This is an optimization exercise on Yosys and OpenROAD, whose aim is small area, a short achievable clock period and few clock cycles per item, not a production implementation. RTL that was checked went through simulation tests only; none was proved equivalent to the original. Some runs may be left out. An edit can pass the tests and still lose a function that they never use. No functional check of the RTL was part of runs 2 to 5 and 11.

`flow/design.v`:
```
module SHA1_hash (
	clk,
	nreset,
	start_hash,
	message_addr,
	message_size,
	hash,
	done,
   port_A_data_out,
   port_A_addr
	);
input  clk;
input  nreset;
input  start_hash;
input  [31:0] message_addr;
input  [31:0] message_size;
output [159:0] hash;
input  [31:0] port_A_data_out;
output [15:0] port_A_addr;
output done;  
function [31:0] changeEndian;
		input [31:0] value;
		changeEndian = { value[7:0], value[15:8], value[23:16], value[31:24]};
endfunction
function [31:0] leftCircleShift;
	input [31:0] value;
	input [31:0] shiftAmount;
	leftCircleShift = (value << shiftAmount) | (value >> (32 - shiftAmount));
endfunction
reg [1:0] STATE;
parameter s_set = 0,
			s_compute = 1,
			s_post = 2,
			s_done = 3;
reg [1:0] READ_STATE;
parameter s_msg = 0,
			s_one = 1,
			s_zero = 2,
			s_length = 3;
reg [1:0] T_STATE;
parameter s_0 = 0,
			s_1 = 1,
			s_2 = 2,
			s_3 = 3;
integer i;
reg [6:0]  t;
reg [15:0] read_addr;
reg [31:0] amount_read;
reg [31:0] W[0:15];
reg [31:0] A, B, C, D, E, F, K, P;
wire [31:0]	word_in, total_length;
wire [15:0]	read_addr_n;
reg [159:0] hash;
reg done;
assign port_A_addr = read_addr;
assign total_length = (message_size * 8) + 1 + 512 - (((8 * message_size) + 65) % 512) + 64;
assign read_addr_n = read_addr + 4;
assign word_in = changeEndian(port_A_data_out);
always@(posedge clk or negedge nreset)
begin
	if(!nreset) begin
		STATE <= s_set;
		T_STATE <= s_0;
		READ_STATE <= s_msg;
		read_addr <= 0;
		done <= 0;
		hash <= 0;
	end
	else begin
		case(STATE)
			s_set:
			begin
				if(start_hash) begin
					STATE <= s_compute;
					read_addr <= message_addr[15:0];
					hash[159:128] <= 32'h67452301;
					hash[127:96]  <= 32'hefcdab89;
					hash[95:64]   <= 32'h98badcfe;
					hash[63:32]   <= 32'h10325476;
					hash[31:0]    <= 32'hc3d2e1f0;
				end
			end
			s_compute:
			begin
				if(t < 16)
				begin
					read_addr <= read_addr + 4;
				end
				if(t < 17)
				begin
					case(READ_STATE)
						s_msg:
						begin
							if((message_size  < (amount_read + 32)/8)) READ_STATE <= s_one;
						end
						s_one:
						begin
							if(t != 0) READ_STATE <= s_zero;
						end
						s_zero:
						begin
							if(amount_read == total_length-32) READ_STATE <= s_length;
						end
						s_length:
						begin
						end
					endcase
				end
				if(t > 1)
				begin
					case(T_STATE)
						s_0: if(t == 20) begin T_STATE <= s_1; end
						s_1: if(t == 40) begin T_STATE <= s_2; end
						s_2: if(t == 60) begin T_STATE <= s_3; end
						s_3: if(t == 81) begin T_STATE <= s_0; end
					endcase
					if(t == 81)
					begin
						STATE <= s_post;
					end
				end
			end
			s_post:
			begin
				hash[159:128] <= hash[159:128] + A;
				hash[127:96]  <= hash[127:96]  + B;
				hash[95:64]   <= hash[95:64]   + C;
				hash[63:32]   <= hash[63:32]   + D;
				hash[31:0]    <= hash[31:0]    + E;
				if(amount_read >= total_length)
				begin
					STATE <= s_done;
				end
				else
				begin
					STATE <= s_compute;
				end
			end
			s_done:
			begin
				done <= 1;
			end
		endcase
	end
end
always@(posedge clk)
begin
	if(nreset) begin
		case(STATE)
			s_set:
			begin
				if(start_hash) begin
					amount_read <= 0;
					t <= 0;
					A <= 32'h67452301;
					B <= 32'hefcdab89;
					C <= 32'h98badcfe;
					D <= 32'h10325476;
					E <= 32'hc3d2e1f0;
					F <= (32'hefcdab89 & 32'h98badcfe) ^ (~32'hefcdab89 & 32'h10325476);
					P <= leftCircleShift( 32'hefcdab89, 30);
					K <= 32'h5a827999;
				end
			end
			s_compute:
			begin
				t <= t + 1;
				if(t < 16)
				begin
					amount_read <= amount_read+32;
				end
				if(t < 17)
				begin
					case(READ_STATE)
						s_msg:
						begin
							W[15] <= word_in;								 
						end
						s_one:
						begin
							case(message_size % 4)           
							0: W[15] <= 32'h80000000;
							1: W[15] <= word_in & 32'hFF000000 | 32'h00800000;
							2: W[15] <= word_in & 32'hFFFF0000 | 32'h00008000;
							3: W[15] <= word_in & 32'hFFFFFF00 | 32'h00000080;
							endcase
						end
						s_zero:
						begin
							W[15] <= 32'h00000000;           
						end
						s_length:
						begin
							W[15] <= (message_size * 8);		 
						end
					endcase
				end
				else
				begin
					W[15] <= leftCircleShift((W[13] ^ W[8] ^ W[2] ^ W[0]), 1);
				end
				for(i = 0; i < 15; i=i+1)
				begin
					W[i] <= W[i+1];
				end
				if(t > 1)
				begin
					case(T_STATE)
						s_0:
						begin
							K <= 32'h5a827999;
							F <= (A & P) ^ (~A & C);
						end
						s_1:
						begin
							K <= 32'h6ed9eba1;
							F <= A ^ P ^ C;
						end
						s_2:
						begin
							K <= 32'h8f1bbcdc;
							F <= (A & P) ^ (A & C) ^ (P & C);
						end
						s_3:
						begin
							K <= 32'hca62c1d6;
							F <=  A ^ P ^ C;
						end
					endcase
					A <= ((A << 5) | (A >> 27)) + F + W[15] + K + E;
					B <= A;
					C <= P;
					D <= C;
					E <= D;
					P <= leftCircleShift(A, 30);
				end
			end
			s_post:
			begin
				t <= 0;
				A <= hash[159:128] + A;
				B <= hash[127:96]  + B;
				C <= hash[95:64]   + C;
				D <= hash[63:32]   + D;
				E <= hash[31:0]    + E;
				F <= ((hash[127:96] + B) & (hash[95:64] + C)) ^ (~(hash[127:96] + B) & (hash[63:32] + D));
				P <= leftCircleShift((hash[127:96] + B), 30);
				K <= 32'h5a827999;
			end
			default:
			begin
			end
		endcase
	end
end
endmodule
```
`flow/run.sh`:
```
#!/bin/bash
# synth_recipe.tcl (not shown) runs the flow's synth.tcl, then flattens the netlist and writes it again
# the make line also repeats each setting of config.mk as NAME=value (left out here)
make -C /OpenROAD-flow-scripts/flow DESIGN_CONFIG=/design/flow/config.mk WORK_HOME=/design/flow/orfs CLKGATE_MAP_FILE= SYNTH_SCRIPT=/design/flow/synth_recipe.tcl finish
```
`flow/config.mk`:
```
export PLATFORM = sky130hd
export DESIGN_NAME = SHA1_hash
export DESIGN_NICKNAME = SHA1_hash
export VERILOG_FILES = /design/flow/design.v
export SDC_FILE = /design/flow/constraint.sdc
export NUM_CORES = 4
export LEC_CHECK = 0
export CAP_MARGIN = 20
export CORE_MARGIN = 2
export CORE_UTILIZATION = 40
export SLEW_MARGIN = 20
```
`flow/constraint.sdc`:
```
create_clock -name core_clock -period 6.0 [get_ports {clk}]
set_input_delay 1.2000 -clock core_clock [delete_from_list [all_inputs] [get_ports {clk}]]
set_output_delay 1.2000 -clock core_clock [all_outputs]
set_load 0.01 [all_outputs]
```
==> impl_metrics.json, run 1 <==
{
  "startpoint_type": "register",
  "critPathKind": "reg2reg",
  "pre_cts_ws_ns": 0.0664,
  "max-slew-margin-rel_pct": 20.5,
  "path_buf_inv": 2,
  "holdWs_ns": 0.323,
  "met1_usage_pct": 31.9,
  "cts_tree": "built",
  "postCtsResizedCells": 0,
  "dr.pass1.iters": 7,
  "reg2reg_setup_slack_ns": 0.21,
  "grt_overflow": 0,
  "grt_pass1_vias": 34300,
  "fmax_mhz": 173,
  "timing.rr.start": "E[1]",
  "synthMuxAreaShare_pct": 1.39,
  "netlist.area_leader.share_pct": 44.6,
  "io_buffers": 259,
  "postCtsSetupBuffers": 0,
  "synth-simple-area-share_pct": 7.62,
  "worst_slack_ns": 0.214,
  "critPathTopFamily": "compound AO/OA/AOI/OAI gates",
  "routed-wl-met2_mm": 71.1,
  "crit_chain": "fa_1 > fa_1 > inv_1 > fa_1 > inv_1 > ha_1 > fa_1 > a21oi_1 > o21bai_1 > a211oi_2 > o31ai_1 > a211oi_2 > o31a_1 > a31oi_1 > and3_1 > o21ai_0 > nor2b_1 > xnor2_1 > a221o_1",
  "yosysSeqAreaShare_pct": 53.7,
  "yosysUniqueCellTypes": 100,
  "yosysWarningCount": 2,
  "core_um2": 126000,
  "worstRegToRegCells": 19,
  "crit_fanout": 3,
  "netlist_area_um2": 50500,
  "cts_buffer_depth": 3,
  "clkTransAtPathRegs_ns": 0.06,
  "cp_common_cell": "fa_1",
  "cp-endpoint": "A[29]",
  "outcome": "no timing/DRC/antenna violations",
  "dieWidth_um": 359,
  "period_needed_ns": 5.79,
  "cp.required_ns": 6.44,
  "hold_buffers": 0,
  "grt_pass1_wl_mm": 228,
  "drt-met1-wl_mm": 65.4,
  "die_area_um2": 129000,
  "endpoint_kind": "register",
  "drcViolationCount": 0,
  "fin_nets": 4841,
  "ant_nets": 0,
  "root_buffer": "clkbuf_16",
  "synth_edf_count": 751,
  "ios": 276,
  "yosys-top-cells-area": "edfxtp_1 45%, dfrtp_1 9.1%, ha_1 7.4%, fa_1 5.0%, xnor2_1 4.4%",
  "synth_top_family_by_area": "compound AO/OA/AOI/OAI gates",
  "dp_hpwl_mm": 113,
  "drt-initial-drc-count": 3790,
  "cp_slowest_cell": "o31ai_1",
  "cp.depth": 19,
  "grt_util_met2_pct": 37.3,
  "yosys_register_bits": 934,
  "drive_above_1_share_pct": 7.47,
  "reg2reg_to": "A[29]",
  "async_flop_share_pct": 19.6,
  "post-route-period-util_pct": 96.4,
  "final_core_util_pct": 46.7,
  "synth_top_area_cell": "edfxtp_1",
  "grt_start_max_net_pins": 166,
  "synth-main-ff-cell": "edfxtp_1",
  "finalHoldViolations": 0,
  "maxCapViolCount": 0,
  "synth-compound-area-share_pct": 16.6,
  "synth_xor_area_share_pct": 6.11,
  "gp_congestion": 0.920,
  "dieHeight_um": 359,
  "crit_start": "E[1]",
  "h-tree-depth": 3,
  "hold_path_class": "in2async",
  "wl_met3_mm": 11.1,
  "setup_violations": 0,
  "syn2layout_area_growth_pct": 16.0,
  "dr.max_layer_used": "met4",
  "initial_core_util_pct": 40.2,
  "via_per_inst": 5.83,
  "grt-busiest-layer": "met2",
  "synth_most_common_cell": "edfxtp_1",
  "met3_usage_pct": 4.05,
  "max_stage_delay_ns": 0.67,
  "drv_slew": 0,
  "tightest_slew_ns": 1.19,
  "syn_inst": 4035,
  "final_cell_mix": "751 x edfxtp_1, 296 x ha_1, 282 x a21oi_1",
  "syn_area_per_cell_um2": 12.5,
  "grt_antenna_before_repair": 3,
  "arrival_ns": 6.23,
  "rows": 130,
  "synthTopCellsByCount": "751 x edfxtp_1, 298 x ha_1, 283 x a21oi_1, 255 x xnor2_1, 221 x nor2_1"
}
Testbench counts for the RTL of run 1, summed over its fixed seeds: cycles 215,859, bytes 152,657.
## run 1: cell type report
| class | count | area (um^2) |
|---|---|---|
| Fill cell | 11300 | 66900 |
| Clock inverter | 44 | 369 |
| Clock buffer | 147 | 2890 |
| Sequential cell | 934 | 27100 |
| Tap cell | 1650 | 2060 |
| Inverter | 147 | 567 |
| Timing Repair Buffer | 333 | 3260 |
| Antenna cell | 1 | 2.50 |
| Multi-Input combinational cell | 2801 | 22400 |
## run 1: state kept, by name, indices dropped and copies added (netlist names), 7 cells and up
signal       count
W              512
hash           160
A               32
C               32
D               32
E               32
F               32
P               31
amount_read     27
read_addr       16
K               13
t                7
## run 1: per-stage QoR
step                instance area [um^2]  std cells  setup TNS (ns)
floorplan                          50600       4035        -1711.37
global placement                   55300       5864               0
detailed placement                 55300       5864               0
CTS                                58600       6055               0
global route                       58600       6056        -0.00400
finish                             58600       6057               0
Figure 1. The clock network (run 1).
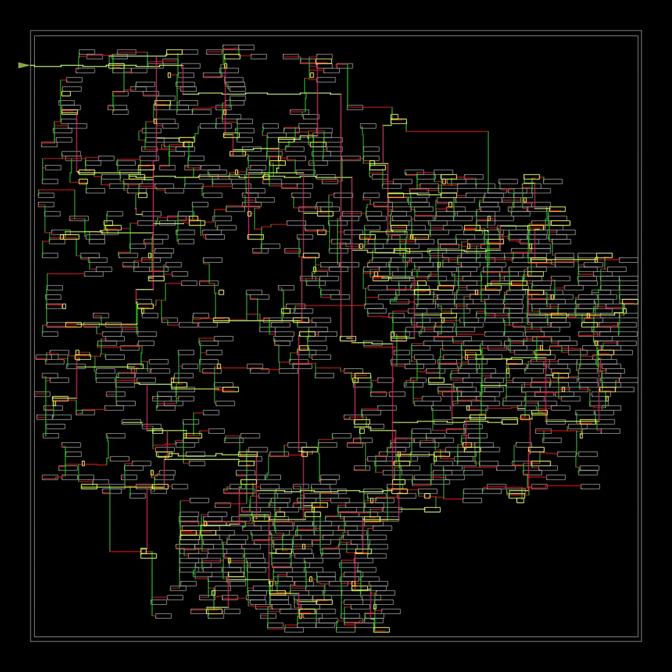
CTS sink count: 934
cts bufs inserted: 102
Layout Skew: 0.0390 ns

Figure 2. Signal wires by layer (run 1).
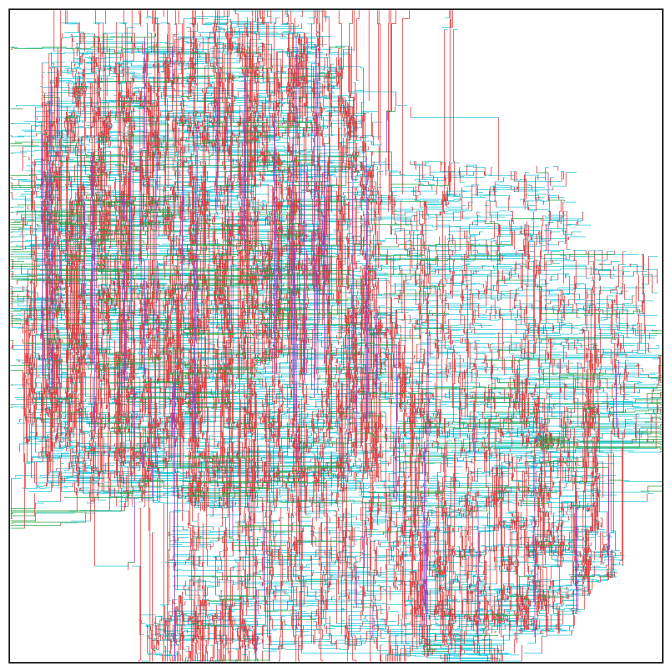
color	layer	wire length
cyan	metal 1	65.4 mm
purple	metal 4	7270 um
red	metal 2	71.1 mm
green	metal 3	11100 um
Final Routed Wirelength: 155 mm
WL per Instance: 25.6 um
vias post-DR: 35300
Total GRT Usage: 23.6%

Figure 3. Logic cells by family (run 1).
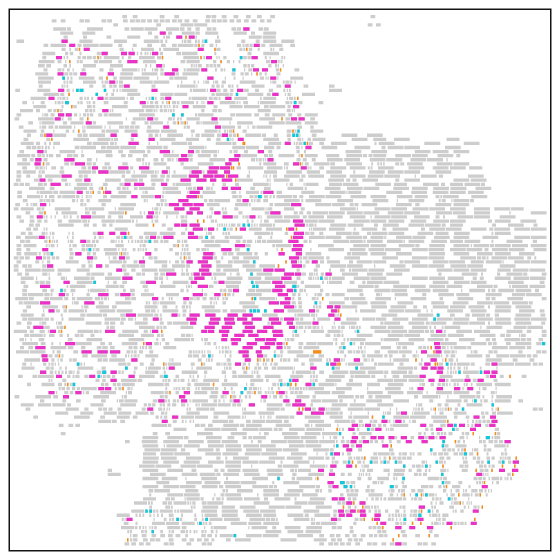
color	family	cells	most used	where
orange	inverters	147	inv_1	widely spread
magenta	adder and majority cells	423	ha_1	widely spread
cyan	AND and OR gates	117	and3_1	widely spread
multi-input gate share of total cell area: 38.1%
commonest non-fill, non-tap cell in the layout: edfxtp_1
Non-Filler Instances: 6057

==> run 2: a larger rewrite; changed files in full <==
==> flow/design.v <==
module SHA1_hash (
    input              clk,
    input              nreset,
    input              start_hash,
    input      [31:0]  message_addr,
    input      [31:0]  message_size,
    output     [159:0] hash,
    output reg         done,
    input      [31:0]  port_A_data_out,
    output     [15:0]  port_A_addr
);
localparam [31:0] H0I = 32'h67452301, H1I = 32'hefcdab89, H2I = 32'h98badcfe,
                  H3I = 32'h10325476, H4I = 32'hc3d2e1f0;
localparam [31:0] K0 = 32'h5a827999, K1 = 32'h6ed9eba1, K2 = 32'h8f1bbcdc,
                  K3 = 32'hca62c1d6;
reg        run;         
reg        first;       
reg        lastblk;     
reg        past;        
reg [6:0]  t;           
reg [10:0] lb;          
reg [13:0] raddr;       
reg        c_inc;       
reg        c_ld;        
reg [3:0]  c_j;         
reg        c_part;      
reg        c_len;       
reg        c_hupd;      
reg        c_hxa;       
reg        c_ldc;       
reg        c_ldb;       
reg        c_lda;       
reg [1:0]  c_k;         
reg        c_ch, c_maj; 
reg        c_fin;       
assign port_A_addr = {raddr, 2'b00};
wire start  = !run && !done && start_hash;
wire finish = run && c_fin;
wire run_n  = start || (run && !c_fin);
wire [6:0] tn = !run ? 7'd76 : (t == 7'd81) ? 7'd0 : t + 7'd1;
wire       ldn = (tn >= 7'd79) || (tn <= 7'd12);
wire [6:0] jtn = (tn >= 7'd79) ? tn - 7'd79 : tn + 7'd3;
wire [14:0] gn = {lb, jtn[3:0]};
always @(posedge clk or negedge nreset) begin
    if (!nreset) begin
        run    <= 1'b0;
        done   <= 1'b0;
        raddr  <= 14'd0;
        c_hupd <= 1'b0;
    end else begin
        run    <= run_n;
        c_hupd <= run_n && (tn >= 7'd76) && (tn <= 7'd80);
        if (finish)
            done <= 1'b1;
        if (start)
            raddr <= message_addr[15:2];
        else if (run && c_inc)
            raddr <= raddr + 14'd1;
    end
end
always @(posedge clk) begin
    t      <= tn;
    c_inc  <= (tn >= 7'd78) || (tn <= 7'd11);
    c_ld   <= ldn;
    c_j    <= jtn[3:0];
    c_part <= ldn && (gn == message_size[16:2]);
    c_len  <= ldn && (jtn[3:0] == 4'd15) && past;
    c_hxa  <= (tn >= 7'd79);
    c_ldc  <= (tn == 7'd79) || (tn == 7'd80);
    c_ldb  <= (tn == 7'd80);
    c_lda  <= (tn >= 7'd80);
    c_k    <= (tn <= 7'd17 || tn >= 7'd80) ? 2'd0 :
              (tn <= 7'd37) ? 2'd1 : (tn <= 7'd57) ? 2'd2 : 2'd3;
    c_ch   <= (tn <= 7'd18) || (tn == 7'd81);
    c_maj  <= (tn >= 7'd39) && (tn <= 7'd58);
    c_fin  <= (tn == 7'd80) && lastblk;
    if (!run) begin
        first   <= 1'b1;
        lb      <= 11'd0;
        lastblk <= 1'b0;
        past    <= 1'b0;
    end else begin
        if (t == 7'd81)
            first <= 1'b0;
        if (t == 7'd77 && !first)
            lb <= lb + 11'd1;
        if (c_ld && c_part)
            past <= 1'b1;
        if (c_ld && c_len)
            lastblk <= 1'b1;
    end
end
wire [31:0] word_in = {port_A_data_out[7:0], port_A_data_out[15:8],
                       port_A_data_out[23:16], port_A_data_out[31:24]};
wire        w_full = !past && !c_part;
reg  [31:0] mword;
always @* begin
    if (w_full)
        mword = word_in;
    else if (c_part)
        case (message_size[1:0])
            2'd0: mword = 32'h80000000;
            2'd1: mword = {word_in[31:24], 24'h800000};
            2'd2: mword = {word_in[31:16], 16'h8000};
            default: mword = {word_in[31:8], 8'h80};
        endcase
    else if (c_len)
        mword = {message_size[28:0], 3'b000};
    else
        mword = 32'd0;
end
reg  [31:0] W [0:15];
wire [31:0] wx = W[13] ^ W[8] ^ W[2] ^ W[0];
integer i;
always @(posedge clk) begin
    for (i = 0; i < 15; i = i + 1)
        W[i] <= W[i+1];
    W[15] <= c_ld ? mword : {wx[30:0], wx[31]};
end
reg [31:0] A, B, C, Y, Z;
reg [31:0] Q0, Q1, Q2, Q3, Q4;
assign hash = {Q0, Q1, Q2, Q3, Q4};
wire [31:0] Br = {B[1:0], B[31:2]};    
reg [31:0] kz;
always @* begin
    case (c_k)
        2'd0: kz = K0;
        2'd1: kz = K1;
        2'd2: kz = K2;
        default: kz = K3;
    endcase
end
wire [31:0] fy = c_ch  ? ((A & Br) | (~A & C)) :
                 c_maj ? ((A & Br) | (A & C) | (Br & C)) :
                         (A ^ Br ^ C);
wire [31:0] hx = c_hxa ? A : {A[1:0], A[31:2]};
wire [31:0] hsum = Q4 + hx;
reg  [31:0] hinit;
always @* begin
    case (t[2:0])
        3'd4: hinit = H4I;    
        3'd5: hinit = H3I;
        3'd6: hinit = H2I;
        3'd7: hinit = H1I;
        default: hinit = H0I;  
    endcase
end
always @(posedge clk) begin
    Z <= C + kz + W[15];
    Y <= fy + Z;
    A <= c_lda ? Q0 : ({A[26:0], A[31:27]} + Y);
    B <= c_ldb ? {Q1[29:0], Q1[31:30]} : A;
    C <= c_ldc ? Q2 : Br;
    if (c_hupd) begin
        Q0 <= first ? hinit : hsum;
        Q1 <= Q0;
        Q2 <= Q1;
        Q3 <= Q2;
        Q4 <= Q3;
    end
end
endmodule
==> flow/config.mk <==
export PLATFORM = sky130hd
export DESIGN_NAME = SHA1_hash
export DESIGN_NICKNAME = SHA1_hash
export VERILOG_FILES = /design/flow/design.v
export SDC_FILE = /design/flow/constraint.sdc
export NUM_CORES = 4
export LEC_CHECK = 0
export CAP_MARGIN = 20
export CORE_MARGIN = 2
export CORE_UTILIZATION = 40
export SETUP_SLACK_MARGIN = 4
export SLEW_MARGIN = 20
Figure 4. Signal wires by layer (run 2).
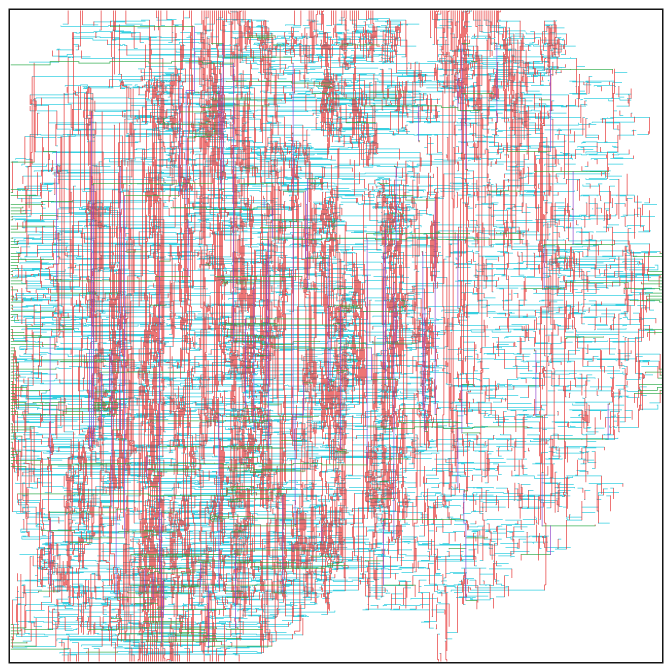
color	layer	wire length
green	metal 3	4800 um
purple	metal 4	3540 um
cyan	metal 1	45.7 mm
red	metal 2	47.6 mm
vias post-DR: 23700
Final Routed Wirelength: 102 mm

Figure 5. A small window of the routed layout (run 2).
Bar = 10 um. Region (60, 206) to (85, 231) um. Cells in gray, sequential cells in the stronger gray; small squares are vias.
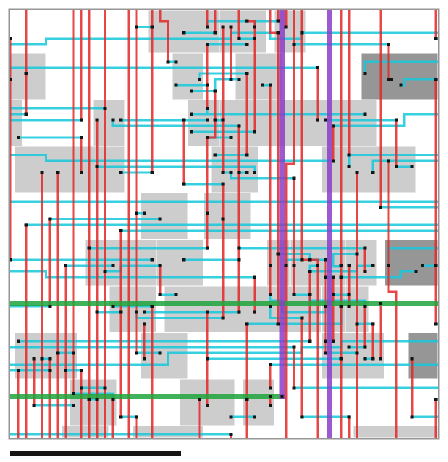
color	layer
purple	metal 4
cyan	metal 1
red	metal 2
green	metal 3
sequential cells in the window	0
most frequent	buf_4 (6)
cells with their middle in the window	29

Figure 6. The clock network (run 2).
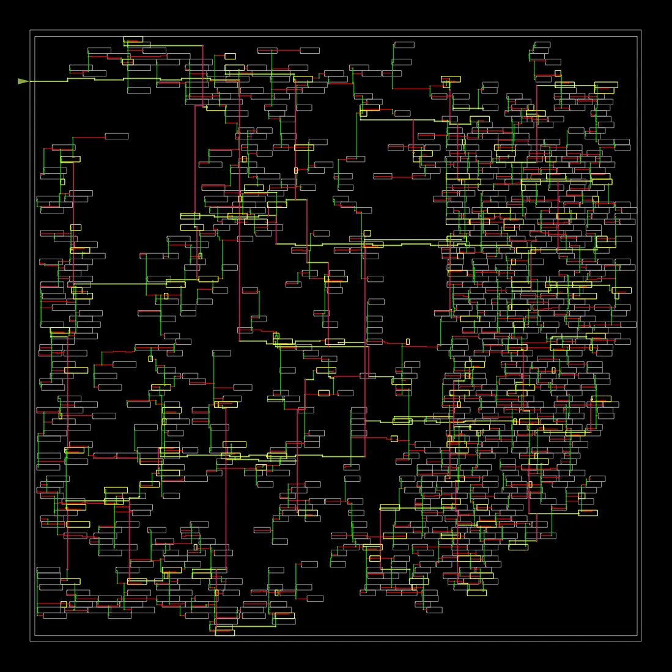
Layout Skew: 0.0358 ns
seq_cells: 883
CTS sink count: 883
cts bufs inserted: 89

==> run 2 against run 1 <==
  * Global-route usage shrank 0.39 points
  * First-iteration DRC count down 61%
  * Sequential cell count is 51 lower
  * Clock skew down 0.0032 ns
  * Sequential share of layout area shrank 3.5 points
  * Highest routed layer unchanged
  * Die area fell by 34%
  * Register-to-register slack better by 2.3 ns
  * Critical endpoint is now Z[19]
  * Wire length is 34% lower
  * Clock-buffer cell count shrank 32
==> impl_metrics.json, run 2 <==
{
  "period_needed_ns": 3.49,
  "arrival_ns": 4.05,
  "final_area_um2": 45600,
  "fin_cells": 4616,
  "gp_congestion": 0.934,
  "setup_violations": 0,
  "yosys-top-cells-area": "dfxtp_1 43%, edfxtp_1 15%, ha_1 5.6%, fa_1 3.9%, xnor2_1 3.6%",
  "max_stage_delay_ns": 0.39,
  "grt_usage_pct": 23.2,
  "initial_core_util_pct": 40.3,
  "worstRegToRegCells": 17,
  "yosysSeqAreaShare_pct": 58.6,
  "dp_hpwl_mm": 67.2,
  "h-tree-depth": 3,
  "root_buffer": "clkbuf_16",
  "grt_util_met2_pct": 37.8,
  "syn_area_per_cell_um2": 11.9,
  "yosysWarningCount": 2,
  "crit_fanout": 3,
  "grt_pass1_vias": 23800,
  "final_cell_mix": "649 x dfxtp_1, 328 x buf_4, 160 x edfxtp_1",
  "startpoint_type": "register",
  "crit_chain": "inv_4 > ha_4 > nor2_2 > or2_4 > fa_2 > inv_2 > ha_4 > inv_2 > fa_2 > nor2b_4 > o2111ai_4 > nand4b_1 > nand2_2 > o31ai_4 > a21o_1 > a2111oi_1 > a311o_1",
  "dp.cells": 4039,
  "drt-initial-drc-count": 1482,
  "fmax_mhz": 286,
  "dieHeight_um": 291,
  "grt-busiest-layer": "met2",
  "critPathKind": "reg2reg",
  "cts_buffer_depth": 3,
  "post-route-period-util_pct": 58.2,
  "synth-simple-area-share_pct": 7.60,
  "worst_slack_ns": 2.51,
  "yosysUniqueCellTypes": 83,
  "core_um2": 82000,
  "place_area_um2": 37500,
  "final_core_util_pct": 55.7,
  "synth-main-ff-cell": "dfxtp_1",
  "io_buffers": 252,
  "netlist_area_um2": 33000,
  "max-slew-margin-rel_pct": 27.7,
  "cp_slowest_cell": "fa_2",
  "fin_nets": 3785,
  "outcome": "no timing/DRC/antenna violations",
  "grt_pass1_wl_mm": 149,
  "largest_reg_flops": 512,
  "ios": 276,
  "final_common_cell": "dfxtp_1",
  "tightest_slew_ns": 1.08,
  "reg2reg_setup_slack_ns": 2.51,
  "reg2reg_to": "Z[19]",
  "cts_tree": "built",
  "netlist.area_leader.share_pct": 42.8,
  "hold_path_class": "reg2reg",
  "holdWs_ns": 0.316,
  "async_flop_share_pct": 1.93,
  "endpoint_kind": "register",
  "fillCellCount": 6822,
  "synth_top_area_cell": "dfxtp_1",
  "diodes": 0,
  "dieWidth_um": 291
}
[run 2: how the worst max path moves through the flow]
stage | slack [ns] | startpoint | end | depth (start not counted)
after floorplan | 2.79 | A[13] | Y[29] | 13
after global placement | 2.17 | c_maj | Y[29] | 11
after detailed placement | 2.12 | c_maj | Y[29] | 11
after CTS | 2.46 | c_k[1] | Z[19] | 17
after global routing | 2.39 | c_k[0] | Z[31] | 12
final | 2.51 | c_k[1] | Z[19] | 17
[run 2: layer usage]
| layer | vias up | wire length (um) |
|---|---|---|
| met5 | - | 0 |
| met4 | 0 | 3540 |
| met3 | 171 | 4800 |
| met2 | 689 | 47600 |
| met1 | 11700 | 45700 |
| li1 | 11200 | - |
[run 2: timing repair]
action,in CTS,in global routing
resized for setup,1040,241
hold buffers,0,0
cloned,3,0
hold endpoints to repair,0,0
setup buffers,298,112
endpoints found under the setup margin,358,317
pin swaps,180,160
[run 2: layout make-up]
class                           instances  area [um^2]  share of cell area [%]
Inverter                              137          543                    1.19
Timing Repair Buffer                  677         5560                    12.2
Multi-Input combinational cell       1685        15500                    34.0
Clock buffer                          115         2450                    5.38
Sequential cell                       883        19500                    42.7
Tap cell                             1070         1340                    2.93
Clock inverter                         49          706                    1.55
==> inputs of run 3 (changes only) <==
--- a/flow/config.mk
+++ b/flow/config.mk
@@ -10,3 +10,3 @@
 export CORE_UTILIZATION = 40
-export SETUP_SLACK_MARGIN = 4
+export SETUP_SLACK_MARGIN = 3
 export SLEW_MARGIN = 20
Figure 7. Sequential cells grouped by signal name (run 3).
Other sequential cells in the stronger gray, the rest of the logic in the fainter gray.
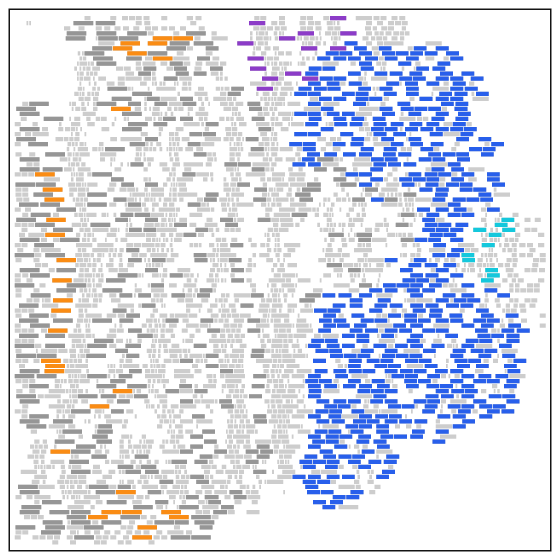
color	netlist name	flops
cyan	lb	11
orange	Q1	32
purple	raddr	14
blue	W	512
Core Util, Final: 52.0%
register area: 19500 um^2
Seq/total area: 45.7%

Figure 8. The clock network (run 3).
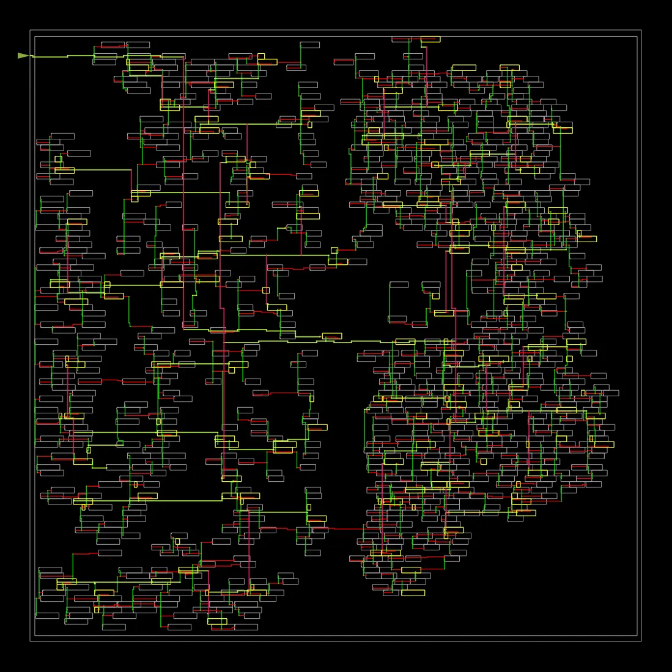
worst-skew pair later-pin latency: 0.65 ns
clock buffers: 115
cts bufs inserted: 90
Layout Skew: 0.0253 ns

Figure 9. Logic cells by family (run 3).
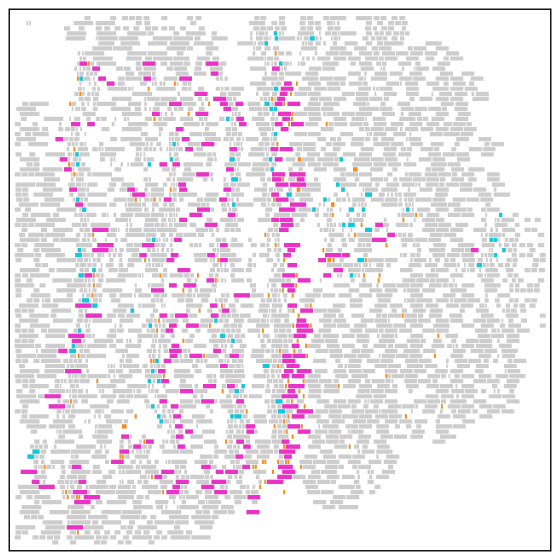
color	family	cells	most used
magenta	adder and majority cells	213	ha_1
orange	inverters	137	inv_1
cyan	AND and OR gates	76	and3_1
Non-Filler Instances: 4343
multi-input gate share of total cell area: 33.6%
commonest non-fill, non-tap cell in the layout: dfxtp_1

==> run 3 against run 2 <==
  * Still clean
  * Setup slack lost 0.079 ns
  * First-iteration DRC count shrank 9.3%
  * Hold slack lost 0.0045 ns
  * Critical endpoint is now Y[29]
==> impl_metrics.json, run 3 <==
{
  "drt-initial-drc-count": 1344,
  "routed-wl-met2_mm": 40.7,
  "setup_violations": 0,
  "clock_sinks": 883,
  "reg2reg_setup_slack_ns": 2.43,
  "fin_nets": 3508,
  "io_buffers": 252,
  "cts_tree": "built",
  "endpoint_kind": "register",
  "crit_start": "A[13]",
  "final_cell_mix": "658 x dfxtp_1, 252 x clkdlybuf4s50_1, 160 x edfxtp_1",
  "grt_pass1_wl_mm": 134,
  "core_um2": 82000,
  "ios": 276,
  "h-tree-depth": 3,
  "yosysSeqAreaShare_pct": 58.6,
  "synth-simple-area-share_pct": 7.60,
  "multi_input_area_um2": 14300,
  "dieHeight_um": 291,
  "tightest_slew_ns": 1.05,
  "initial_core_util_pct": 40.3,
  "num_vias": 22200,
  "grt-busiest-layer": "met2",
  "postCtsSetupBuffers": 101,
  "yosysUniqueCellTypes": 83,
  "holdWs_ns": 0.312,
  "critPathKind": "reg2reg",
  "post-route-period-util_pct": 59.5,
  "hold_buffers": 0,
  "netlist_area_um2": 33000,
  "period_needed_ns": 3.57,
  "worst_slack_ns": 2.43,
  "dp_hpwl_mm": 61.9,
  "outcome": "no timing/DRC/antenna violations",
  "drt_wl_total_mm": 88.6,
  "cts_buffer_depth": 3,
  "yosys-top-cells-area": "dfxtp_1 43%, edfxtp_1 15%, ha_1 5.6%, fa_1 3.9%, xnor2_1 3.6%",
  "hold_path_class": "reg2reg",
  "place_area_um2": 36900,
  "syn_area_per_cell_um2": 11.9,
  "grt_util_met2_pct": 33.2,
  "async_flop_share_pct": 1.93,
  "synth_top_area_cell": "dfxtp_1",
  "cp-endpoint": "Y[29]",
  "gp_congestion": 0.954,
  "synth-main-ff-cell": "dfxtp_1",
  "wl_met3_mm": 4.37
}
-- run 3: worst max-delay path, cell delays in order (launching register included) --
cell      delay, ns
dfxtp_4        0.37
fa_1           0.45
nor2b_4        0.14
a211oi_2       0.23
a21oi_2        0.06
ha_1           0.31
and2_4         0.15
a221o_1        0.37
a211o_1        0.32
a21oi_4        0.25
buf_6          0.15
nor3_2         0.03
or3b_4         0.40
a21oi_2        0.14
xnor2_1        0.13
-- run 3: cell type report --
class                      count  area share [%]
clock inverter                53            1.61
multi-input combinational   1684            33.6
sequential                   883            45.7
clock buffer                 115            5.78
inverter                     137            1.25
tap                         1070            3.14
timing repair buffer         400            8.97
antenna                        1         0.00587
-- run 3: worst min path at each step --
stage	startpoint	end	slack [ns]	cells past startpoint
detailed placement	W[1][1]	W[0][1]	0.31	0
finish	W[7][7]	W[6][7]	0.31	0
global route	W[7][7]	W[6][7]	0.32	0
global placement	W[6][0]	W[5][0]	0.31	0
floorplan	W[1][0]	W[0][0]	0.31	0
CTS	W[7][7]	W[6][7]	0.31	0
==> inputs of run 4 (changes only) <==
--- a/flow/design.v
+++ b/flow/design.v
@@ -71,4 +71,4 @@
     c_lda  <= (tn >= 7'd80);
-    c_k    <= (tn <= 7'd17 || tn >= 7'd80) ? 2'd0 :
-              (tn <= 7'd37) ? 2'd1 : (tn <= 7'd57) ? 2'd2 : 2'd3;
+    c_k    <= (tn <= 7'd16 || tn >= 7'd79) ? 2'd0 :
+              (tn <= 7'd36) ? 2'd1 : (tn <= 7'd56) ? 2'd2 : 2'd3;
     c_ch   <= (tn <= 7'd18) || (tn == 7'd81);
@@ -107,3 +107,3 @@
     else if (c_len)
-        mword = {message_size[28:0], 3'b000};
+        mword = {12'd0, message_size[16:0], 3'b000};
     else
@@ -119,3 +119,3 @@
 end
-reg [31:0] A, B, C, Y, Z;
+reg [31:0] A, B, C, CK, Y, Z;
 reg [31:0] Q0, Q1, Q2, Q3, Q4;
@@ -148,3 +148,4 @@
 always @(posedge clk) begin
-    Z <= C + kz + W[15];
+    Z <= CK + W[15];
+    CK <= (c_ldc ? Q2 : Br) + kz;
     Y <= fy + Z;
--- a/flow/config.mk
+++ b/flow/config.mk
@@ -10,3 +10,3 @@
 export CORE_UTILIZATION = 40
-export SETUP_SLACK_MARGIN = 3
+export SETUP_SLACK_MARGIN = 2
 export SLEW_MARGIN = 20
Figure 10. Signal wires by layer (run 4).
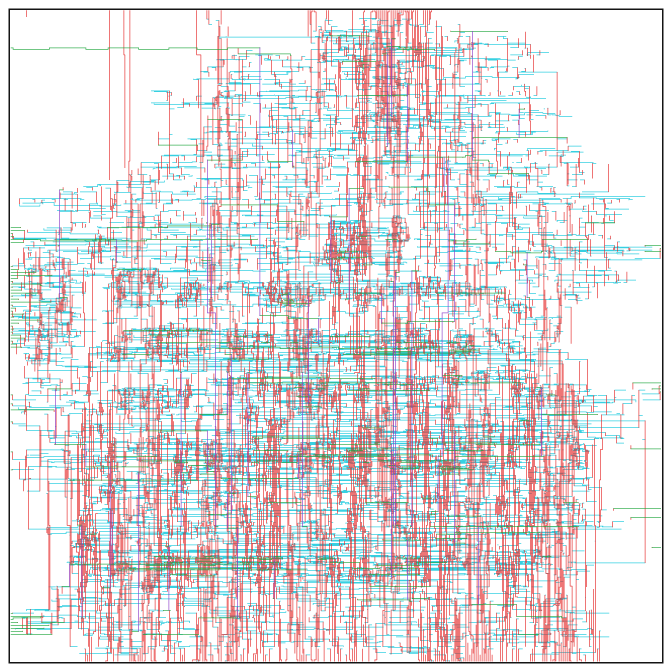
color	layer	wire length
purple	metal 4	2210 um
green	metal 3	3780 um
cyan	metal 1	38.6 mm
red	metal 2	39.5 mm
Final Routed Wirelength: 84.1 mm
WL per Instance: 18.8 um
Total GRT Usage: 19.0%
vias post-DR: 22400

Figure 11. Logic cells by family (run 4).
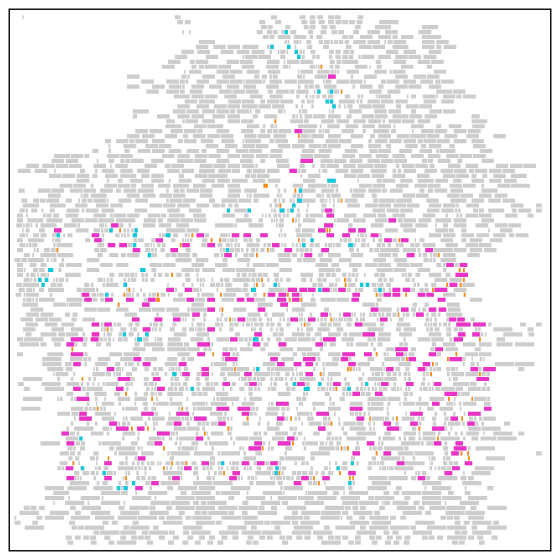
color	family	cells	most used
orange	inverters	108	inv_1
magenta	adder and majority cells	236	ha_1
cyan	AND and OR gates	66	and3_1
multi-input gate share of total cell area: 33.0%
Non-Filler Instances: 4462

Figure 12. A small window of the routed layout (run 4).
Bar = 10 um. Region (62, 210) to (87, 235) um. Cells in gray, sequential cells in the stronger gray; small squares are vias.
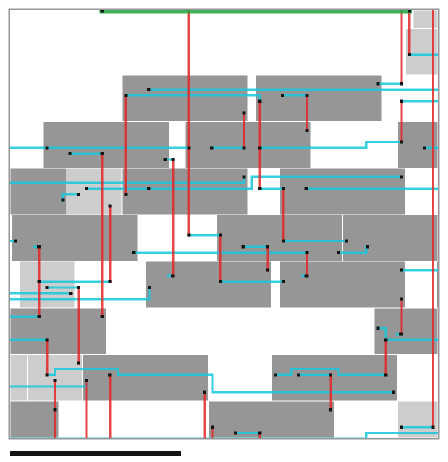
color	layer
green	metal 3
red	metal 2
cyan	metal 1
cells with their middle in the window	20
sequential cells in the window	16
most frequent	dfxtp_1 (16), xnor2_1 (3), clkdlybuf4s50_1 (1)
netlist names of flops here include	W (16)

==> run 4 against run 3 <==
  * Cell area fell by 3.0%
  * Still clean on timing, DRC and antenna
  * Maximum frequency down 7.9%
  * Global-route usage shrank 1.4 points
  * Clock-buffer cell count is 1 higher
  * Setup slack worse by 0.30 ns
  * Utilization is 3.3 points lower
==> impl_metrics.json, run 4 <==
{
  "diodes": 1,
  "holdWs_ns": 0.299,
  "reg2reg_setup_slack_ns": 2.12,
  "clock_sinks": 915,
  "drt-initial-drc-count": 1664,
  "tightest_slew_ns": 1.09,
  "nonClkBufAreaFrac_pct": 6.23,
  "clock_buffers": 116,
  "holdPathStages": 0,
  "netlist_area_um2": 34200,
  "cts_inserted_buffers": 91,
  "yosys-top-cells-area": "dfxtp_1 43%, edfxtp_1 14%, ha_1 7.2%, xnor2_1 4.7%, a21oi_1 3.1%",
  "synth_top_family_by_area": "compound AO/OA/AOI/OAI gates",
  "dp_hpwl_mm": 62.8,
  "h-tree-depth": 3,
  "synthAdderAreaFrac_pct": 9.47,
  "skew_ns": 0.0364,
  "holdPathEnd": "W[8][17]",
  "worst_slack_ns": 2.12,
  "worstRegToRegCells": 14,
  "netlist.area_leader.share_pct": 43.2,
  "ios": 276,
  "synth-main-ff-cell": "dfxtp_1",
  "min_from": "W[9][17]",
  "period_needed_ns": 3.88,
  "regArea_um2": 20000,
  "reg2reg_to": "CK[28]",
  "crit_start": "c_k[0]",
  "dieHeight_um": 296,
  "cp.depth": 14,
  "multi_input_gates": 1868,
  "yosysSeqAreaShare_pct": 58.5,
  "synth-simple-area-share_pct": 7.90,
  "die_area_um2": 87800,
  "hold_path_class": "reg2reg",
  "fin_nets": 3581,
  "startpoint_type": "register",
  "async_flop_share_pct": 1.86,
  "initial_core_util_pct": 40.3,
  "cts_buffer_depth": 3,
  "final_common_cell": "dfxtp_1",
  "outcome": "no timing/DRC/antenna violations",
  "seq_area_share_pct": 48.5,
  "clockNetworkAreaShare_pct": 7.88,
  "seq_cells": 915,
  "inverters": 108,
  "gp_congestion": 0.948,
  "syn_inst": 2966,
  "cp_slowest_cell": "dfxtp_1",
  "largestClassByArea": "flip-flops and latches",
  "via_per_inst": 5.02,
  "max-slew-margin-rel_pct": 27.2,
  "n_all_buffers": 262,
  "cp_common_cell": "ha_1",
  "taps": 1144,
  "crit_chain": "inv_1 > ha_1 > inv_4 > nand2_1 > ha_1 > nor2b_1 > o31a_1 > o211ai_1 > a31oi_2 > a2111oi_4 > nor2_1 > o2111ai_1 > nand4_1 > xor2_1",
  "final_cell_mix": "725 x dfxtp_1, 240 x clkdlybuf4s50_1, 217 x nand2_1",
  "max_stage_delay_ns": 0.40,
  "drive_above_1_share_pct": 8.41,
  "yosysUniqueCellTypes": 88,
  "multi_input_area_um2": 13600,
  "final_core_util_pct": 48.7,
  "post-route-period-util_pct": 64.6,
  "cts_tree": "built",
  "critPathTopFamily": "compound AO/OA/AOI/OAI gates",
  "dr.pass1.iters": 7,
  "worstSkewPairLatency_ns": 0.66,
  "clkTransAtPathRegs_ns": 0.07,
  "grt_pass1_wl_mm": 126,
  "place_area_um2": 37800,
  "cp-endpoint": "CK[28]",
  "grt_overflow": 0,
  "io_buffers": 240,
  "grt_start_max_net_pins": 68,
  "setup_violations": 0,
  "path_buf_inv": 2,
  "critPathKind": "reg2reg",
  "core_um2": 84900,
  "synth_top_area_cell": "dfxtp_1",
  "syn_area_per_cell_um2": 11.5,
  "endpoint_kind": "register",
  "final_area_um2": 41300
}
run 4: cell count changes after synthesis, sizes merged, moves of 21 or more:
cell   delta
o21ai    +92
nand2    +75
ha       +49
mux2     -49
xnor2    +48
dfxtp    +32
inv      -29
fa       -26
a21oi    +25
a22oi    -21
run 4: kinds of logic after synthesis:
| kind of cell | count (synthesis) |
|---|---|
| other | 1 |
| DFF | 915 |
| muxes | 45 |
| and+or+nand+nor | 567 |
| adders and majority gates | 236 |
| buffers and inverters | 184 |
| xor gates and xnor gates | 263 |
| AOI/OAI and AO/OA | 755 |
run 4: timing repair:
| action | in CTS | in global routing |
|---|---|---|
| pin swaps | 3 | 16 |
| hold buffers | 0 | 0 |
| gates cloned | 0 | 0 |
| setup endpoints to repair | 9 | 26 |
| buffers inserted | 2 | 7 |
| gates resized for setup | 9 | 38 |
run 4: routing by layer:
layer	GRT usage [%]	wire length (um)	share of wire (%)	vias up
met5	0	0	0	-
met4	6.32	2210	2.6	0
met3	2.73	3780	4.5	118
met2	31.0	39500	47	541
met1	26.0	38600	46	10700
li1	-	-	-	11000
==> inputs of run 5 (changes only) <==
==> flow/flow/run.sh (new file) <==
#!/bin/bash
# Own flow: the standard layout, but synthesis maps adders without Yosys's
# full-adder extraction and with a delay-driven ABC script (flow/abc_speed.script).
set -euo pipefail
W=$PWD
rm -rf "$W/scripts_own"
cp -r "$FLOW_HOME/scripts" "$W/scripts_own"
cp "$W/flow/abc_speed.script" "$W/scripts_own/abc_speed.script"
bash standard.sh SCRIPTS_DIR="$W/scripts_own" ADDER_MAP_FILE= synth > "$W/synth.log" 2>&1
bash standard.sh > "$W/layout.log" 2>&1
==> flow/flow/abc_speed.script (new file) <==
strash
dch
map -D 1800
buffer -c
upsize -c -D 1800
dnsize -c -D 1800
==> flow/standard.sh (new file) <==
#!/bin/bash
# synth_recipe.tcl (not shown) runs the flow's synth.tcl, then flattens the netlist and writes it again
# the make line also repeats each setting of config.mk as NAME=value (left out here)
make -C /OpenROAD-flow-scripts/flow DESIGN_CONFIG=/design/flow/config.mk WORK_HOME=/design/flow/orfs CLKGATE_MAP_FILE= SYNTH_SCRIPT=/design/flow/synth_recipe.tcl "${@:-finish}"
--- a/flow/config.mk
+++ b/flow/config.mk
@@ -10,3 +10,3 @@
 export CORE_UTILIZATION = 40
-export SETUP_SLACK_MARGIN = 2
+export SETUP_SLACK_MARGIN = 3.5
 export SLEW_MARGIN = 20
removed: flow/run.sh
Figure 13. Sequential cells grouped by signal name (run 5).
Other sequential cells in the stronger gray, the rest of the logic in the fainter gray.
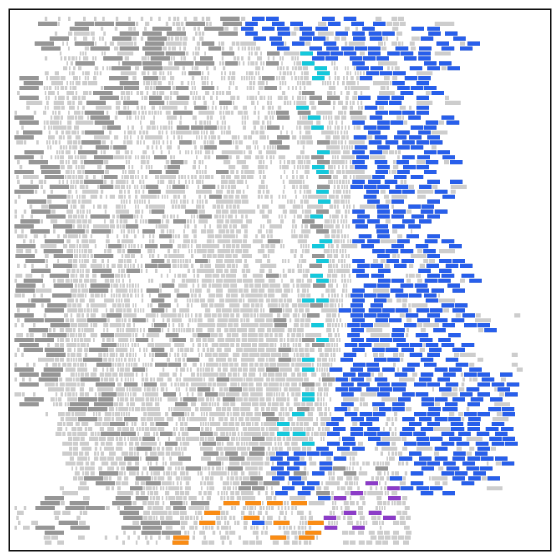
color	netlist name	flops
cyan	CK	32
blue	W	512
orange	raddr	14
purple	lb	11
not colored	346
Seq/total area: 41.2%
Core Util, Final: 57.4%
register area: 20100 um^2

Figure 14. The clock network (run 5).
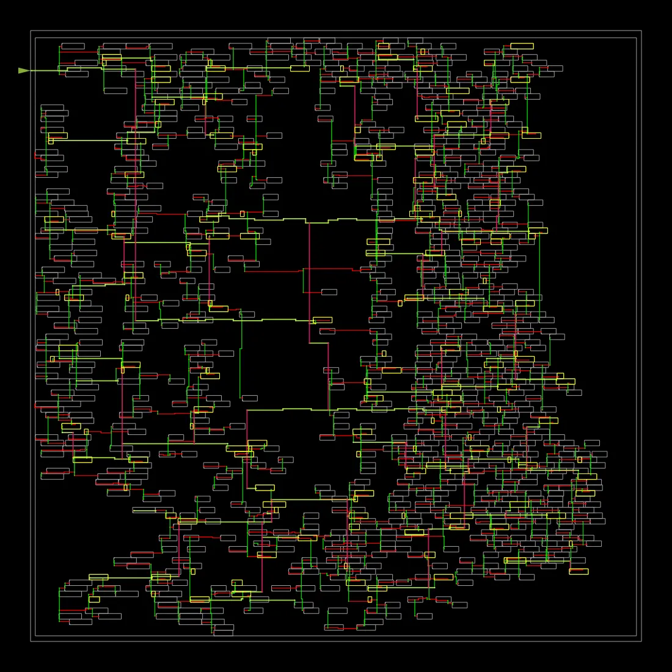
worst-skew pair later-pin latency: 0.70 ns
seq_cells: 915
clock buffers: 120
cts bufs inserted: 92

Figure 15. Logic cells by family (run 5).
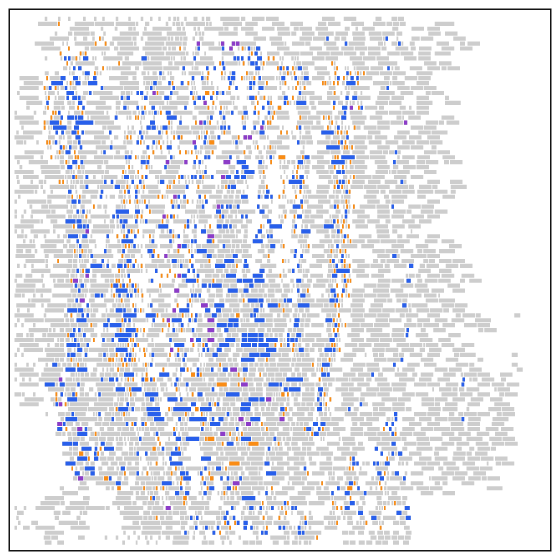
color	family	cells	most used
blue	inverting AOI/OAI gates	759	o21ai_0
orange	inverters	491	inv_1
purple	AND and OR gates	52	or2_2
multi-input gate share of total cell area: 32.9%
Non-Filler Instances: 5852

==> run 5 against run 4 <==
  * Sequential share of layout area decreased by 7.3 points
  * Final cell count increased by 31%
  * Cell area increased by 18%
  * First-iteration DRC count increased by 19%
  * Clock-buffer cell count increased by 4
  * Via count increased by 31%
  * Sequential cell count unchanged
  * Hold slack got worse by 0.017 ns
==> impl_metrics.json, run 5 <==
{
  "worst_slack_ns": 3.04,
  "netlist.area_leader.share_pct": 42.9,
  "clkTransAtPathRegs_ns": 0.06,
  "grt_overflow": 0,
  "place_area_um2": 38200,
  "clock_sinks": 915,
  "dr.pass1.iters": 7,
  "synth_top_area_cell": "dfxtp_1",
  "grt_start_max_net_pins": 67,
  "max-slew-margin-rel_pct": 28.2,
  "path_buf_inv": 2,
  "holdWs_ns": 0.281,
  "ant_nets": 0,
  "num_vias": 29300,
  "crit_chain": "buf_12 > buf_12 > nand2_1 > o21ai_2 > nor2_2 > nor2_4 > a21oi_2 > o21ai_1 > a21oi_2 > o21ai_4 > a21oi_4 > o21ai_2 > nand3_2 > nand2_2 > a31oi_2 > xor2_1 > o21ai_1",
  "final_area_um2": 48900,
  "skew_ns": 0.0677,
  "setup_violations": 0,
  "hold_buffers": 0,
  "postCtsSetupBuffers": 363,
  "synthAdderAreaFrac_pct": 0,
  "postCtsResizedCells": 1476,
  "syn_inst": 3851,
  "wl_per_cell_um": 18.9,
  "synthMuxAreaShare_pct": 0,
  "grt_pass1_wl_mm": 158,
  "fmax_mhz": 337,
  "cts_buffer_depth": 3,
  "drive_above_1_share_pct": 33.7,
  "critPathKind": "reg2reg",
  "drt-initial-drc-count": 1985,
  "regMostFlops": "W",
  "gp_congestion": 0.942,
  "min_from": "W[3][11]",
  "grt_usage_pct": 23.1,
  "ios": 276,
  "dp.cells": 5196,
  "netlist_area_um2": 34400,
  "met1_usage_pct": 30.5,
  "cts_tree": "built",
  "critPathTopFamily": "compound AO/OA/AOI/OAI gates",
  "core_um2": 85100,
  "drv_slew": 0,
  "crit_start": "c_hxa",
  "via_per_inst": 5.00,
  "dp_hpwl_mm": 70.7,
  "dieWidth_um": 297,
  "yosys-top-cells-area": "dfxtp_1 43%, edfxtp_1 14%, nor2_1 7.4%, inv_1 5.2%, nand2_1 5.0%",
  "met3_usage_pct": 3.29,
  "outcome": "no timing/DRC/antenna violations",
  "h-tree-depth": 3,
  "startpoint_type": "register",
  "period_needed_ns": 2.96,
  "post-route-period-util_pct": 49.4,
  "drt_wl_total_mm": 110,
  "fin_tns_setup_ns": 0,
  "yosysSeqAreaShare_pct": 58.1,
  "wl_met3_mm": 6.79,
  "drt-met1-wl_mm": 47.0,
  "cp_slowest_cell": "dfxtp_4",
  "async_flop_share_pct": 1.86,
  "syn_area_per_cell_um2": 8.93,
  "synth-simple-area-share_pct": 15.6,
  "timing.rr.start": "c_hxa",
  "fin_nets": 4735,
  "tightest_slew_ns": 1.07,
  "endpoint_kind": "register",
  "grt-busiest-layer": "met2",
  "final_cell_mix": "689 x dfxtp_1, 476 x nor2_1, 437 x inv_1",
  "final_common_cell": "dfxtp_1",
  "largest_reg_flops": 512,
  "routed-wl-met2_mm": 50.5,
  "io_buffers": 240,
  "yosysUniqueCellTypes": 74,
  "dieHeight_um": 297,
  "dr.max_layer_used": "met4",
  "max_stage_delay_ns": 0.37,
  "initial_core_util_pct": 40.4,
  "grt_util_met2_pct": 37.2,
  "hold_path_class": "reg2reg",
  "die_area_um2": 88400,
  "synth_top_family_by_area": "simple AND/OR/NAND/NOR gates",
  "synth-main-ff-cell": "dfxtp_1"
}
-- run 5: cell types whose count changed after synthesis, sizes merged, moves of 45 or more --
| cell | before | now |
|---|---|---|
| nor2b | 50 | 0 |
| a211oi | 56 | 11 |
| xor2 | 78 | 139 |
| inv | 107 | 487 |
| o21ai | 229 | 334 |
| a21oi | 212 | 284 |
| nand2 | 217 | 457 |
| nor2 | 124 | 682 |
| a21o | 74 | 8 |
| ha | 198 | 0 |
| xnor2 | 185 | 109 |
-- run 5: area by class of cell --
| type | count | area [um^2] |
|---|---|---|
| timing repair inverter | 1 | 8.76 |
| tap | 1144 | 1430 |
| clock buffer | 120 | 2540 |
| inverter | 490 | 1940 |
| multi-input combinational | 2390 | 16100 |
| antenna | 1 | 2.50 |
| sequential | 915 | 20100 |
| clock inverter | 45 | 522 |
| fill | 7296 | 36300 |
| timing repair buffer | 746 | 6220 |
-- run 5: path summary, 6_finish.rpt --
kind                       endpoint  slack (ns)  cells past startpoint
max                          Q0[29]        3.04                     17
min                        W[2][11]        0.28                      0
max reg2reg                  Q0[29]        3.04                     17
min reg2reg                W[2][11]        0.28                      0
max in group asynchronous    c_hupd        4.38                      1
min in group asynchronous  raddr[6]        0.99                      1
==> inputs of run 6 (changes only) <==
--- a/flow/design.v
+++ b/flow/design.v
@@ -20,3 +20,3 @@
 reg [6:0]  t;           
-reg [10:0] lb;          
+reg [14:0] rq;          
 reg [13:0] raddr;       
@@ -24,3 +24,2 @@
 reg        c_ld;        
-reg [3:0]  c_j;         
 reg        c_part;      
@@ -39,6 +38,5 @@
 wire run_n  = start || (run && !c_fin);
+wire       first_n = !run || (first && t != 7'd81);
 wire [6:0] tn = !run ? 7'd76 : (t == 7'd81) ? 7'd0 : t + 7'd1;
 wire       ldn = (tn >= 7'd79) || (tn <= 7'd12);
-wire [6:0] jtn = (tn >= 7'd79) ? tn - 7'd79 : tn + 7'd3;
-wire [14:0] gn = {lb, jtn[3:0]};
 always @(posedge clk or negedge nreset) begin
@@ -64,5 +62,4 @@
     c_ld   <= ldn;
-    c_j    <= jtn[3:0];
-    c_part <= ldn && (gn == message_size[16:2]);
-    c_len  <= ldn && (jtn[3:0] == 4'd15) && past;
+    c_part <= ldn && (c_ld ? (rq == 15'd1) : (rq == 15'd0));
+    c_len  <= (tn == 7'd12) && past;
     c_hxa  <= (tn >= 7'd79);
@@ -76,5 +73,5 @@
     c_fin  <= (tn == 7'd80) && lastblk;
+    first <= first_n;
     if (!run) begin
-        first   <= 1'b1;
-        lb      <= 11'd0;
+        rq      <= message_size[16:2];
         lastblk <= 1'b0;
@@ -82,6 +79,4 @@
     end else begin
-        if (t == 7'd81)
-            first <= 1'b0;
-        if (t == 7'd77 && !first)
-            lb <= lb + 11'd1;
+        if (c_ld)
+            rq <= rq - 15'd1;
         if (c_ld && c_part)
--- a/flow/config.mk
+++ b/flow/config.mk
@@ -10,3 +10,3 @@
 export CORE_UTILIZATION = 40
-export SETUP_SLACK_MARGIN = 3.5
+export SETUP_SLACK_MARGIN = 3.0
 export SLEW_MARGIN = 20
Figure 16. Signal wires by layer (run 6).
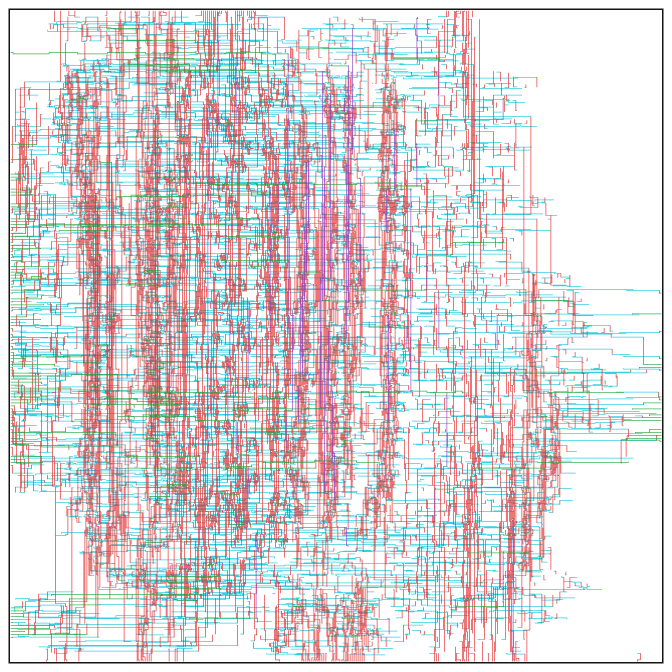
color	layer	wire length
cyan	metal 1	43.8 mm
purple	metal 4	3690 um
red	metal 2	43.7 mm
green	metal 3	4700 um
Total GRT Usage: 20.7%
WL per Instance: 17.5 um
vias post-DR: 26500
Final Routed Wirelength: 95.9 mm

Figure 17. The clock network (run 6).
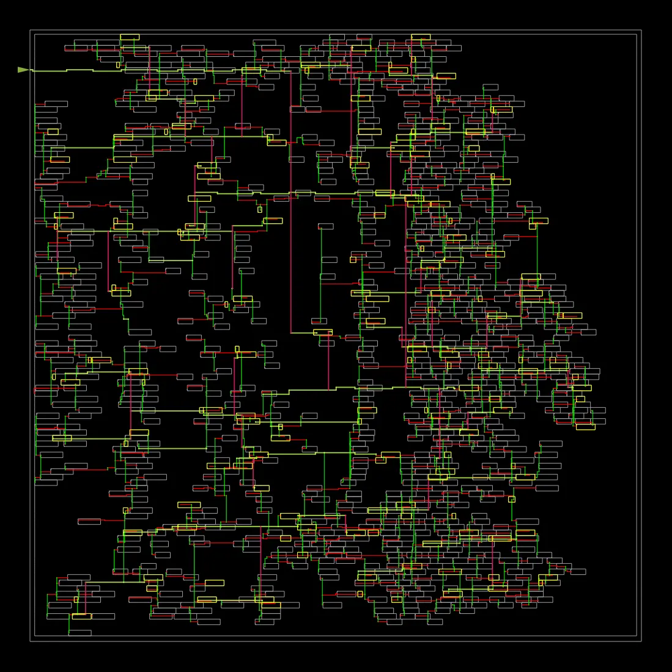
clock buffers: 121
worst-skew pair later-pin latency: 0.69 ns
seq_cells: 919

Figure 18. Sequential cells grouped by signal name (run 6).
Other sequential cells in the stronger gray, the rest of the logic in the fainter gray.
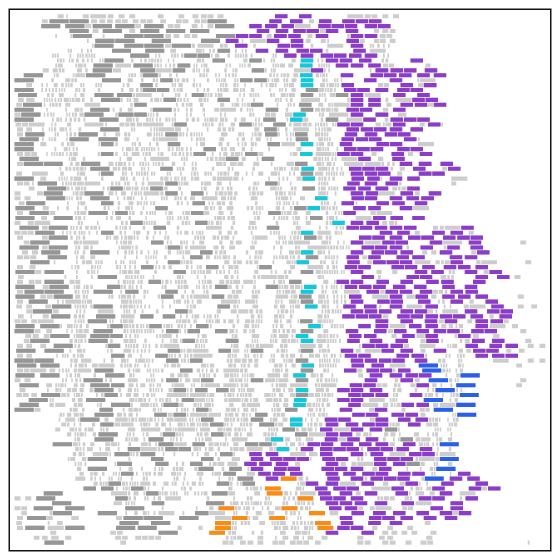
color	netlist name	flops
cyan	CK	32
blue	rq	15
orange	raddr	14
purple	W	512
not colored	346
Seq/total area: 46.8%
register area: 20300 um^2
Core Util, Final: 50.2%

==> run 6 against run 5 <==
  * Via count shrank 9.6%
  * Final cell count fell by 6.5%
  * Global-route usage is 2.4 points lower
  * Synthesized area rose by 0.89%
  * Wire length is 13% lower
  * Critical path depth down 16
  * Die area is 0.88% higher
  * Highest routed layer unchanged
==> impl_metrics.json, run 6 <==
{
  "critPathTopFamily": "buffers and inverters",
  "async_flop_share_pct": 1.85,
  "core_um2": 86300,
  "max_stage_delay_ns": 0.60,
  "yosys-top-cells-area": "dfxtp_1 42%, edfxtp_1 15%, nor2_1 7.4%, nand2_1 5.4%, inv_1 5.0%",
  "worst_slack_ns": 3.04,
  "yosysUniqueCellTypes": 76,
  "drt-initial-drc-count": 1912,
  "regMostFlops": "W",
  "final_common_cell": "dfxtp_1",
  "io_buffers": 240,
  "netlist_area_um2": 34700,
  "holdWs_ns": 0.304,
  "dieWidth_um": 299,
  "reg2reg_setup_slack_ns": 3.07,
  "clock_sinks": 919,
  "worstRegToRegCells": 14,
  "ios": 276,
  "synth_top_area_cell": "dfxtp_1",
  "die_area_um2": 89200,
  "period_needed_ns": 2.96,
  "critPathKind": "reg2out",
  "clkTransAtPathRegs_ns": 0.06,
  "grt_pass1_wl_mm": 143,
  "hold_path_class": "reg2reg",
  "min_from": "W[6][0]",
  "netlist.area_leader.share_pct": 41.9,
  "place_area_um2": 38400,
  "ant_nets": 0,
  "synth-main-ff-cell": "dfxtp_1",
  "cts_buffer_depth": 3,
  "crit_chain": "clkdlybuf4s50_1",
  "drv_slew": 0,
  "cp_slowest_cell": "clkdlybuf4s50_1",
  "setup_violations": 0,
  "fin_tns_setup_ns": 0,
  "outcome": "no timing/DRC/antenna violations",
  "skew_ns": 0.0579,
  "cts_inserted_buffers": 92,
  "dieHeight_um": 299,
  "grt_overflow": 0,
  "gp_congestion": 0.920
}
Testbench counts for the RTL of run 6, summed over its fixed seeds: cycles 214,546, bytes 152,657.
[run 6: layout make-up]
type | instances | area share, %
Tap cell | 1155 | 3.33
Inverter | 475 | 4.23
Sequential cell | 919 | 46.8
Antenna cell | 1 | 0.00577
Clock inverter | 49 | 1.36
Multi-Input combinational cell | 2417 | 30.6
Timing Repair Buffer | 334 | 7.62
Clock buffer | 121 | 6.00
[run 6: layer usage]
layer	vias to the layer above	GRT usage [%]	part of all wire, %
li1	13300	-	-
met1	12300	27.6	46
met2	677	33.6	46
met3	183	3.51	4.9
met4	0	8.10	3.8
met5	-	0	0
[run 6: cell families after synthesis]
| family | count (synthesis) | share of synthesized area (%) |
|---|---|---|
| and+or+nand+nor | 1368 | 15.9 |
| DFF | 919 | 58.3 |
| AOI/OAI and AO/OA | 793 | 13.4 |
| buffers and inverters | 537 | 5.98 |
| xor gates and xnor gates | 254 | 6.45 |
| other | 1 | 0.0108 |
[run 6: timing repair]
| action | CTS | global route |
|---|---|---|
| buffers inserted | 22 | 51 |
| pin swaps | 15 | 52 |
| gates cloned | 1 | 2 |
| resized for setup | 91 | 242 |
| hold buffers | 0 | 0 |
| setup endpoints to repair | 74 | 63 |
==> inputs of run 7 (changes only) <==
--- a/flow/config.mk
+++ b/flow/config.mk
@@ -10,3 +10,3 @@
 export CORE_UTILIZATION = 40
-export SETUP_SLACK_MARGIN = 3.0
+export SETUP_SLACK_MARGIN = 3.3
 export SLEW_MARGIN = 20
Figure 19. Signal wires by layer (run 7).
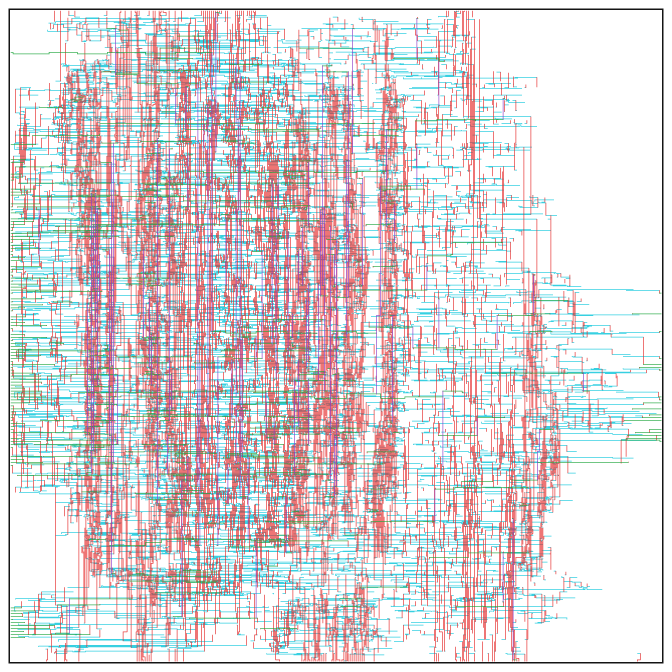
color	layer	wire length
green	metal 3	5640 um
purple	metal 4	4750 um
red	metal 2	46.9 mm
cyan	metal 1	45.8 mm
WL per Instance: 18.2 um
Total GRT Usage: 22.0%
Final Routed Wirelength: 103 mm
vias post-DR: 27900

Figure 20. Logic cells by family (run 7).
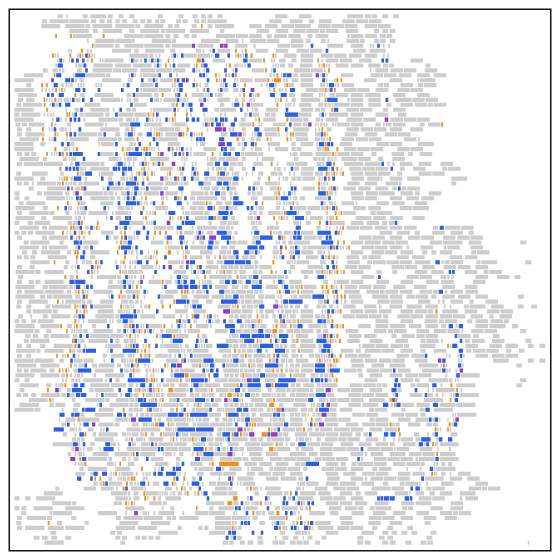
color	family	cells	most used
purple	AND and OR gates	47	or2_2
orange	inverters	476	inv_1
blue	inverting AOI/OAI gates	747	o21ai_0
multi-input gate share of total cell area: 32.3%
Non-Filler Instances: 5675

Figure 21. The clock network (run 7).
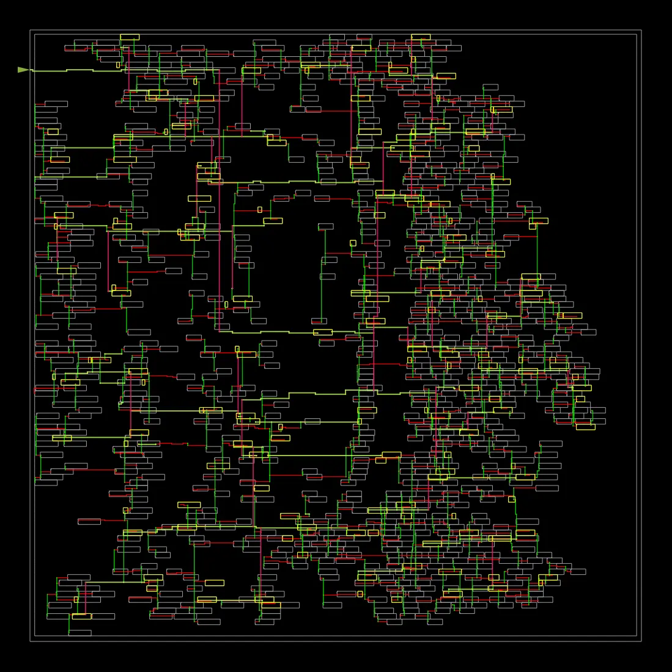
CTS sink count: 919
Layout Skew: 0.0536 ns

==> run 7 against run 6 <==
  * Synthesized area unchanged
  * Global-route usage increased by 1.2 points
  * Still clean on timing, DRC and antenna
  * Highest routed layer unchanged
  * Critical path type is now reg2reg
  * Cell area increased by 8.0%
==> impl_metrics.json, run 7 <==
{
  "outcome": "no timing/DRC/antenna violations",
  "multi_input_gates": 2417,
  "taps": 1155,
  "fin_tns_setup_ns": 0,
  "largestClassByArea": "flip-flops and latches",
  "max_stage_delay_ns": 0.42,
  "holdWs_ns": 0.305,
  "n_all_buffers": 537,
  "period_needed_ns": 2.88,
  "synth_edf_count": 175,
  "grt_pass1_wl_mm": 151,
  "netlist_area_um2": 34700,
  "clock_buffers": 121,
  "place_area_um2": 38400,
  "postCtsResizedCells": 590,
  "cts_inserted_buffers": 92,
  "clkTransAtPathRegs_ns": 0.06,
  "nonClkBufAreaFrac_pct": 10.3,
  "yosysUniqueCellTypes": 76,
  "hold_path_class": "reg2reg",
  "synth-main-ff-cell": "dfxtp_1",
  "cts_buffer_depth": 3,
  "syn2layout_area_growth_pct": 34.9,
  "drt-initial-drc-count": 1965,
  "ant_nets": 0,
  "clockNetworkAreaShare_pct": 6.83,
  "worstSkewPairLatency_ns": 0.69,
  "ios": 276,
  "dp.cells": 5224,
  "syn_inst": 3872,
  "die_area_um2": 89200,
  "synth_top_area_cell": "dfxtp_1",
  "cp_slowest_cell": "dfxtp_4",
  "dieHeight_um": 299,
  "seq_area_share_pct": 43.5,
  "grt_overflow": 0,
  "tightest_slew_ns": 1.02,
  "rows": 108,
  "reg2reg_setup_slack_ns": 3.12,
  "postCtsSetupBuffers": 170,
  "core_um2": 86300,
  "yosys-top-cells-area": "dfxtp_1 42%, edfxtp_1 15%, nor2_1 7.4%, nand2_1 5.4%, inv_1 5.0%",
  "diodes": 1,
  "final_common_cell": "dfxtp_1",
  "regMostFlops": "W",
  "dp_hpwl_mm": 70.1,
  "synth_most_common_cell": "dfxtp_1",
  "seq_cells": 919,
  "regArea_um2": 20300,
  "dieWidth_um": 299,
  "setup_violations": 0,
  "crit_chain": "buf_12 > nand2_1 > o21ai_1 > nor2_1 > inv_1 > nand2_2 > nor3_4 > nand3_1 > o21a_4 > o21ai_2 > a21o_1 > buf_4 > a21oi_2 > nor2_1 > o21ai_1",
  "netlist.area_leader.share_pct": 41.9,
  "io_buffers": 240,
  "critPathKind": "reg2reg",
  "gp_congestion": 0.920,
  "hold_buffers": 0,
  "worst_slack_ns": 3.12,
  "async_flop_share_pct": 1.85,
  "maxCapViolCount": 0,
  "final_core_util_pct": 54.2,
  "inverters": 476,
  "drv_slew": 0
}
-- run 7: logic make-up after synthesis --
| kind of cell | share of synthesized area (%) |
|---|---|
| other | 0.0108 |
| buffers and inverters | 5.98 |
| flip-flops | 58.3 |
| AO/OA/AOI/OAI | 13.4 |
| XOR/XNOR | 6.45 |
| AND/OR/NAND/NOR | 15.9 |
-- run 7: critical path: cells and delay by family (launching register included) --
family                 cells  cell delay, ns
AND/OR/NAND/NOR            6            0.69
buffers and inverters      3            0.46
AO/OA/AOI/OAI              6            0.97
flip-flops                 1            0.42
-- run 7: path summary, 6_finish.rpt --
kind | endpoint | start | cells after the start
worst max-delay path | Q0[27] | c_hxa | 15
worst min-delay path | W[4][30] | W[5][30] | 0
worst max register to register | Q0[27] | c_hxa | 15
worst min register to register | W[4][30] | W[5][30] | 0
max in group asynchronous | c_hupd | nreset | 1
min in group asynchronous | done | nreset | 1
-- run 7: metal layers --
metal	up-vias	global-route usage [%]	part of all wire [%]
li1	13800	-	-
met1	13100	29.0	44
met2	830	35.8	46
met3	222	3.50	5.5
met4	0	9.16	4.6
met5	-	0	0
==> inputs of run 8 (changes only) <==
--- a/flow/config.mk
+++ b/flow/config.mk
@@ -10,3 +10,5 @@
 export CORE_UTILIZATION = 40
-export SETUP_SLACK_MARGIN = 3.3
+export CTS_CLUSTER_DIAMETER = 60
+export CTS_CLUSTER_SIZE = 24
+export SETUP_SLACK_MARGIN = 3.0
 export SLEW_MARGIN = 20
Figure 22. Signal wires by layer (run 8).
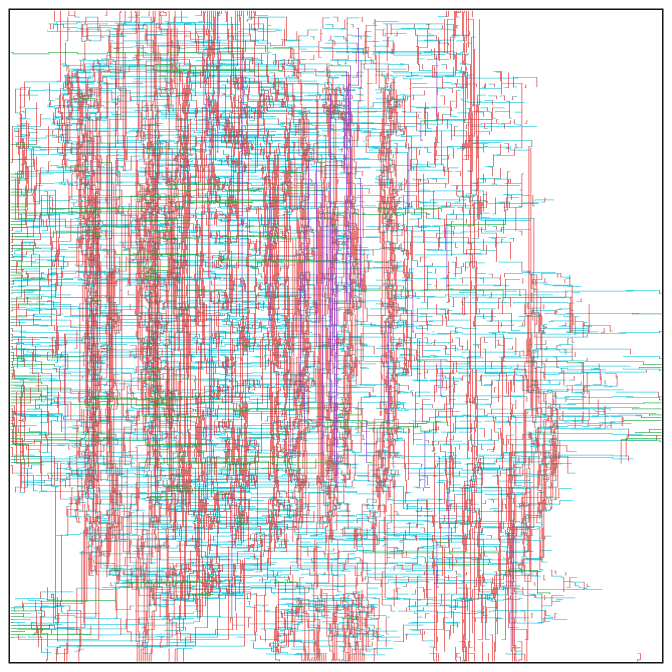
color	layer	wire length
purple	metal 4	3540 um
red	metal 2	42.7 mm
cyan	metal 1	42.9 mm
green	metal 3	4630 um
Final Routed Wirelength: 93.8 mm
Total GRT Usage: 20.4%
vias post-DR: 26000
WL per Instance: 17.4 um

Figure 23. The clock network (run 8).
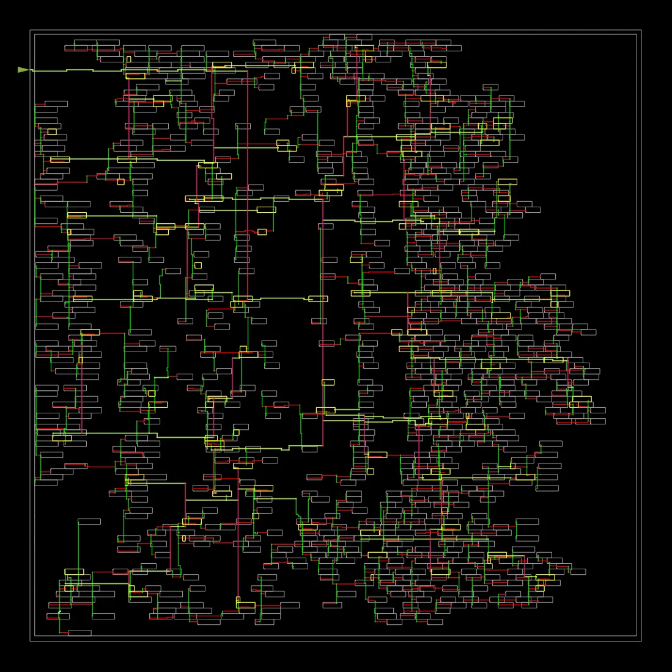
clock buffers: 80
Layout Skew: 0.0256 ns

Figure 24. A small window of the routed layout (run 8).
Bar = 10 um. Region (62, 211) to (87, 236) um. Cells in gray, sequential cells in the stronger gray; small squares are vias.
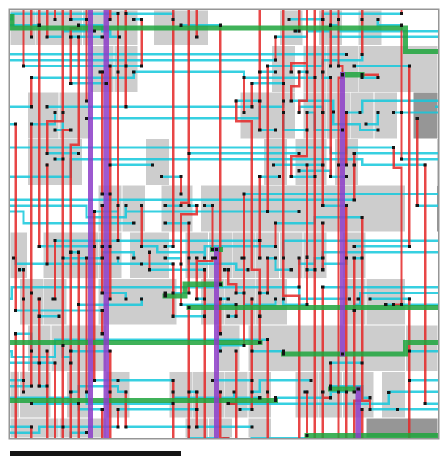
color	layer
red	metal 2
purple	metal 4
green	metal 3
cyan	metal 1
cells with their middle in the window	62
sequential cells in the window	0
most frequent	nor2_1 (16), inv_1 (14), nand2_1 (9)

==> run 8 against run 7 <==
  * Still clean on timing, DRC and antenna
  * Cell area down 10%
  * Register-to-register slack worse by 0.04 ns
  * Critical path depth down 14
  * Clock-buffer cell count down 41
  * Clock skew down 0.028 ns
  * Synthesized area unchanged
  * Hold slack better by 0.019 ns
  * Utilization down 5.5 points
  * Critical endpoint is now hash[89]
  * Largest cell class unchanged
==> impl_metrics.json, run 8 <==
{
  "outcome": "no timing/DRC/antenna violations",
  "synth-simple-area-share_pct": 15.9,
  "dieHeight_um": 299,
  "timing.rr.start": "A[27]",
  "grt_overflow": 0,
  "postCtsResizedCells": 71,
  "synth_top_area_cell": "dfxtp_1",
  "synth_xor_area_share_pct": 6.45,
  "netlist.area_leader.share_pct": 41.9,
  "synthMuxAreaShare_pct": 0,
  "yosys-top-cells-area": "dfxtp_1 42%, edfxtp_1 15%, nor2_1 7.4%, nand2_1 5.4%, inv_1 5.0%",
  "grt_pass1_wl_mm": 141,
  "yosysUniqueCellTypes": 76,
  "ios": 276,
  "maxCapViolCount": 0,
  "cp-endpoint": "hash[89]",
  "worstRegToRegCells": 16,
  "drive_above_1_share_pct": 10.3,
  "crit_fanout": 3,
  "synth_most_common_cell": "dfxtp_1",
  "drv_slew": 0,
  "cp.depth": 1,
  "drcViolationCount": 0,
  "place_area_um2": 38400,
  "crit_start": "Q2[25]",
  "drt-initial-drc-count": 1848,
  "core_um2": 86300,
  "grt_start_max_net_pins": 68,
  "io_buffers": 240,
  "clkTransAtPathRegs_ns": 0.08,
  "holdPathEnd": "W[0][24]",
  "max_stage_delay_ns": 0.61,
  "synthAdderAreaFrac_pct": 0,
  "cp_slowest_cell": "clkdlybuf4s50_1",
  "critPathKind": "reg2out",
  "postCtsSetupBuffers": 17,
  "worstSkewPairLatency_ns": 0.62,
  "gp_congestion": 0.920,
  "fmax_mhz": 341,
  "ant_nets": 0,
  "path_buf_inv": 1,
  "holdPathStages": 0,
  "syn_inst": 3872,
  "final_common_cell": "dfxtp_1",
  "rows": 108,
  "synth-compound-area-share_pct": 13.4,
  "hold_buffers": 0,
  "syn_area_per_cell_um2": 8.96,
  "die_area_um2": 89200,
  "setup_violations": 0,
  "cts_buffer_depth": 3,
  "synth_edf_count": 175,
  "fin_tns_setup_ns": 0,
  "critPathTopFamily": "buffers and inverters",
  "dieWidth_um": 299,
  "tightest_slew_ns": 1.09,
  "netlist_area_um2": 34700,
  "regMostFlops": "W",
  "min_from": "W[1][24]",
  "cts_inserted_buffers": 69,
  "reg2reg_setup_slack_ns": 3.08,
  "dp_hpwl_mm": 70.1,
  "period_needed_ns": 2.93,
  "final_core_util_pct": 48.7,
  "synth-main-ff-cell": "dfxtp_1",
  "hold_path_class": "reg2reg",
  "synth_top_family_by_area": "simple AND/OR/NAND/NOR gates",
  "syn2layout_area_growth_pct": 21.1
}
==> run 8: changes by cell type in the layout (fill, tap and decap cells not counted), sizes merged, moves of 17 or more <==
cell / before / now
clkbuf: 121 / 81
clkdlybuf4s50: 65 / 240
dlygate4sd2: 169 / 0
clkinv: 32 / 15
inv: 472 / 489
buf: 295 / 74
==> run 8: layout make-up <==
class / instances / area (um^2)
Fill cell: 8102 / 44300
Sequential cell: 919 / 20300
Multi-Input combinational cell: 2417 / 13100
Timing Repair Buffer: 316 / 3100
Inverter: 475 / 1830
Clock buffer: 80 / 1820
Tap cell: 1155 / 1450
Clock inverter: 38 / 438
Antenna cell: 1 / 2.50
==> run 8: per-layer routing <==
layer	GRT usage [%]	wire (um)	vias to the layer above
met1	27.3	42900	12000
met4	7.90	3540	0
met3	3.33	4630	156
met5	0	0	-
li1	-	-	13200
met2	33.0	42700	588
==> run 8: stage by stage <==
stage	hold slack (ns)	instances	worst slack [ns]
2_1_floorplan	0.310	3873	3.49
3_3_place_gp	0.310	5224	2.43
3_5_place_dp	0.312	5224	2.41
4_1_cts	0.329	5360	2.94
5_1_grt	0.318	5401	2.91
6_report	0.323	5401	3.07
==> inputs of run 9 (changes only) <==
==> flow/flow/run.sh (replaced) <==
#!/bin/bash
# Own flow: the standard layout (standard.sh) with three changes:
# - synthesis maps adders without Yosys's full-adder extraction
#   (ADDER_MAP_FILE empty) and with a delay-driven ABC script
#   (flow/abc_speed.script, copied over ORFS's);
# - ports are buffered with a plain buffer instead of a delay buffer.
# Each step's output goes to a log file of its own here.
set -euo pipefail
W=$PWD
rm -rf "$W/scripts_own"
cp -r "$FLOW_HOME/scripts" "$W/scripts_own"
cp "$W/flow/abc_speed.script" "$W/scripts_own/abc_speed.script"
bash standard.sh SCRIPTS_DIR="$W/scripts_own" ADDER_MAP_FILE= synth > "$W/synth.log" 2>&1
bash standard.sh "BUFFER_PORTS_ARGS=-buffer_cell sky130_fd_sc_hd__buf_2" > "$W/layout.log" 2>&1
--- a/flow/config.mk
+++ b/flow/config.mk
@@ -10,4 +10,2 @@
 export CORE_UTILIZATION = 40
-export CTS_CLUSTER_DIAMETER = 60
-export CTS_CLUSTER_SIZE = 24
 export SETUP_SLACK_MARGIN = 3.0
Figure 25. Signal wires by layer (run 9).
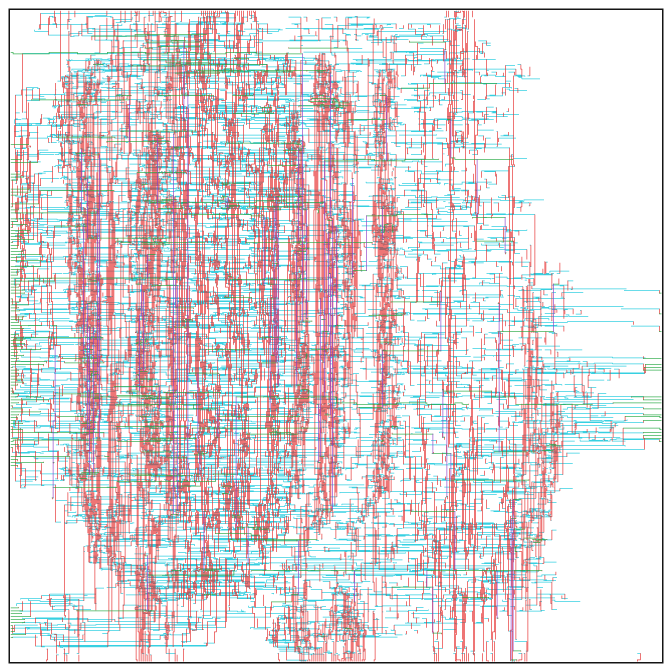
color	layer	wire length
cyan	metal 1	43.3 mm
green	metal 3	4350 um
purple	metal 4	3230 um
red	metal 2	44.2 mm
WL per Instance: 17.4 um
Total GRT Usage: 20.5%
Final Routed Wirelength: 95.1 mm

Figure 26. A small window of the routed layout (run 9).
Bar = 10 um. Region (62, 211) to (87, 236) um. Cells in gray, sequential cells in the stronger gray; small squares are vias.
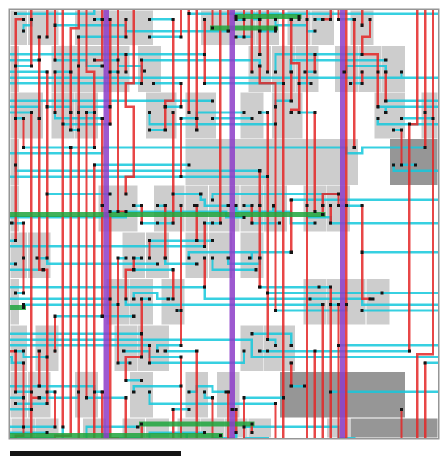
color	layer
cyan	metal 1
red	metal 2
purple	metal 4
green	metal 3
most frequent	nor2_1 (18), inv_1 (12), nand2_1 (11)
netlist names of flops here include	B (1)
cells with their middle in the window	59
sequential cells in the window	1

Figure 27. Sequential cells grouped by signal name (run 9).
Other sequential cells in the stronger gray, the rest of the logic in the fainter gray.
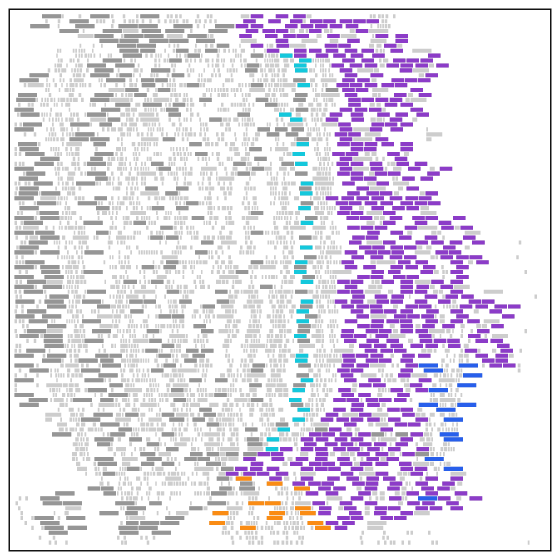
color	netlist name	flops
cyan	CK	32
orange	raddr	14
blue	rq	15
purple	W	512
Seq/total area: 48.2%
Core Util, Final: 48.7%
register area: 20300 um^2

==> run 9 against run 8 <==
  * Critical path depth up 13
  * Register-to-register slack worse by 0.04 ns
  * Clock-buffer cell count up 41
  * Final cell count up 1.1%
  * Synthesized cell count unchanged
  * Non-clock buffer count down 1
  * Synthesized area unchanged
  * Utilization up 0.055 points
  * Clock skew up 0.027 ns
==> impl_metrics.json, run 9 <==
{
  "arrival_ns": 3.31,
  "cp.depth": 14,
  "grt_overflow": 0,
  "clkTransAtPathRegs_ns": 0.06,
  "drv_slew": 0,
  "regMostFlops": "W",
  "path_buf_inv": 3,
  "grt_pass1_wl_mm": 141,
  "netlist_area_um2": 34700,
  "crit_fanout": 33,
  "crit_chain": "buf_12 > buf_16 > o211a_1 > or3_1 > o21ai_2 > inv_1 > a21oi_2 > o21a_2 > o21ai_2 > a21o_1 > a41oi_2 > nand2_1 > nand2_1 > o21ai_1",
  "syn_inst": 3872,
  "fmax_mhz": 338,
  "grt_start_max_net_pins": 145,
  "ant_nets": 0,
  "initial_core_util_pct": 40.2,
  "io_buffers": 240,
  "post-route-period-util_pct": 49.3,
  "synth-main-ff-cell": "dfxtp_1",
  "setup_violations": 0,
  "dr.pass1.iters": 5,
  "rsz0062_at_grt": "yes",
  "yosys-top-cells-area": "dfxtp_1 42%, edfxtp_1 15%, nor2_1 7.4%, nand2_1 5.4%, inv_1 5.0%",
  "max-slew-margin-rel_pct": 26.4,
  "place_area_um2": 37200,
  "dieHeight_um": 299,
  "synth_most_common_cell": "dfxtp_1",
  "finalHoldViolations": 0,
  "num_vias": 26600,
  "grt-busiest-layer": "met2",
  "syn2layout_area_growth_pct": 21.3,
  "critPathKind": "reg2reg",
  "final_area_um2": 42100,
  "cts_buffer_depth": 3,
  "die_area_um2": 89200,
  "cp.required_ns": 6.35,
  "fin_tns_setup_ns": 0,
  "worst_slack_ns": 3.04,
  "dp.cells": 5222,
  "crit_start": "c_hxa",
  "rows": 108,
  "syn_area_per_cell_um2": 8.96,
  "synth_top_area_cell": "dfxtp_1",
  "reg2reg_setup_slack_ns": 3.04,
  "postCtsResizedCells": 88,
  "worstRegToRegCells": 14,
  "final_cell_mix": "700 x dfxtp_1, 608 x nor2_1, 488 x nand2_1",
  "synth_edf_count": 175,
  "async_flop_share_pct": 1.85,
  "cts_tree": "built",
  "cp-endpoint": "Q0[31]",
  "holdWs_ns": 0.297,
  "cts_inserted_buffers": 93,
  "hold_path_class": "reg2reg",
  "pre_cts_ws_ns": 2.49,
  "worstSkewPairLatency_ns": 0.69,
  "grt_pass1_vias": 25300,
  "reg2reg_to": "Q0[31]",
  "dr.max_layer_used": "met4",
  "skew_ns": 0.0529,
  "drt-initial-drc-count": 1781,
  "postCtsSetupBuffers": 28,
  "clock_sinks": 919,
  "drive_above_1_share_pct": 17.4,
  "ios": 276,
  "fin_cells": 5458,
  "gp_congestion": 0.930,
  "drt-met1-wl_mm": 43.3,
  "largest_reg_flops": 512,
  "routed-wl-met2_mm": 44.2,
  "holdPathStages": 0,
  "met1_usage_pct": 27.3,
  "critPathTopFamily": "compound AO/OA/AOI/OAI gates",
  "drcViolationCount": 0,
  "grt_util_met2_pct": 33.9,
  "via_per_inst": 4.87,
  "timing.rr.start": "c_hxa",
  "wl_met3_mm": 4.35,
  "outcome": "no timing/DRC/antenna violations",
  "yosysUniqueCellTypes": 76,
  "met3_usage_pct": 3.05,
  "fin_nets": 4320,
  "fillCellCount": 8177,
  "tightest_slew_ns": 1.09,
  "grt_antenna_before_repair": 2,
  "maxCapViolCount": 0,
  "hold_buffers": 0,
  "netlist.area_leader.share_pct": 41.9,
  "cp_slowest_cell": "dfxtp_4",
  "core_um2": 86300,
  "dieWidth_um": 299,
  "period_needed_ns": 2.96,
  "final_common_cell": "dfxtp_1",
  "dp_hpwl_mm": 69.6,
  "max_stage_delay_ns": 0.40,
  "startpoint_type": "register"
}
-- run 9: logic make-up (layout without fill, tap and decap cells) --
kind of cell	count (synthesis)	in the layout	share of synthesized area, %
compound gates	793	793	13.4
xor+xnor	254	254	6.45
buf+inv	537	966	5.98
flops	919	919	58.3
other cells	1	3	0.0108
simple gates	1368	1368	15.9
-- run 9: worst min-delay path by stage --
stage	from	endpoint	slack (ns)
2_1_floorplan	W[1][0]	W[0][0]	0.31
3_3_place_gp	W[14][10]	W[13][10]	0.31
3_5_place_dp	W[11][22]	W[10][22]	0.31
4_1_cts	W[14][0]	W[13][0]	0.30
5_1_grt	W[4][0]	W[3][0]	0.31
6_report	W[14][0]	W[13][0]	0.30
-- run 9: final cells by class --
cell class / count / area (um^2) / share of cell area [%]
Antenna cell: 1 / 2.50 / 0.00595
Clock buffer: 121 / 2580 / 6.12
Clock inverter: 55 / 838 / 1.99
Inverter: 475 / 1820 / 4.33
Multi-Input combinational cell: 2417 / 13200 / 31.3
Sequential cell: 919 / 20300 / 48.2
Tap cell: 1155 / 1450 / 3.43
Timing Repair Buffer: 315 / 1950 / 4.62
==> inputs of run 10 (changes only) <==
--- a/flow/config.mk
+++ b/flow/config.mk
@@ -10,2 +10,4 @@
 export CORE_UTILIZATION = 40
+export CTS_CLUSTER_DIAMETER = 60
+export CTS_CLUSTER_SIZE = 24
 export SETUP_SLACK_MARGIN = 3.0
Figure 28. A small window of the routed layout (run 10).
Bar = 10 um. Region (62, 211) to (87, 236) um. Cells in gray, sequential cells in the stronger gray; small squares are vias.
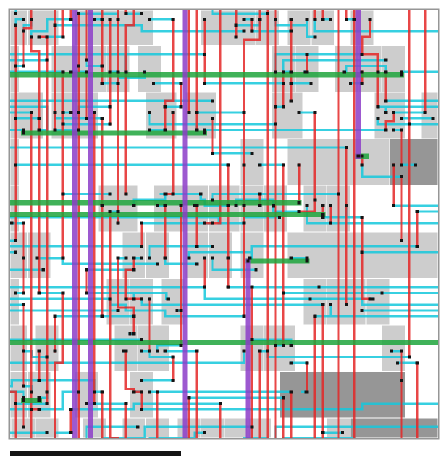
color	layer
cyan	metal 1
green	metal 3
purple	metal 4
red	metal 2
cells with their middle in the window	58
most frequent	nor2_1 (17), inv_1 (12), nand2_1 (10)
sequential cells in the window	1
netlist names of flops here include	B (1)

Figure 29. Logic cells by family (run 10).
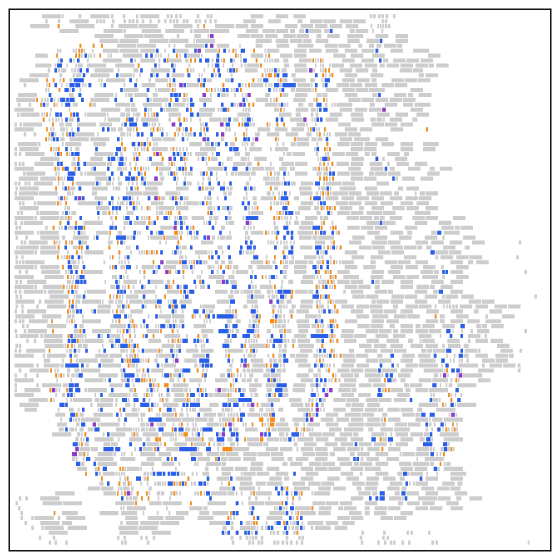
color	family	cells	most used
blue	inverting AOI/OAI gates	747	o21ai_0
orange	inverters	475	inv_1
purple	AND and OR gates	47	or2_2
Non-Filler Instances: 5410
multi-input gate share of total cell area: 31.9%

Figure 30. The clock network (run 10).
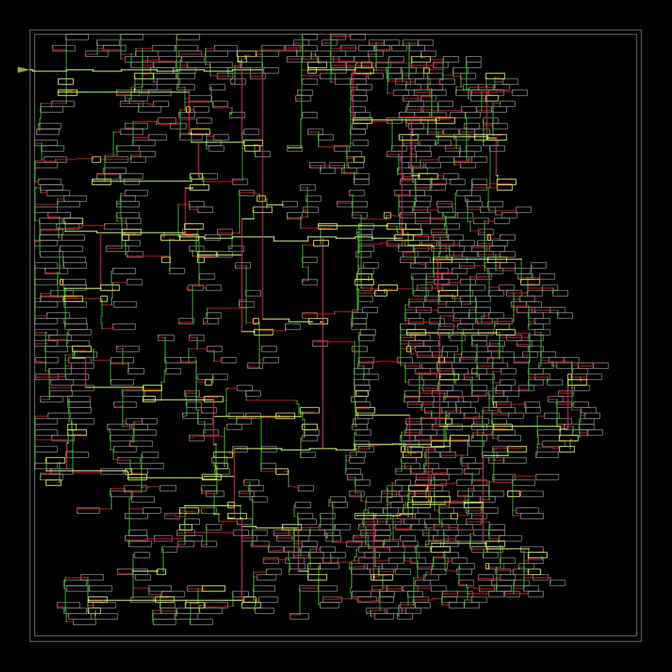
worst-skew pair later-pin latency: 0.65 ns
cts bufs inserted: 73
Layout Skew: 0.0393 ns

==> run 10 against run 9 <==
  * Still clean on timing, DRC and antenna
  * First-iteration DRC count decreased by 3.0%
  * Global-route usage decreased by 0.38 points
  * Critical path depth increased by 2
  * Largest cell class unchanged
==> impl_metrics.json, run 10 <==
{
  "rsz0062_at_grt": "yes",
  "crit_start": "c_hxa",
  "grt_start_max_net_pins": 145,
  "ios": 276,
  "drive_above_1_share_pct": 16.7,
  "nonClkBufAreaFrac_pct": 4.69,
  "multi_input_gates": 2417,
  "largestClassByArea": "flip-flops and latches",
  "setup_violations": 0,
  "drcViolationCount": 0,
  "taps": 1155,
  "io_buffers": 240,
  "cts_buffer_depth": 3,
  "yosys-top-cells-area": "dfxtp_1 42%, edfxtp_1 15%, nor2_1 7.4%, nand2_1 5.4%, inv_1 5.0%",
  "fin_nets": 4297,
  "dp_hpwl_mm": 69.6,
  "netlist.area_leader.share_pct": 41.9,
  "synth_edf_count": 175,
  "wl_per_cell_um": 17.3,
  "n_all_buffers": 312,
  "drt-initial-drc-count": 1727,
  "initial_core_util_pct": 40.2,
  "critPathKind": "reg2reg",
  "holdPathEnd": "W[13][18]",
  "inverters": 475,
  "timing.rr.start": "c_hxa",
  "via_per_inst": 4.84,
  "crit_chain": "buf_12 > nand2_4 > o21ai_4 > and2_4 > buf_4 > or3_1 > o21ai_2 > inv_1 > a21oi_2 > o21a_1 > o21ai_2 > a21o_1 > a41oi_2 > nand2_1 > nand2_1 > o21ai_1",
  "grt_pass1_wl_mm": 139,
  "largest_reg_flops": 512,
  "outcome": "no timing/DRC/antenna violations",
  "min_from": "W[14][18]",
  "drv_slew": 0,
  "hold_path_class": "reg2reg",
  "regMostFlops": "W",
  "seq_area_share_pct": 49.2,
  "dp.cells": 5222,
  "diodes": 2,
  "dr.pass1.iters": 6,
  "fmax_mhz": 337,
  "final_core_util_pct": 47.8,
  "dieWidth_um": 299,
  "grt_usage_pct": 20.2,
  "clockNetworkAreaShare_pct": 6.29,
  "worst_slack_ns": 3.03,
  "holdWs_ns": 0.311,
  "gp_congestion": 0.930,
  "grt_antenna_before_repair": 2,
  "tightest_slew_ns": 1.07,
  "regArea_um2": 20300,
  "dieHeight_um": 299,
  "maxCapViolCount": 0,
  "clkTransAtPathRegs_ns": 0.09,
  "syn_inst": 3872,
  "drt_wl_total_mm": 93.6,
  "ant_nets": 0,
  "hold_buffers": 0,
  "post-route-period-util_pct": 49.4,
  "grt_overflow": 0,
  "cts_tree": "built",
  "arrival_ns": 3.32,
  "seq_cells": 919,
  "postCtsSetupBuffers": 14,
  "netlist_area_um2": 34700,
  "cp-endpoint": "Q0[31]",
  "cp_slowest_cell": "dfxtp_4",
  "max_stage_delay_ns": 0.40,
  "finalHoldViolations": 0,
  "clock_buffers": 82
}
==> run 10: cell types whose count changed in the layout (fill, tap and decap cells not counted), sizes merged <==
cell	before	now
clkbuf	124	84
inv	475	495
bufinv	14	1
clkinv	27	18
clkinvlp	14	9
buf	311	309
diode	1	2
==> run 10: critical path, delay by kind of cell (launching register included) <==
kind	cells	cell delay (ns)
AO/OA/AOI/OAI	8	1.15
AND/OR/NAND/NOR	5	0.74
flip-flops	1	0.40
buffers and inverters	3	0.40
==> run 10: logic make-up after synthesis <==
family / synth area share (%)
XOR/XNOR: 6.45
AND/OR/NAND/NOR: 15.9
AO/OA/AOI/OAI: 13.4
buffers and inverters: 5.98
flip-flops: 58.3
other: 0.0108
==> run 10: routing by layer <==
| layer | vias up | global-route usage [%] | routed length [um] |
|---|---|---|---|
| met4 | 0 | 6.84 | 3150 |
| met1 | 12200 | 27.1 | 42900 |
| li1 | 13300 | - | - |
| met2 | 605 | 33.4 | 43300 |
| met3 | 135 | 2.75 | 4330 |
| met5 | - | 0 | 0 |
==> inputs of run 11 (changes only) <==
--- a/flow/design.v
+++ b/flow/design.v
@@ -114,2 +114,23 @@
 end
+function [31:0] add32;
+    input [31:0] x, y;
+    reg [31:0] g, p, g2, p2;
+    integer k, d;
+    begin
+        g = x & y;
+        p = x ^ y;
+        for (d = 1; d < 32; d = d * 2) begin
+            g2 = g;
+            p2 = p;
+            for (k = 0; k < 32; k = k + 1)
+                if (k & d) begin
+                    g2[k] = g[k] | (p[k] & g[(k & ~(d - 1)) - 1]);
+                    p2[k] = p[k] & p[(k & ~(d - 1)) - 1];
+                end
+            g = g2;
+            p = p2;
+        end
+        add32 = x ^ y ^ {g[30:0], 1'b0};
+    end
+endfunction
 reg [31:0] A, B, C, CK, Y, Z;
@@ -131,3 +152,3 @@
 wire [31:0] hx = c_hxa ? A : {A[1:0], A[31:2]};
-wire [31:0] hsum = Q4 + hx;
+wire [31:0] hsum = add32(Q4, hx);
 reg  [31:0] hinit;
@@ -143,6 +164,6 @@
 always @(posedge clk) begin
-    Z <= CK + W[15];
-    CK <= (c_ldc ? Q2 : Br) + kz;
-    Y <= fy + Z;
-    A <= c_lda ? Q0 : ({A[26:0], A[31:27]} + Y);
+    Z <= add32(CK, W[15]);
+    CK <= add32(c_ldc ? Q2 : Br, kz);
+    Y <= add32(fy, Z);
+    A <= c_lda ? Q0 : add32({A[26:0], A[31:27]}, Y);
     B <= c_ldb ? {Q1[29:0], Q1[31:30]} : A;
--- a/flow/config.mk
+++ b/flow/config.mk
@@ -11,3 +11,3 @@
 export CTS_CLUSTER_DIAMETER = 60
-export CTS_CLUSTER_SIZE = 24
+export CTS_CLUSTER_SIZE = 30
 export SETUP_SLACK_MARGIN = 3.0
Figure 31. A small window of the routed layout (run 11).
Bar = 10 um. Region (61, 207) to (86, 232) um. Cells in gray, sequential cells in the stronger gray; small squares are vias.
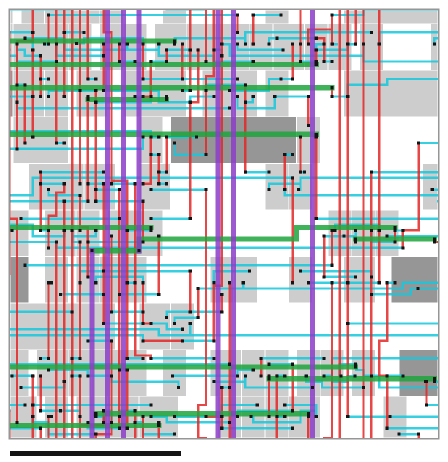
color	layer
cyan	metal 1
purple	metal 4
green	metal 3
red	metal 2
most frequent	nor2_1 (18), inv_1 (14), o21ai_0 (8)
cells with their middle in the window	68
sequential cells in the window	1
netlist names of flops here include	A (1)

Figure 32. Signal wires by layer (run 11).
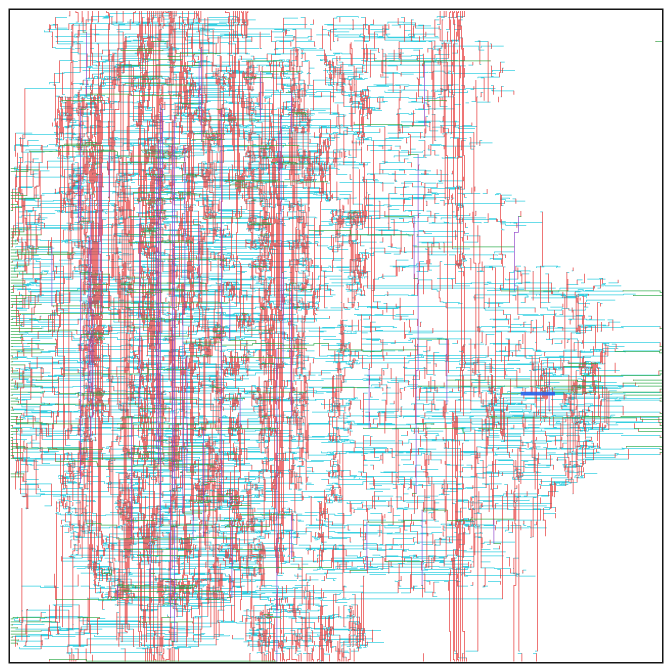
color	layer	wire length
cyan	metal 1	39.0 mm
blue	metal 5	13.8 um
green	metal 3	4710 um
purple	metal 4	3060 um
red	metal 2	36.2 mm
vias post-DR: 24100
Total GRT Usage: 18.8%

Figure 33. Logic cells by family (run 11).
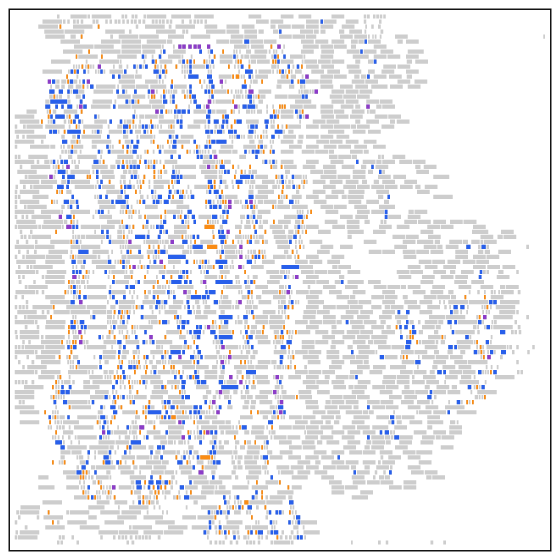
color	family	cells	most used
purple	AND and OR gates	72	and2_1
orange	inverters	434	inv_1
blue	inverting AOI/OAI gates	663	o21ai_0
Non-Filler Instances: 5028
multi-input gate share of total cell area: 30.0%

==> run 11 against run 10 <==
  * Hold slack better by 0.0050 ns
  * Die area down 3.6%
  * Synthesized area down 3.6%
  * Cell area decreased by 4.0%
  * Utilization is 0.24 points lower
  * Global-route usage fell by 1.4 points
  * Critical path depth unchanged
  * Critical path type unchanged
  * Largest cell class unchanged
==> impl_metrics.json, run 11 <==
{
  "n_all_buffers": 299,
  "gp_congestion": 0.879,
  "grt_antenna_before_repair": 1,
  "cts_inserted_buffers": 68,
  "finalHoldViolations": 0,
  "cp_slowest_cell": "dfxtp_4",
  "fin_nets": 3988,
  "io_buffers": 240,
  "synthMuxAreaShare_pct": 0,
  "diodes": 3,
  "cp.depth": 16,
  "largestClassByArea": "flip-flops and latches",
  "wl_per_cell_um": 16.5,
  "synth_most_common_cell": "dfxtp_1",
  "yosys-top-cells-area": "dfxtp_1 43%, edfxtp_1 16%, nor2_1 6.1%, nand2_1 5.7%, inv_1 4.7%",
  "dp.cells": 4854,
  "regMostFlops": "W",
  "synth_edf_count": 175,
  "drt-initial-drc-count": 1529,
  "synth_xor_area_share_pct": 5.91,
  "timing.rr.start": "c_hxa",
  "drive_above_1_share_pct": 17.1,
  "wl_met3_mm": 4.71,
  "synth-simple-area-share_pct": 15.4,
  "max_stage_delay_ns": 0.47,
  "met3_usage_pct": 2.67,
  "nonClkBufAreaFrac_pct": 4.69,
  "netlist.area_leader.share_pct": 43.5,
  "cts_buffer_depth": 3,
  "holdPathEnd": "W[4][17]",
  "arrival_ns": 3.26,
  "regArea_um2": 20300,
  "drt_wl_total_mm": 83.0,
  "grt_overflow": 0,
  "maxCapViolCount": 0,
  "drcViolationCount": 0,
  "synth-compound-area-share_pct": 12.3,
  "grt_pass1_wl_mm": 125,
  "final_common_cell": "dfxtp_1",
  "inverters": 434,
  "min_from": "W[5][17]",
  "crit_start": "c_hxa",
  "dieHeight_um": 293,
  "path_buf_inv": 1,
  "cts_tree": "built",
  "clock_buffers": 79,
  "fmax_mhz": 345,
  "clkTransAtPathRegs_ns": 0.09,
  "grt-busiest-layer": "met2",
  "netlist_area_um2": 33500,
  "initial_core_util_pct": 40.2,
  "dr.pass1.iters": 6,
  "grt_start_max_net_pins": 161,
  "hold_buffers": 0,
  "tightest_slew_ns": 1.04,
  "seq_area_share_pct": 51.2,
  "critPathKind": "reg2reg",
  "crit_chain": "buf_12 > nand2_2 > o21ai_4 > or2_4 > nand2_2 > o21ai_2 > a21oi_2 > o21bai_2 > nand2_2 > o211ai_4 > nand2_2 > o31a_1 > nor2_2 > a311oi_4 > a21oi_2 > a21oi_2",
  "post-route-period-util_pct": 48.3,
  "drt-met1-wl_mm": 39.0,
  "multi_input_gates": 2167,
  "cp-endpoint": "Q0[29]",
  "largest_reg_flops": 512,
  "outcome": "no timing/DRC/antenna violations",
  "dieWidth_um": 293,
  "final_cell_mix": "695 x dfxtp_1, 517 x nor2_1, 489 x nand2_1",
  "hold_path_class": "reg2reg",
  "synthAdderAreaFrac_pct": 0.0598,
  "grt_util_met2_pct": 28.8,
  "worst_slack_ns": 3.10,
  "dr.max_layer_used": "met5",
  "setup_violations": 0,
  "ios": 276,
  "routed-wl-met2_mm": 36.2,
  "seq_cells": 919,
  "taps": 1080,
  "met1_usage_pct": 26.7,
  "ant_nets": 0
}
[run 11: changes by cell type after synthesis, moves of 15 or more]
| cell | previous run | this run |
|---|---|---|
| nor2_1 | 682 | 548 |
| o21ai_1 | 61 | 32 |
| inv_1 | 462 | 417 |
| a31oi_1 | 31 | 49 |
| a21oi_1 | 249 | 152 |
| xor2_1 | 141 | 104 |
| nor2_2 | 4 | 19 |
| nand3_1 | 73 | 53 |
| nor3_1 | 38 | 17 |
| a211o_1 | 21 | 6 |
[run 11: cell families after synthesis]
logic type	after synthesis
AOI/OAI and AO/OA	686
xor gates and xnor gates	225
adders and majority gates	2
buffers and inverters	498
DFF	919
other	1
and+or+nand+nor	1250
[run 11: through the flow]
step	utilization [%]	hold slack [ns]	cell area [um^2]
2_1_floorplan	-	0.310	33500
3_3_place_gp	43.0	0.310	35800
3_5_place_dp	43.0	0.312	35800
4_1_cts	46.5	0.316	38700
5_1_grt	47.5	0.312	39600
6_report	47.6	0.316	39600
[run 11: repair_timing]
item,in CTS,in global routing
endpoints found under the setup margin,83,78
gates cloned,3,4
pin swaps,5,44
buffers inserted,9,29
resized for setup,53,189
==> inputs of run 12 (changes only) <==
--- a/flow/design.v
+++ b/flow/design.v
@@ -24,2 +24,3 @@
 reg        c_ld;        
+reg        c_ldw;       
 reg        c_part;      
@@ -62,3 +63,4 @@
     c_ld   <= ldn;
-    c_part <= ldn && (c_ld ? (rq == 15'd1) : (rq == 15'd0));
+    c_ldw  <= run && (t >= 7'd78 || t <= 7'd11);
+    c_part <= c_ld ? (rq == 15'd1) : (rq == 15'd0);
     c_len  <= (tn == 7'd12) && past;
@@ -112,3 +114,3 @@
         W[i] <= W[i+1];
-    W[15] <= c_ld ? mword : {wx[30:0], wx[31]};
+    W[15] <= c_ldw ? mword : {wx[30:0], wx[31]};
 end
Figure 34. The clock network (run 12).
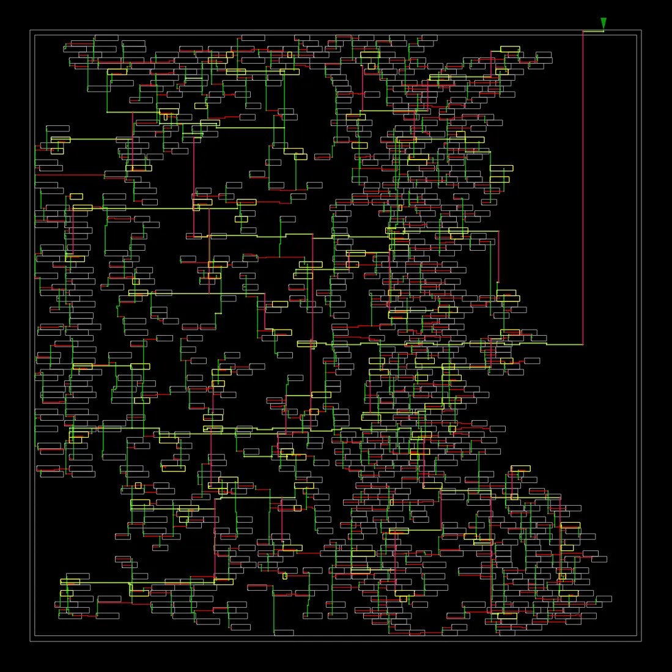
CTS sink count: 920
seq_cells: 920
Layout Skew: 0.0383 ns

Figure 35. Logic cells by family (run 12).
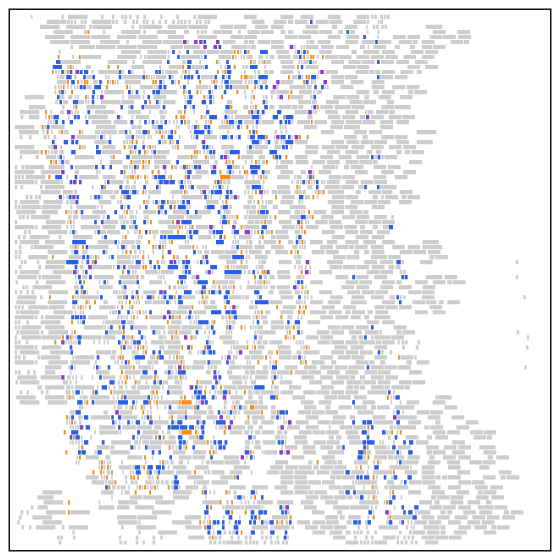
color	family	cells	most used
blue	inverting AOI/OAI gates	655	o21ai_0
orange	inverters	428	inv_1
purple	AND and OR gates	73	and2_1
Non-Filler Instances: 4984
multi-input gate share of total cell area: 29.8%

Figure 36. Signal wires by layer (run 12).
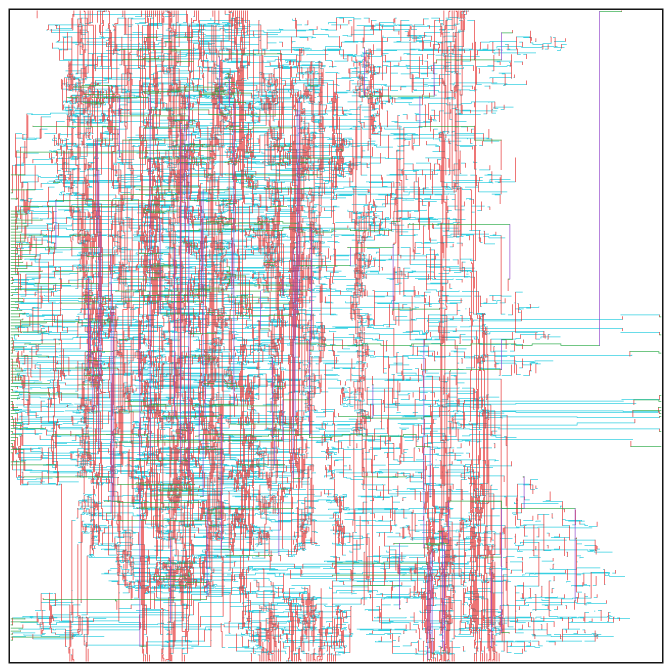
color	layer	wire length
green	metal 3	4390 um
cyan	metal 1	38.4 mm
red	metal 2	36.5 mm
purple	metal 4	3280 um
WL per Instance: 16.6 um
Final Routed Wirelength: 82.5 mm

==> run 12 against run 11 <==
  * Still clean
  * Via count shrank 0.70%
  * Synthesized area is 0.17% higher
  * Setup slack gained 0.042 ns
  * Non-clock buffer count decreased by 5
  * Synthesized cell count down 0.81%
  * Critical path depth is 1 lower
  * Register-to-register slack better by 0.04 ns
  * Highest routed layer is now met4
==> impl_metrics.json, run 12 <==
{
  "timing.rr.start": "A[6]",
  "outcome": "no timing/DRC/antenna violations",
  "tightest_slew_ns": 0.897,
  "arrival_ns": 3.35,
  "synthAdderAreaFrac_pct": 0.0635,
  "largest_reg_flops": 512,
  "maxCapViolCount": 0,
  "cp.depth": 15,
  "yosys-top-cells-area": "dfxtp_1 43%, edfxtp_1 16%, nor2_1 6.2%, nand2_1 5.2%, inv_1 4.5%",
  "synthMuxAreaShare_pct": 0,
  "hold_buffers": 0,
  "min_from": "W[12][3]",
  "grt_usage_pct": 18.7,
  "cts_tree": "built",
  "dp.cells": 4825,
  "postCtsResizedCells": 38,
  "synth_edf_count": 175,
  "clkTransAtPathRegs_ns": 0.10,
  "cts_buffer_depth": 3,
  "holdPathStages": 0,
  "synth-compound-area-share_pct": 12.3,
  "final_common_cell": "dfxtp_1",
  "cp_slowest_cell": "dfxtp_2",
  "inverters": 428,
  "drcViolationCount": 0,
  "dieWidth_um": 293,
  "drt-initial-drc-count": 1589,
  "synth_top_area_cell": "dfxtp_1",
  "drive_above_1_share_pct": 17.1,
  "initial_core_util_pct": 40.2,
  "taps": 1080,
  "post-route-period-util_pct": 47.6,
  "critPathKind": "reg2reg",
  "final_core_util_pct": 47.3,
  "grt_antenna_before_repair": 3,
  "grt_overflow": 0,
  "regArea_um2": 20300,
  "num_vias": 23900,
  "worst_slack_ns": 3.15,
  "synth_xor_area_share_pct": 6.09,
  "async_flop_share_pct": 1.85,
  "synth-simple-area-share_pct": 15.2,
  "cp-endpoint": "Y[30]",
  "diodes": 1,
  "setup_violations": 0,
  "hold_path_class": "reg2reg",
  "largestClassByArea": "flip-flops and latches",
  "regMostFlops": "W",
  "crit_chain": "inv_2 > nor2_4 > nor2_1 > a211oi_1 > a31oi_1 > o21ai_2 > xor2_1 > and2_1 > a221oi_2 > nand2_2 > a21boi_4 > clkbuf_16 > o21ai_0 > nand2_1 > nand2_1",
  "holdPathEnd": "W[11][3]",
  "synth_most_common_cell": "dfxtp_1",
  "grt_pass1_wl_mm": 124,
  "nonClkBufAreaFrac_pct": 4.65,
  "clock_buffers": 74,
  "postCtsSetupBuffers": 4,
  "n_all_buffers": 294,
  "grt_start_max_net_pins": 69,
  "crit_start": "A[6]",
  "netlist_area_um2": 33500,
  "multi_input_gates": 2140,
  "final_cell_mix": "697 x dfxtp_1, 522 x nor2_1, 461 x nand2_1",
  "dieHeight_um": 293,
  "fmax_mhz": 350,
  "io_buffers": 240,
  "via_per_inst": 4.80,
  "fin_nets": 3950
}
Testbench counts for the RTL of run 12, summed over its fixed seeds: cycles 214,546, bytes 152,657.
run 12: cell types whose count changed in the layout (fill, tap and decap cells not counted), sizes merged, moves of 5 or more:
| cell | before | now |
|---|---|---|
| a211oi | 24 | 30 |
| a22oi | 12 | 17 |
| inv | 455 | 448 |
| a21oi | 161 | 155 |
| xor2 | 105 | 113 |
| a21o | 6 | 1 |
| a31oi | 51 | 45 |
| and2 | 29 | 34 |
| buf | 294 | 287 |
| nand4 | 6 | 13 |
| nand2 | 510 | 474 |
run 12: metal layers:
layer / up-vias / part of all wire [%] / global-route usage (%)
met1: 11000 / 46 / 26.2
li1: 12100 / - / -
met2: 631 / 44 / 28.7
met3: 141 / 5.3 / 2.80
met5: - / 0 / 0
met4: 0 / 4.0 / 7.68
run 12: per-stage QoR:
| stage | hold WS [ns] | area [um^2] |
|---|---|---|
| after CTS | 0.311 | 38600 |
| after global routing | 0.313 | 39400 |
| after global placement | 0.310 | 35800 |
| final | 0.313 | 39400 |
| after floorplan | 0.310 | 33500 |
| after detailed placement | 0.312 | 35800 |
==> inputs of run 13 (changes only) <==
--- a/flow/config.mk
+++ b/flow/config.mk
@@ -12,3 +12,3 @@
 export CTS_CLUSTER_SIZE = 30
-export SETUP_SLACK_MARGIN = 3.0
+export SETUP_SLACK_MARGIN = 3.2
 export SLEW_MARGIN = 20
Figure 37. A small window of the routed layout (run 13).
Bar = 10 um. Region (61, 208) to (86, 233) um. Cells in gray, sequential cells in the stronger gray; small squares are vias.
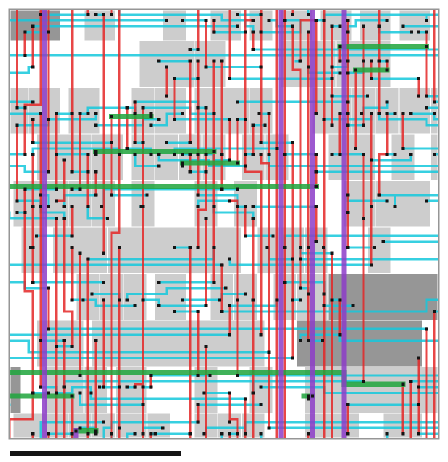
color	layer
red	metal 2
purple	metal 4
green	metal 3
cyan	metal 1
cells with their middle in the window	76
netlist names of flops here include	B (2)
sequential cells in the window	2
most frequent	nor2_1 (15), inv_1 (13), nand2_1 (10)

Figure 38. Signal wires by layer (run 13).
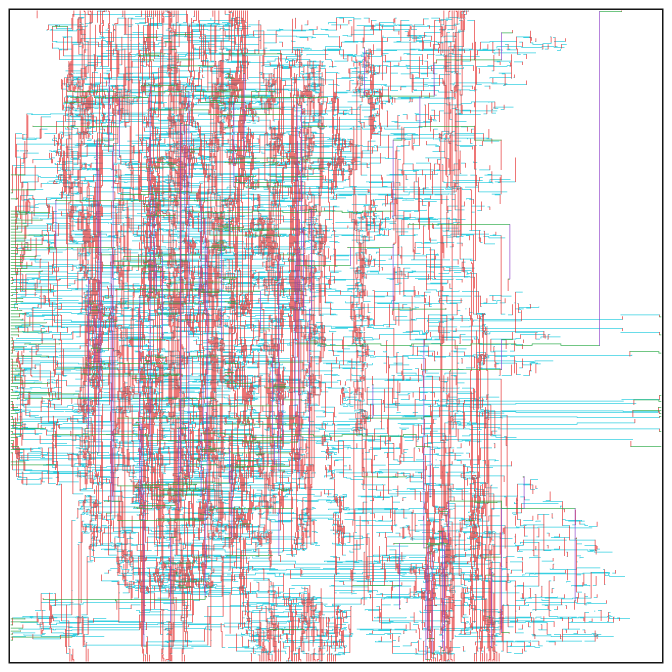
color	layer	wire length
green	metal 3	4110 um
red	metal 2	37.9 mm
purple	metal 4	3610 um
cyan	metal 1	39.2 mm
vias post-DR: 24400
WL per Instance: 16.8 um
Total GRT Usage: 19.0%
Final Routed Wirelength: 84.9 mm

Figure 39. Logic cells by family (run 13).
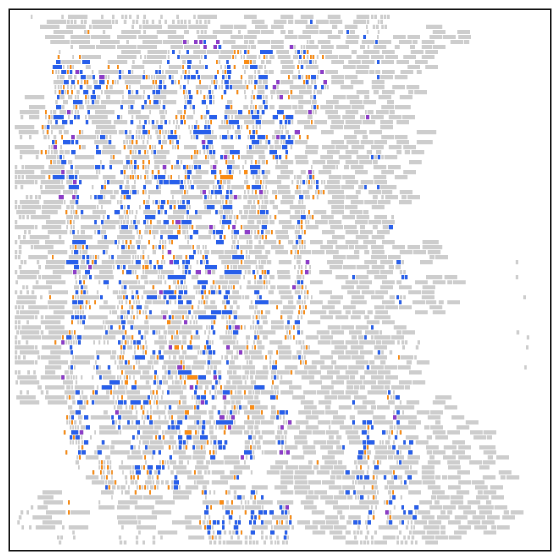
color	family	cells	most used
blue	inverting AOI/OAI gates	655	o21ai_0
orange	inverters	428	inv_1
purple	AND and OR gates	73	and2_1
multi-input gate share of total cell area: 30.7%
Non-Filler Instances: 5045

==> run 13 against run 12 <==
  * Critical path depth up 1
==> impl_metrics.json, run 13 <==
{
  "final_cell_mix": "687 x dfxtp_1, 482 x nor2_1, 439 x nand2_1",
  "max_stage_delay_ns": 0.40,
  "nonClkBufAreaFrac_pct": 5.90,
  "synthMuxAreaShare_pct": 0,
  "grt_start_max_net_pins": 69,
  "regArea_um2": 20400,
  "multi_input_area_um2": 12500,
  "final_area_um2": 40800,
  "synth-compound-area-share_pct": 12.3,
  "met3_usage_pct": 2.77,
  "gp_congestion": 0.887,
  "grt-busiest-layer": "met2",
  "clock_buffers": 74,
  "crit_fanout": 6,
  "inverters": 428,
  "setup_violations": 0,
  "netlist_area_um2": 33500,
  "seq_cells": 920,
  "cp_slowest_cell": "dfxtp_4",
  "fmax_mhz": 352,
  "drt-met1-wl_mm": 39.2,
  "fin_nets": 4011,
  "cts_buffer_depth": 3,
  "place_area_um2": 35800,
  "multi_input_gates": 2140,
  "skew_ns": 0.0373,
  "clock_sinks": 920,
  "largestClassByArea": "flip-flops and latches",
  "final_core_util_pct": 49.0,
  "postCtsResizedCells": 153,
  "holdWs_ns": 0.312,
  "rsz0062_at_grt": "yes",
  "outcome": "no timing/DRC/antenna violations",
  "grt_antenna_before_repair": 2,
  "largest_reg_flops": 512,
  "clkTransAtPathRegs_ns": 0.10,
  "synth_top_area_cell": "dfxtp_1",
  "endpoint_kind": "register",
  "yosys-top-cells-area": "dfxtp_1 43%, edfxtp_1 16%, nor2_1 6.2%, nand2_1 5.2%, inv_1 4.5%",
  "maxCapViolCount": 0,
  "synthAdderAreaFrac_pct": 0.0635,
  "synth-simple-area-share_pct": 15.2,
  "dr.max_layer_used": "met4",
  "min_from": "W[12][3]",
  "critPathKind": "reg2reg",
  "routed-wl-met2_mm": 37.9,
  "dp.cells": 4825,
  "grt_pass1_vias": 22300,
  "ios": 276,
  "regMostFlops": "W",
  "via_per_inst": 4.84,
  "finalHoldViolations": 0,
  "startpoint_type": "register",
  "initial_core_util_pct": 40.2,
  "final_common_cell": "dfxtp_1",
  "drcViolationCount": 0,
  "cts_tree": "built",
  "hold_buffers": 0,
  "diodes": 1,
  "tightest_slew_ns": 1.03,
  "seq_area_share_pct": 49.9,
  "synth_edf_count": 175,
  "dp_hpwl_mm": 59.7,
  "grt_overflow": 0,
  "hold_path_class": "reg2reg",
  "syn_inst": 3552,
  "met1_usage_pct": 26.4,
  "grt_util_met2_pct": 29.6,
  "post-route-period-util_pct": 47.3,
  "dieWidth_um": 293,
  "n_all_buffers": 355,
  "synth-main-ff-cell": "dfxtp_1",
  "crit_chain": "buf_8 > clkbuf_16 > o21ai_2 > inv_1 > or2_0 > nand2_2 > nor2_2 > nand2_1 > nor2_4 > nand2_1 > o211ai_1 > buf_4 > a31oi_4 > o21a_1 > or2_0 > a31oi_1",
  "taps": 1080,
  "holdPathEnd": "W[11][3]",
  "synth_xor_area_share_pct": 6.09,
  "async_flop_share_pct": 1.85,
  "synth_most_common_cell": "dfxtp_1",
  "syn2layout_area_growth_pct": 21.7,
  "postCtsSetupBuffers": 34,
  "holdPathStages": 0,
  "dieHeight_um": 293,
  "drive_above_1_share_pct": 22.1,
  "timing.rr.start": "c_hxa",
  "worst_slack_ns": 3.16,
  "arrival_ns": 3.20,
  "wl_met3_mm": 4.11,
  "io_buffers": 240,
  "grt_pass1_wl_mm": 126,
  "drt-initial-drc-count": 1724
}
## run 13: cells by family after synthesis
logic type      count (synthesis)
flops                         920
buf+inv                       493
xor+xnor                      232
simple gates                 1226
compound gates                678
other cells                     1
fa+ha+maj                       2
## run 13: critical path: cells and delay by family (launching register included)
family / cells / cell delay, ns
AND/OR/NAND/NOR: 7 / 0.78
buffers and inverters: 4 / 0.56
flip-flops: 1 / 0.40
AO/OA/AOI/OAI: 5 / 0.83
## run 13: how the worst max path moves through the flow
stage                      start      to  slack [ns]  cells after the start
after CTS                  c_hxa  Q0[31]        3.13                     12
after global routing       c_hxa  Q0[28]        3.06                     15
after global placement      c_ch   Y[21]        2.55                     13
after floorplan           c_hupd   Q0[0]        3.49                      0
final                      c_hxa  Q0[28]        3.16                     16
after detailed placement    c_ch   Y[25]        2.47                     13

[what the ideal ports hide]
In the flow no input, the clock included, has a driving cell. The finished layouts below were timed again as built, in two steps.
Step 1: set_driving_cell puts a clkbuf_16 on clk and a buf_2 on each other input, an assumption about the parent block.
Step 2, shift: input delay + t, output delay - t, t = (earliest + latest rising clock arrival at the registers) / 2. This alone moves slack from input paths to output paths.
Slacks: no drivers / after step 1 / after step 2; pairs: no drivers / after step 1.
run | t (ns) | setup WS [ns] | worst register clock-pin slew, ns | cell pins on the clock port's net
run 1 | 0.781 | 0.214 / 0.214 / -0.013 | 0.07 / 0.07 | 1
run 2 | 0.728 | 2.507 / 2.507 / 2.507 | 0.07 / 0.07 | 1
run 3 | 0.710 | 2.428 / 2.428 / 2.428 | 0.07 / 0.07 | 1
run 4 | 0.702 | 2.123 / 2.123 / 2.123 | 0.07 / 0.07 | 1
run 5 | 0.736 | 3.035 / 3.035 / 2.790 | 0.07 / 0.07 | 1
run 6 | 0.729 | 3.035 / 2.966 / 2.580 | 0.07 / 0.07 | 1
run 7 | 0.732 | 3.125 / 3.125 / 2.708 | 0.07 / 0.07 | 1
run 8 | 0.671 | 3.069 / 3.004 / 2.607 | 0.09 / 0.09 | 1
run 9 | 0.737 | 3.039 / 3.039 / 2.922 | 0.07 / 0.07 | 1
run 10 | 0.696 | 3.033 / 3.033 / 2.938 | 0.09 / 0.09 | 1
run 11 | 0.674 | 3.104 / 3.104 / 2.843 | 0.10 / 0.10 | 1
run 12 | 0.676 | 3.146 / 3.146 / 2.914 | 0.10 / 0.10 | 1
run 13 | 0.679 | 3.159 / 3.159 / 2.805 | 0.11 / 0.11 | 1
Met with ideal ports but missed after step 2: setup timing in run 1. For run 8, which loses most, drivers alone change the setup slack by -0.065 ns; drivers and shift together by -0.462 ns.
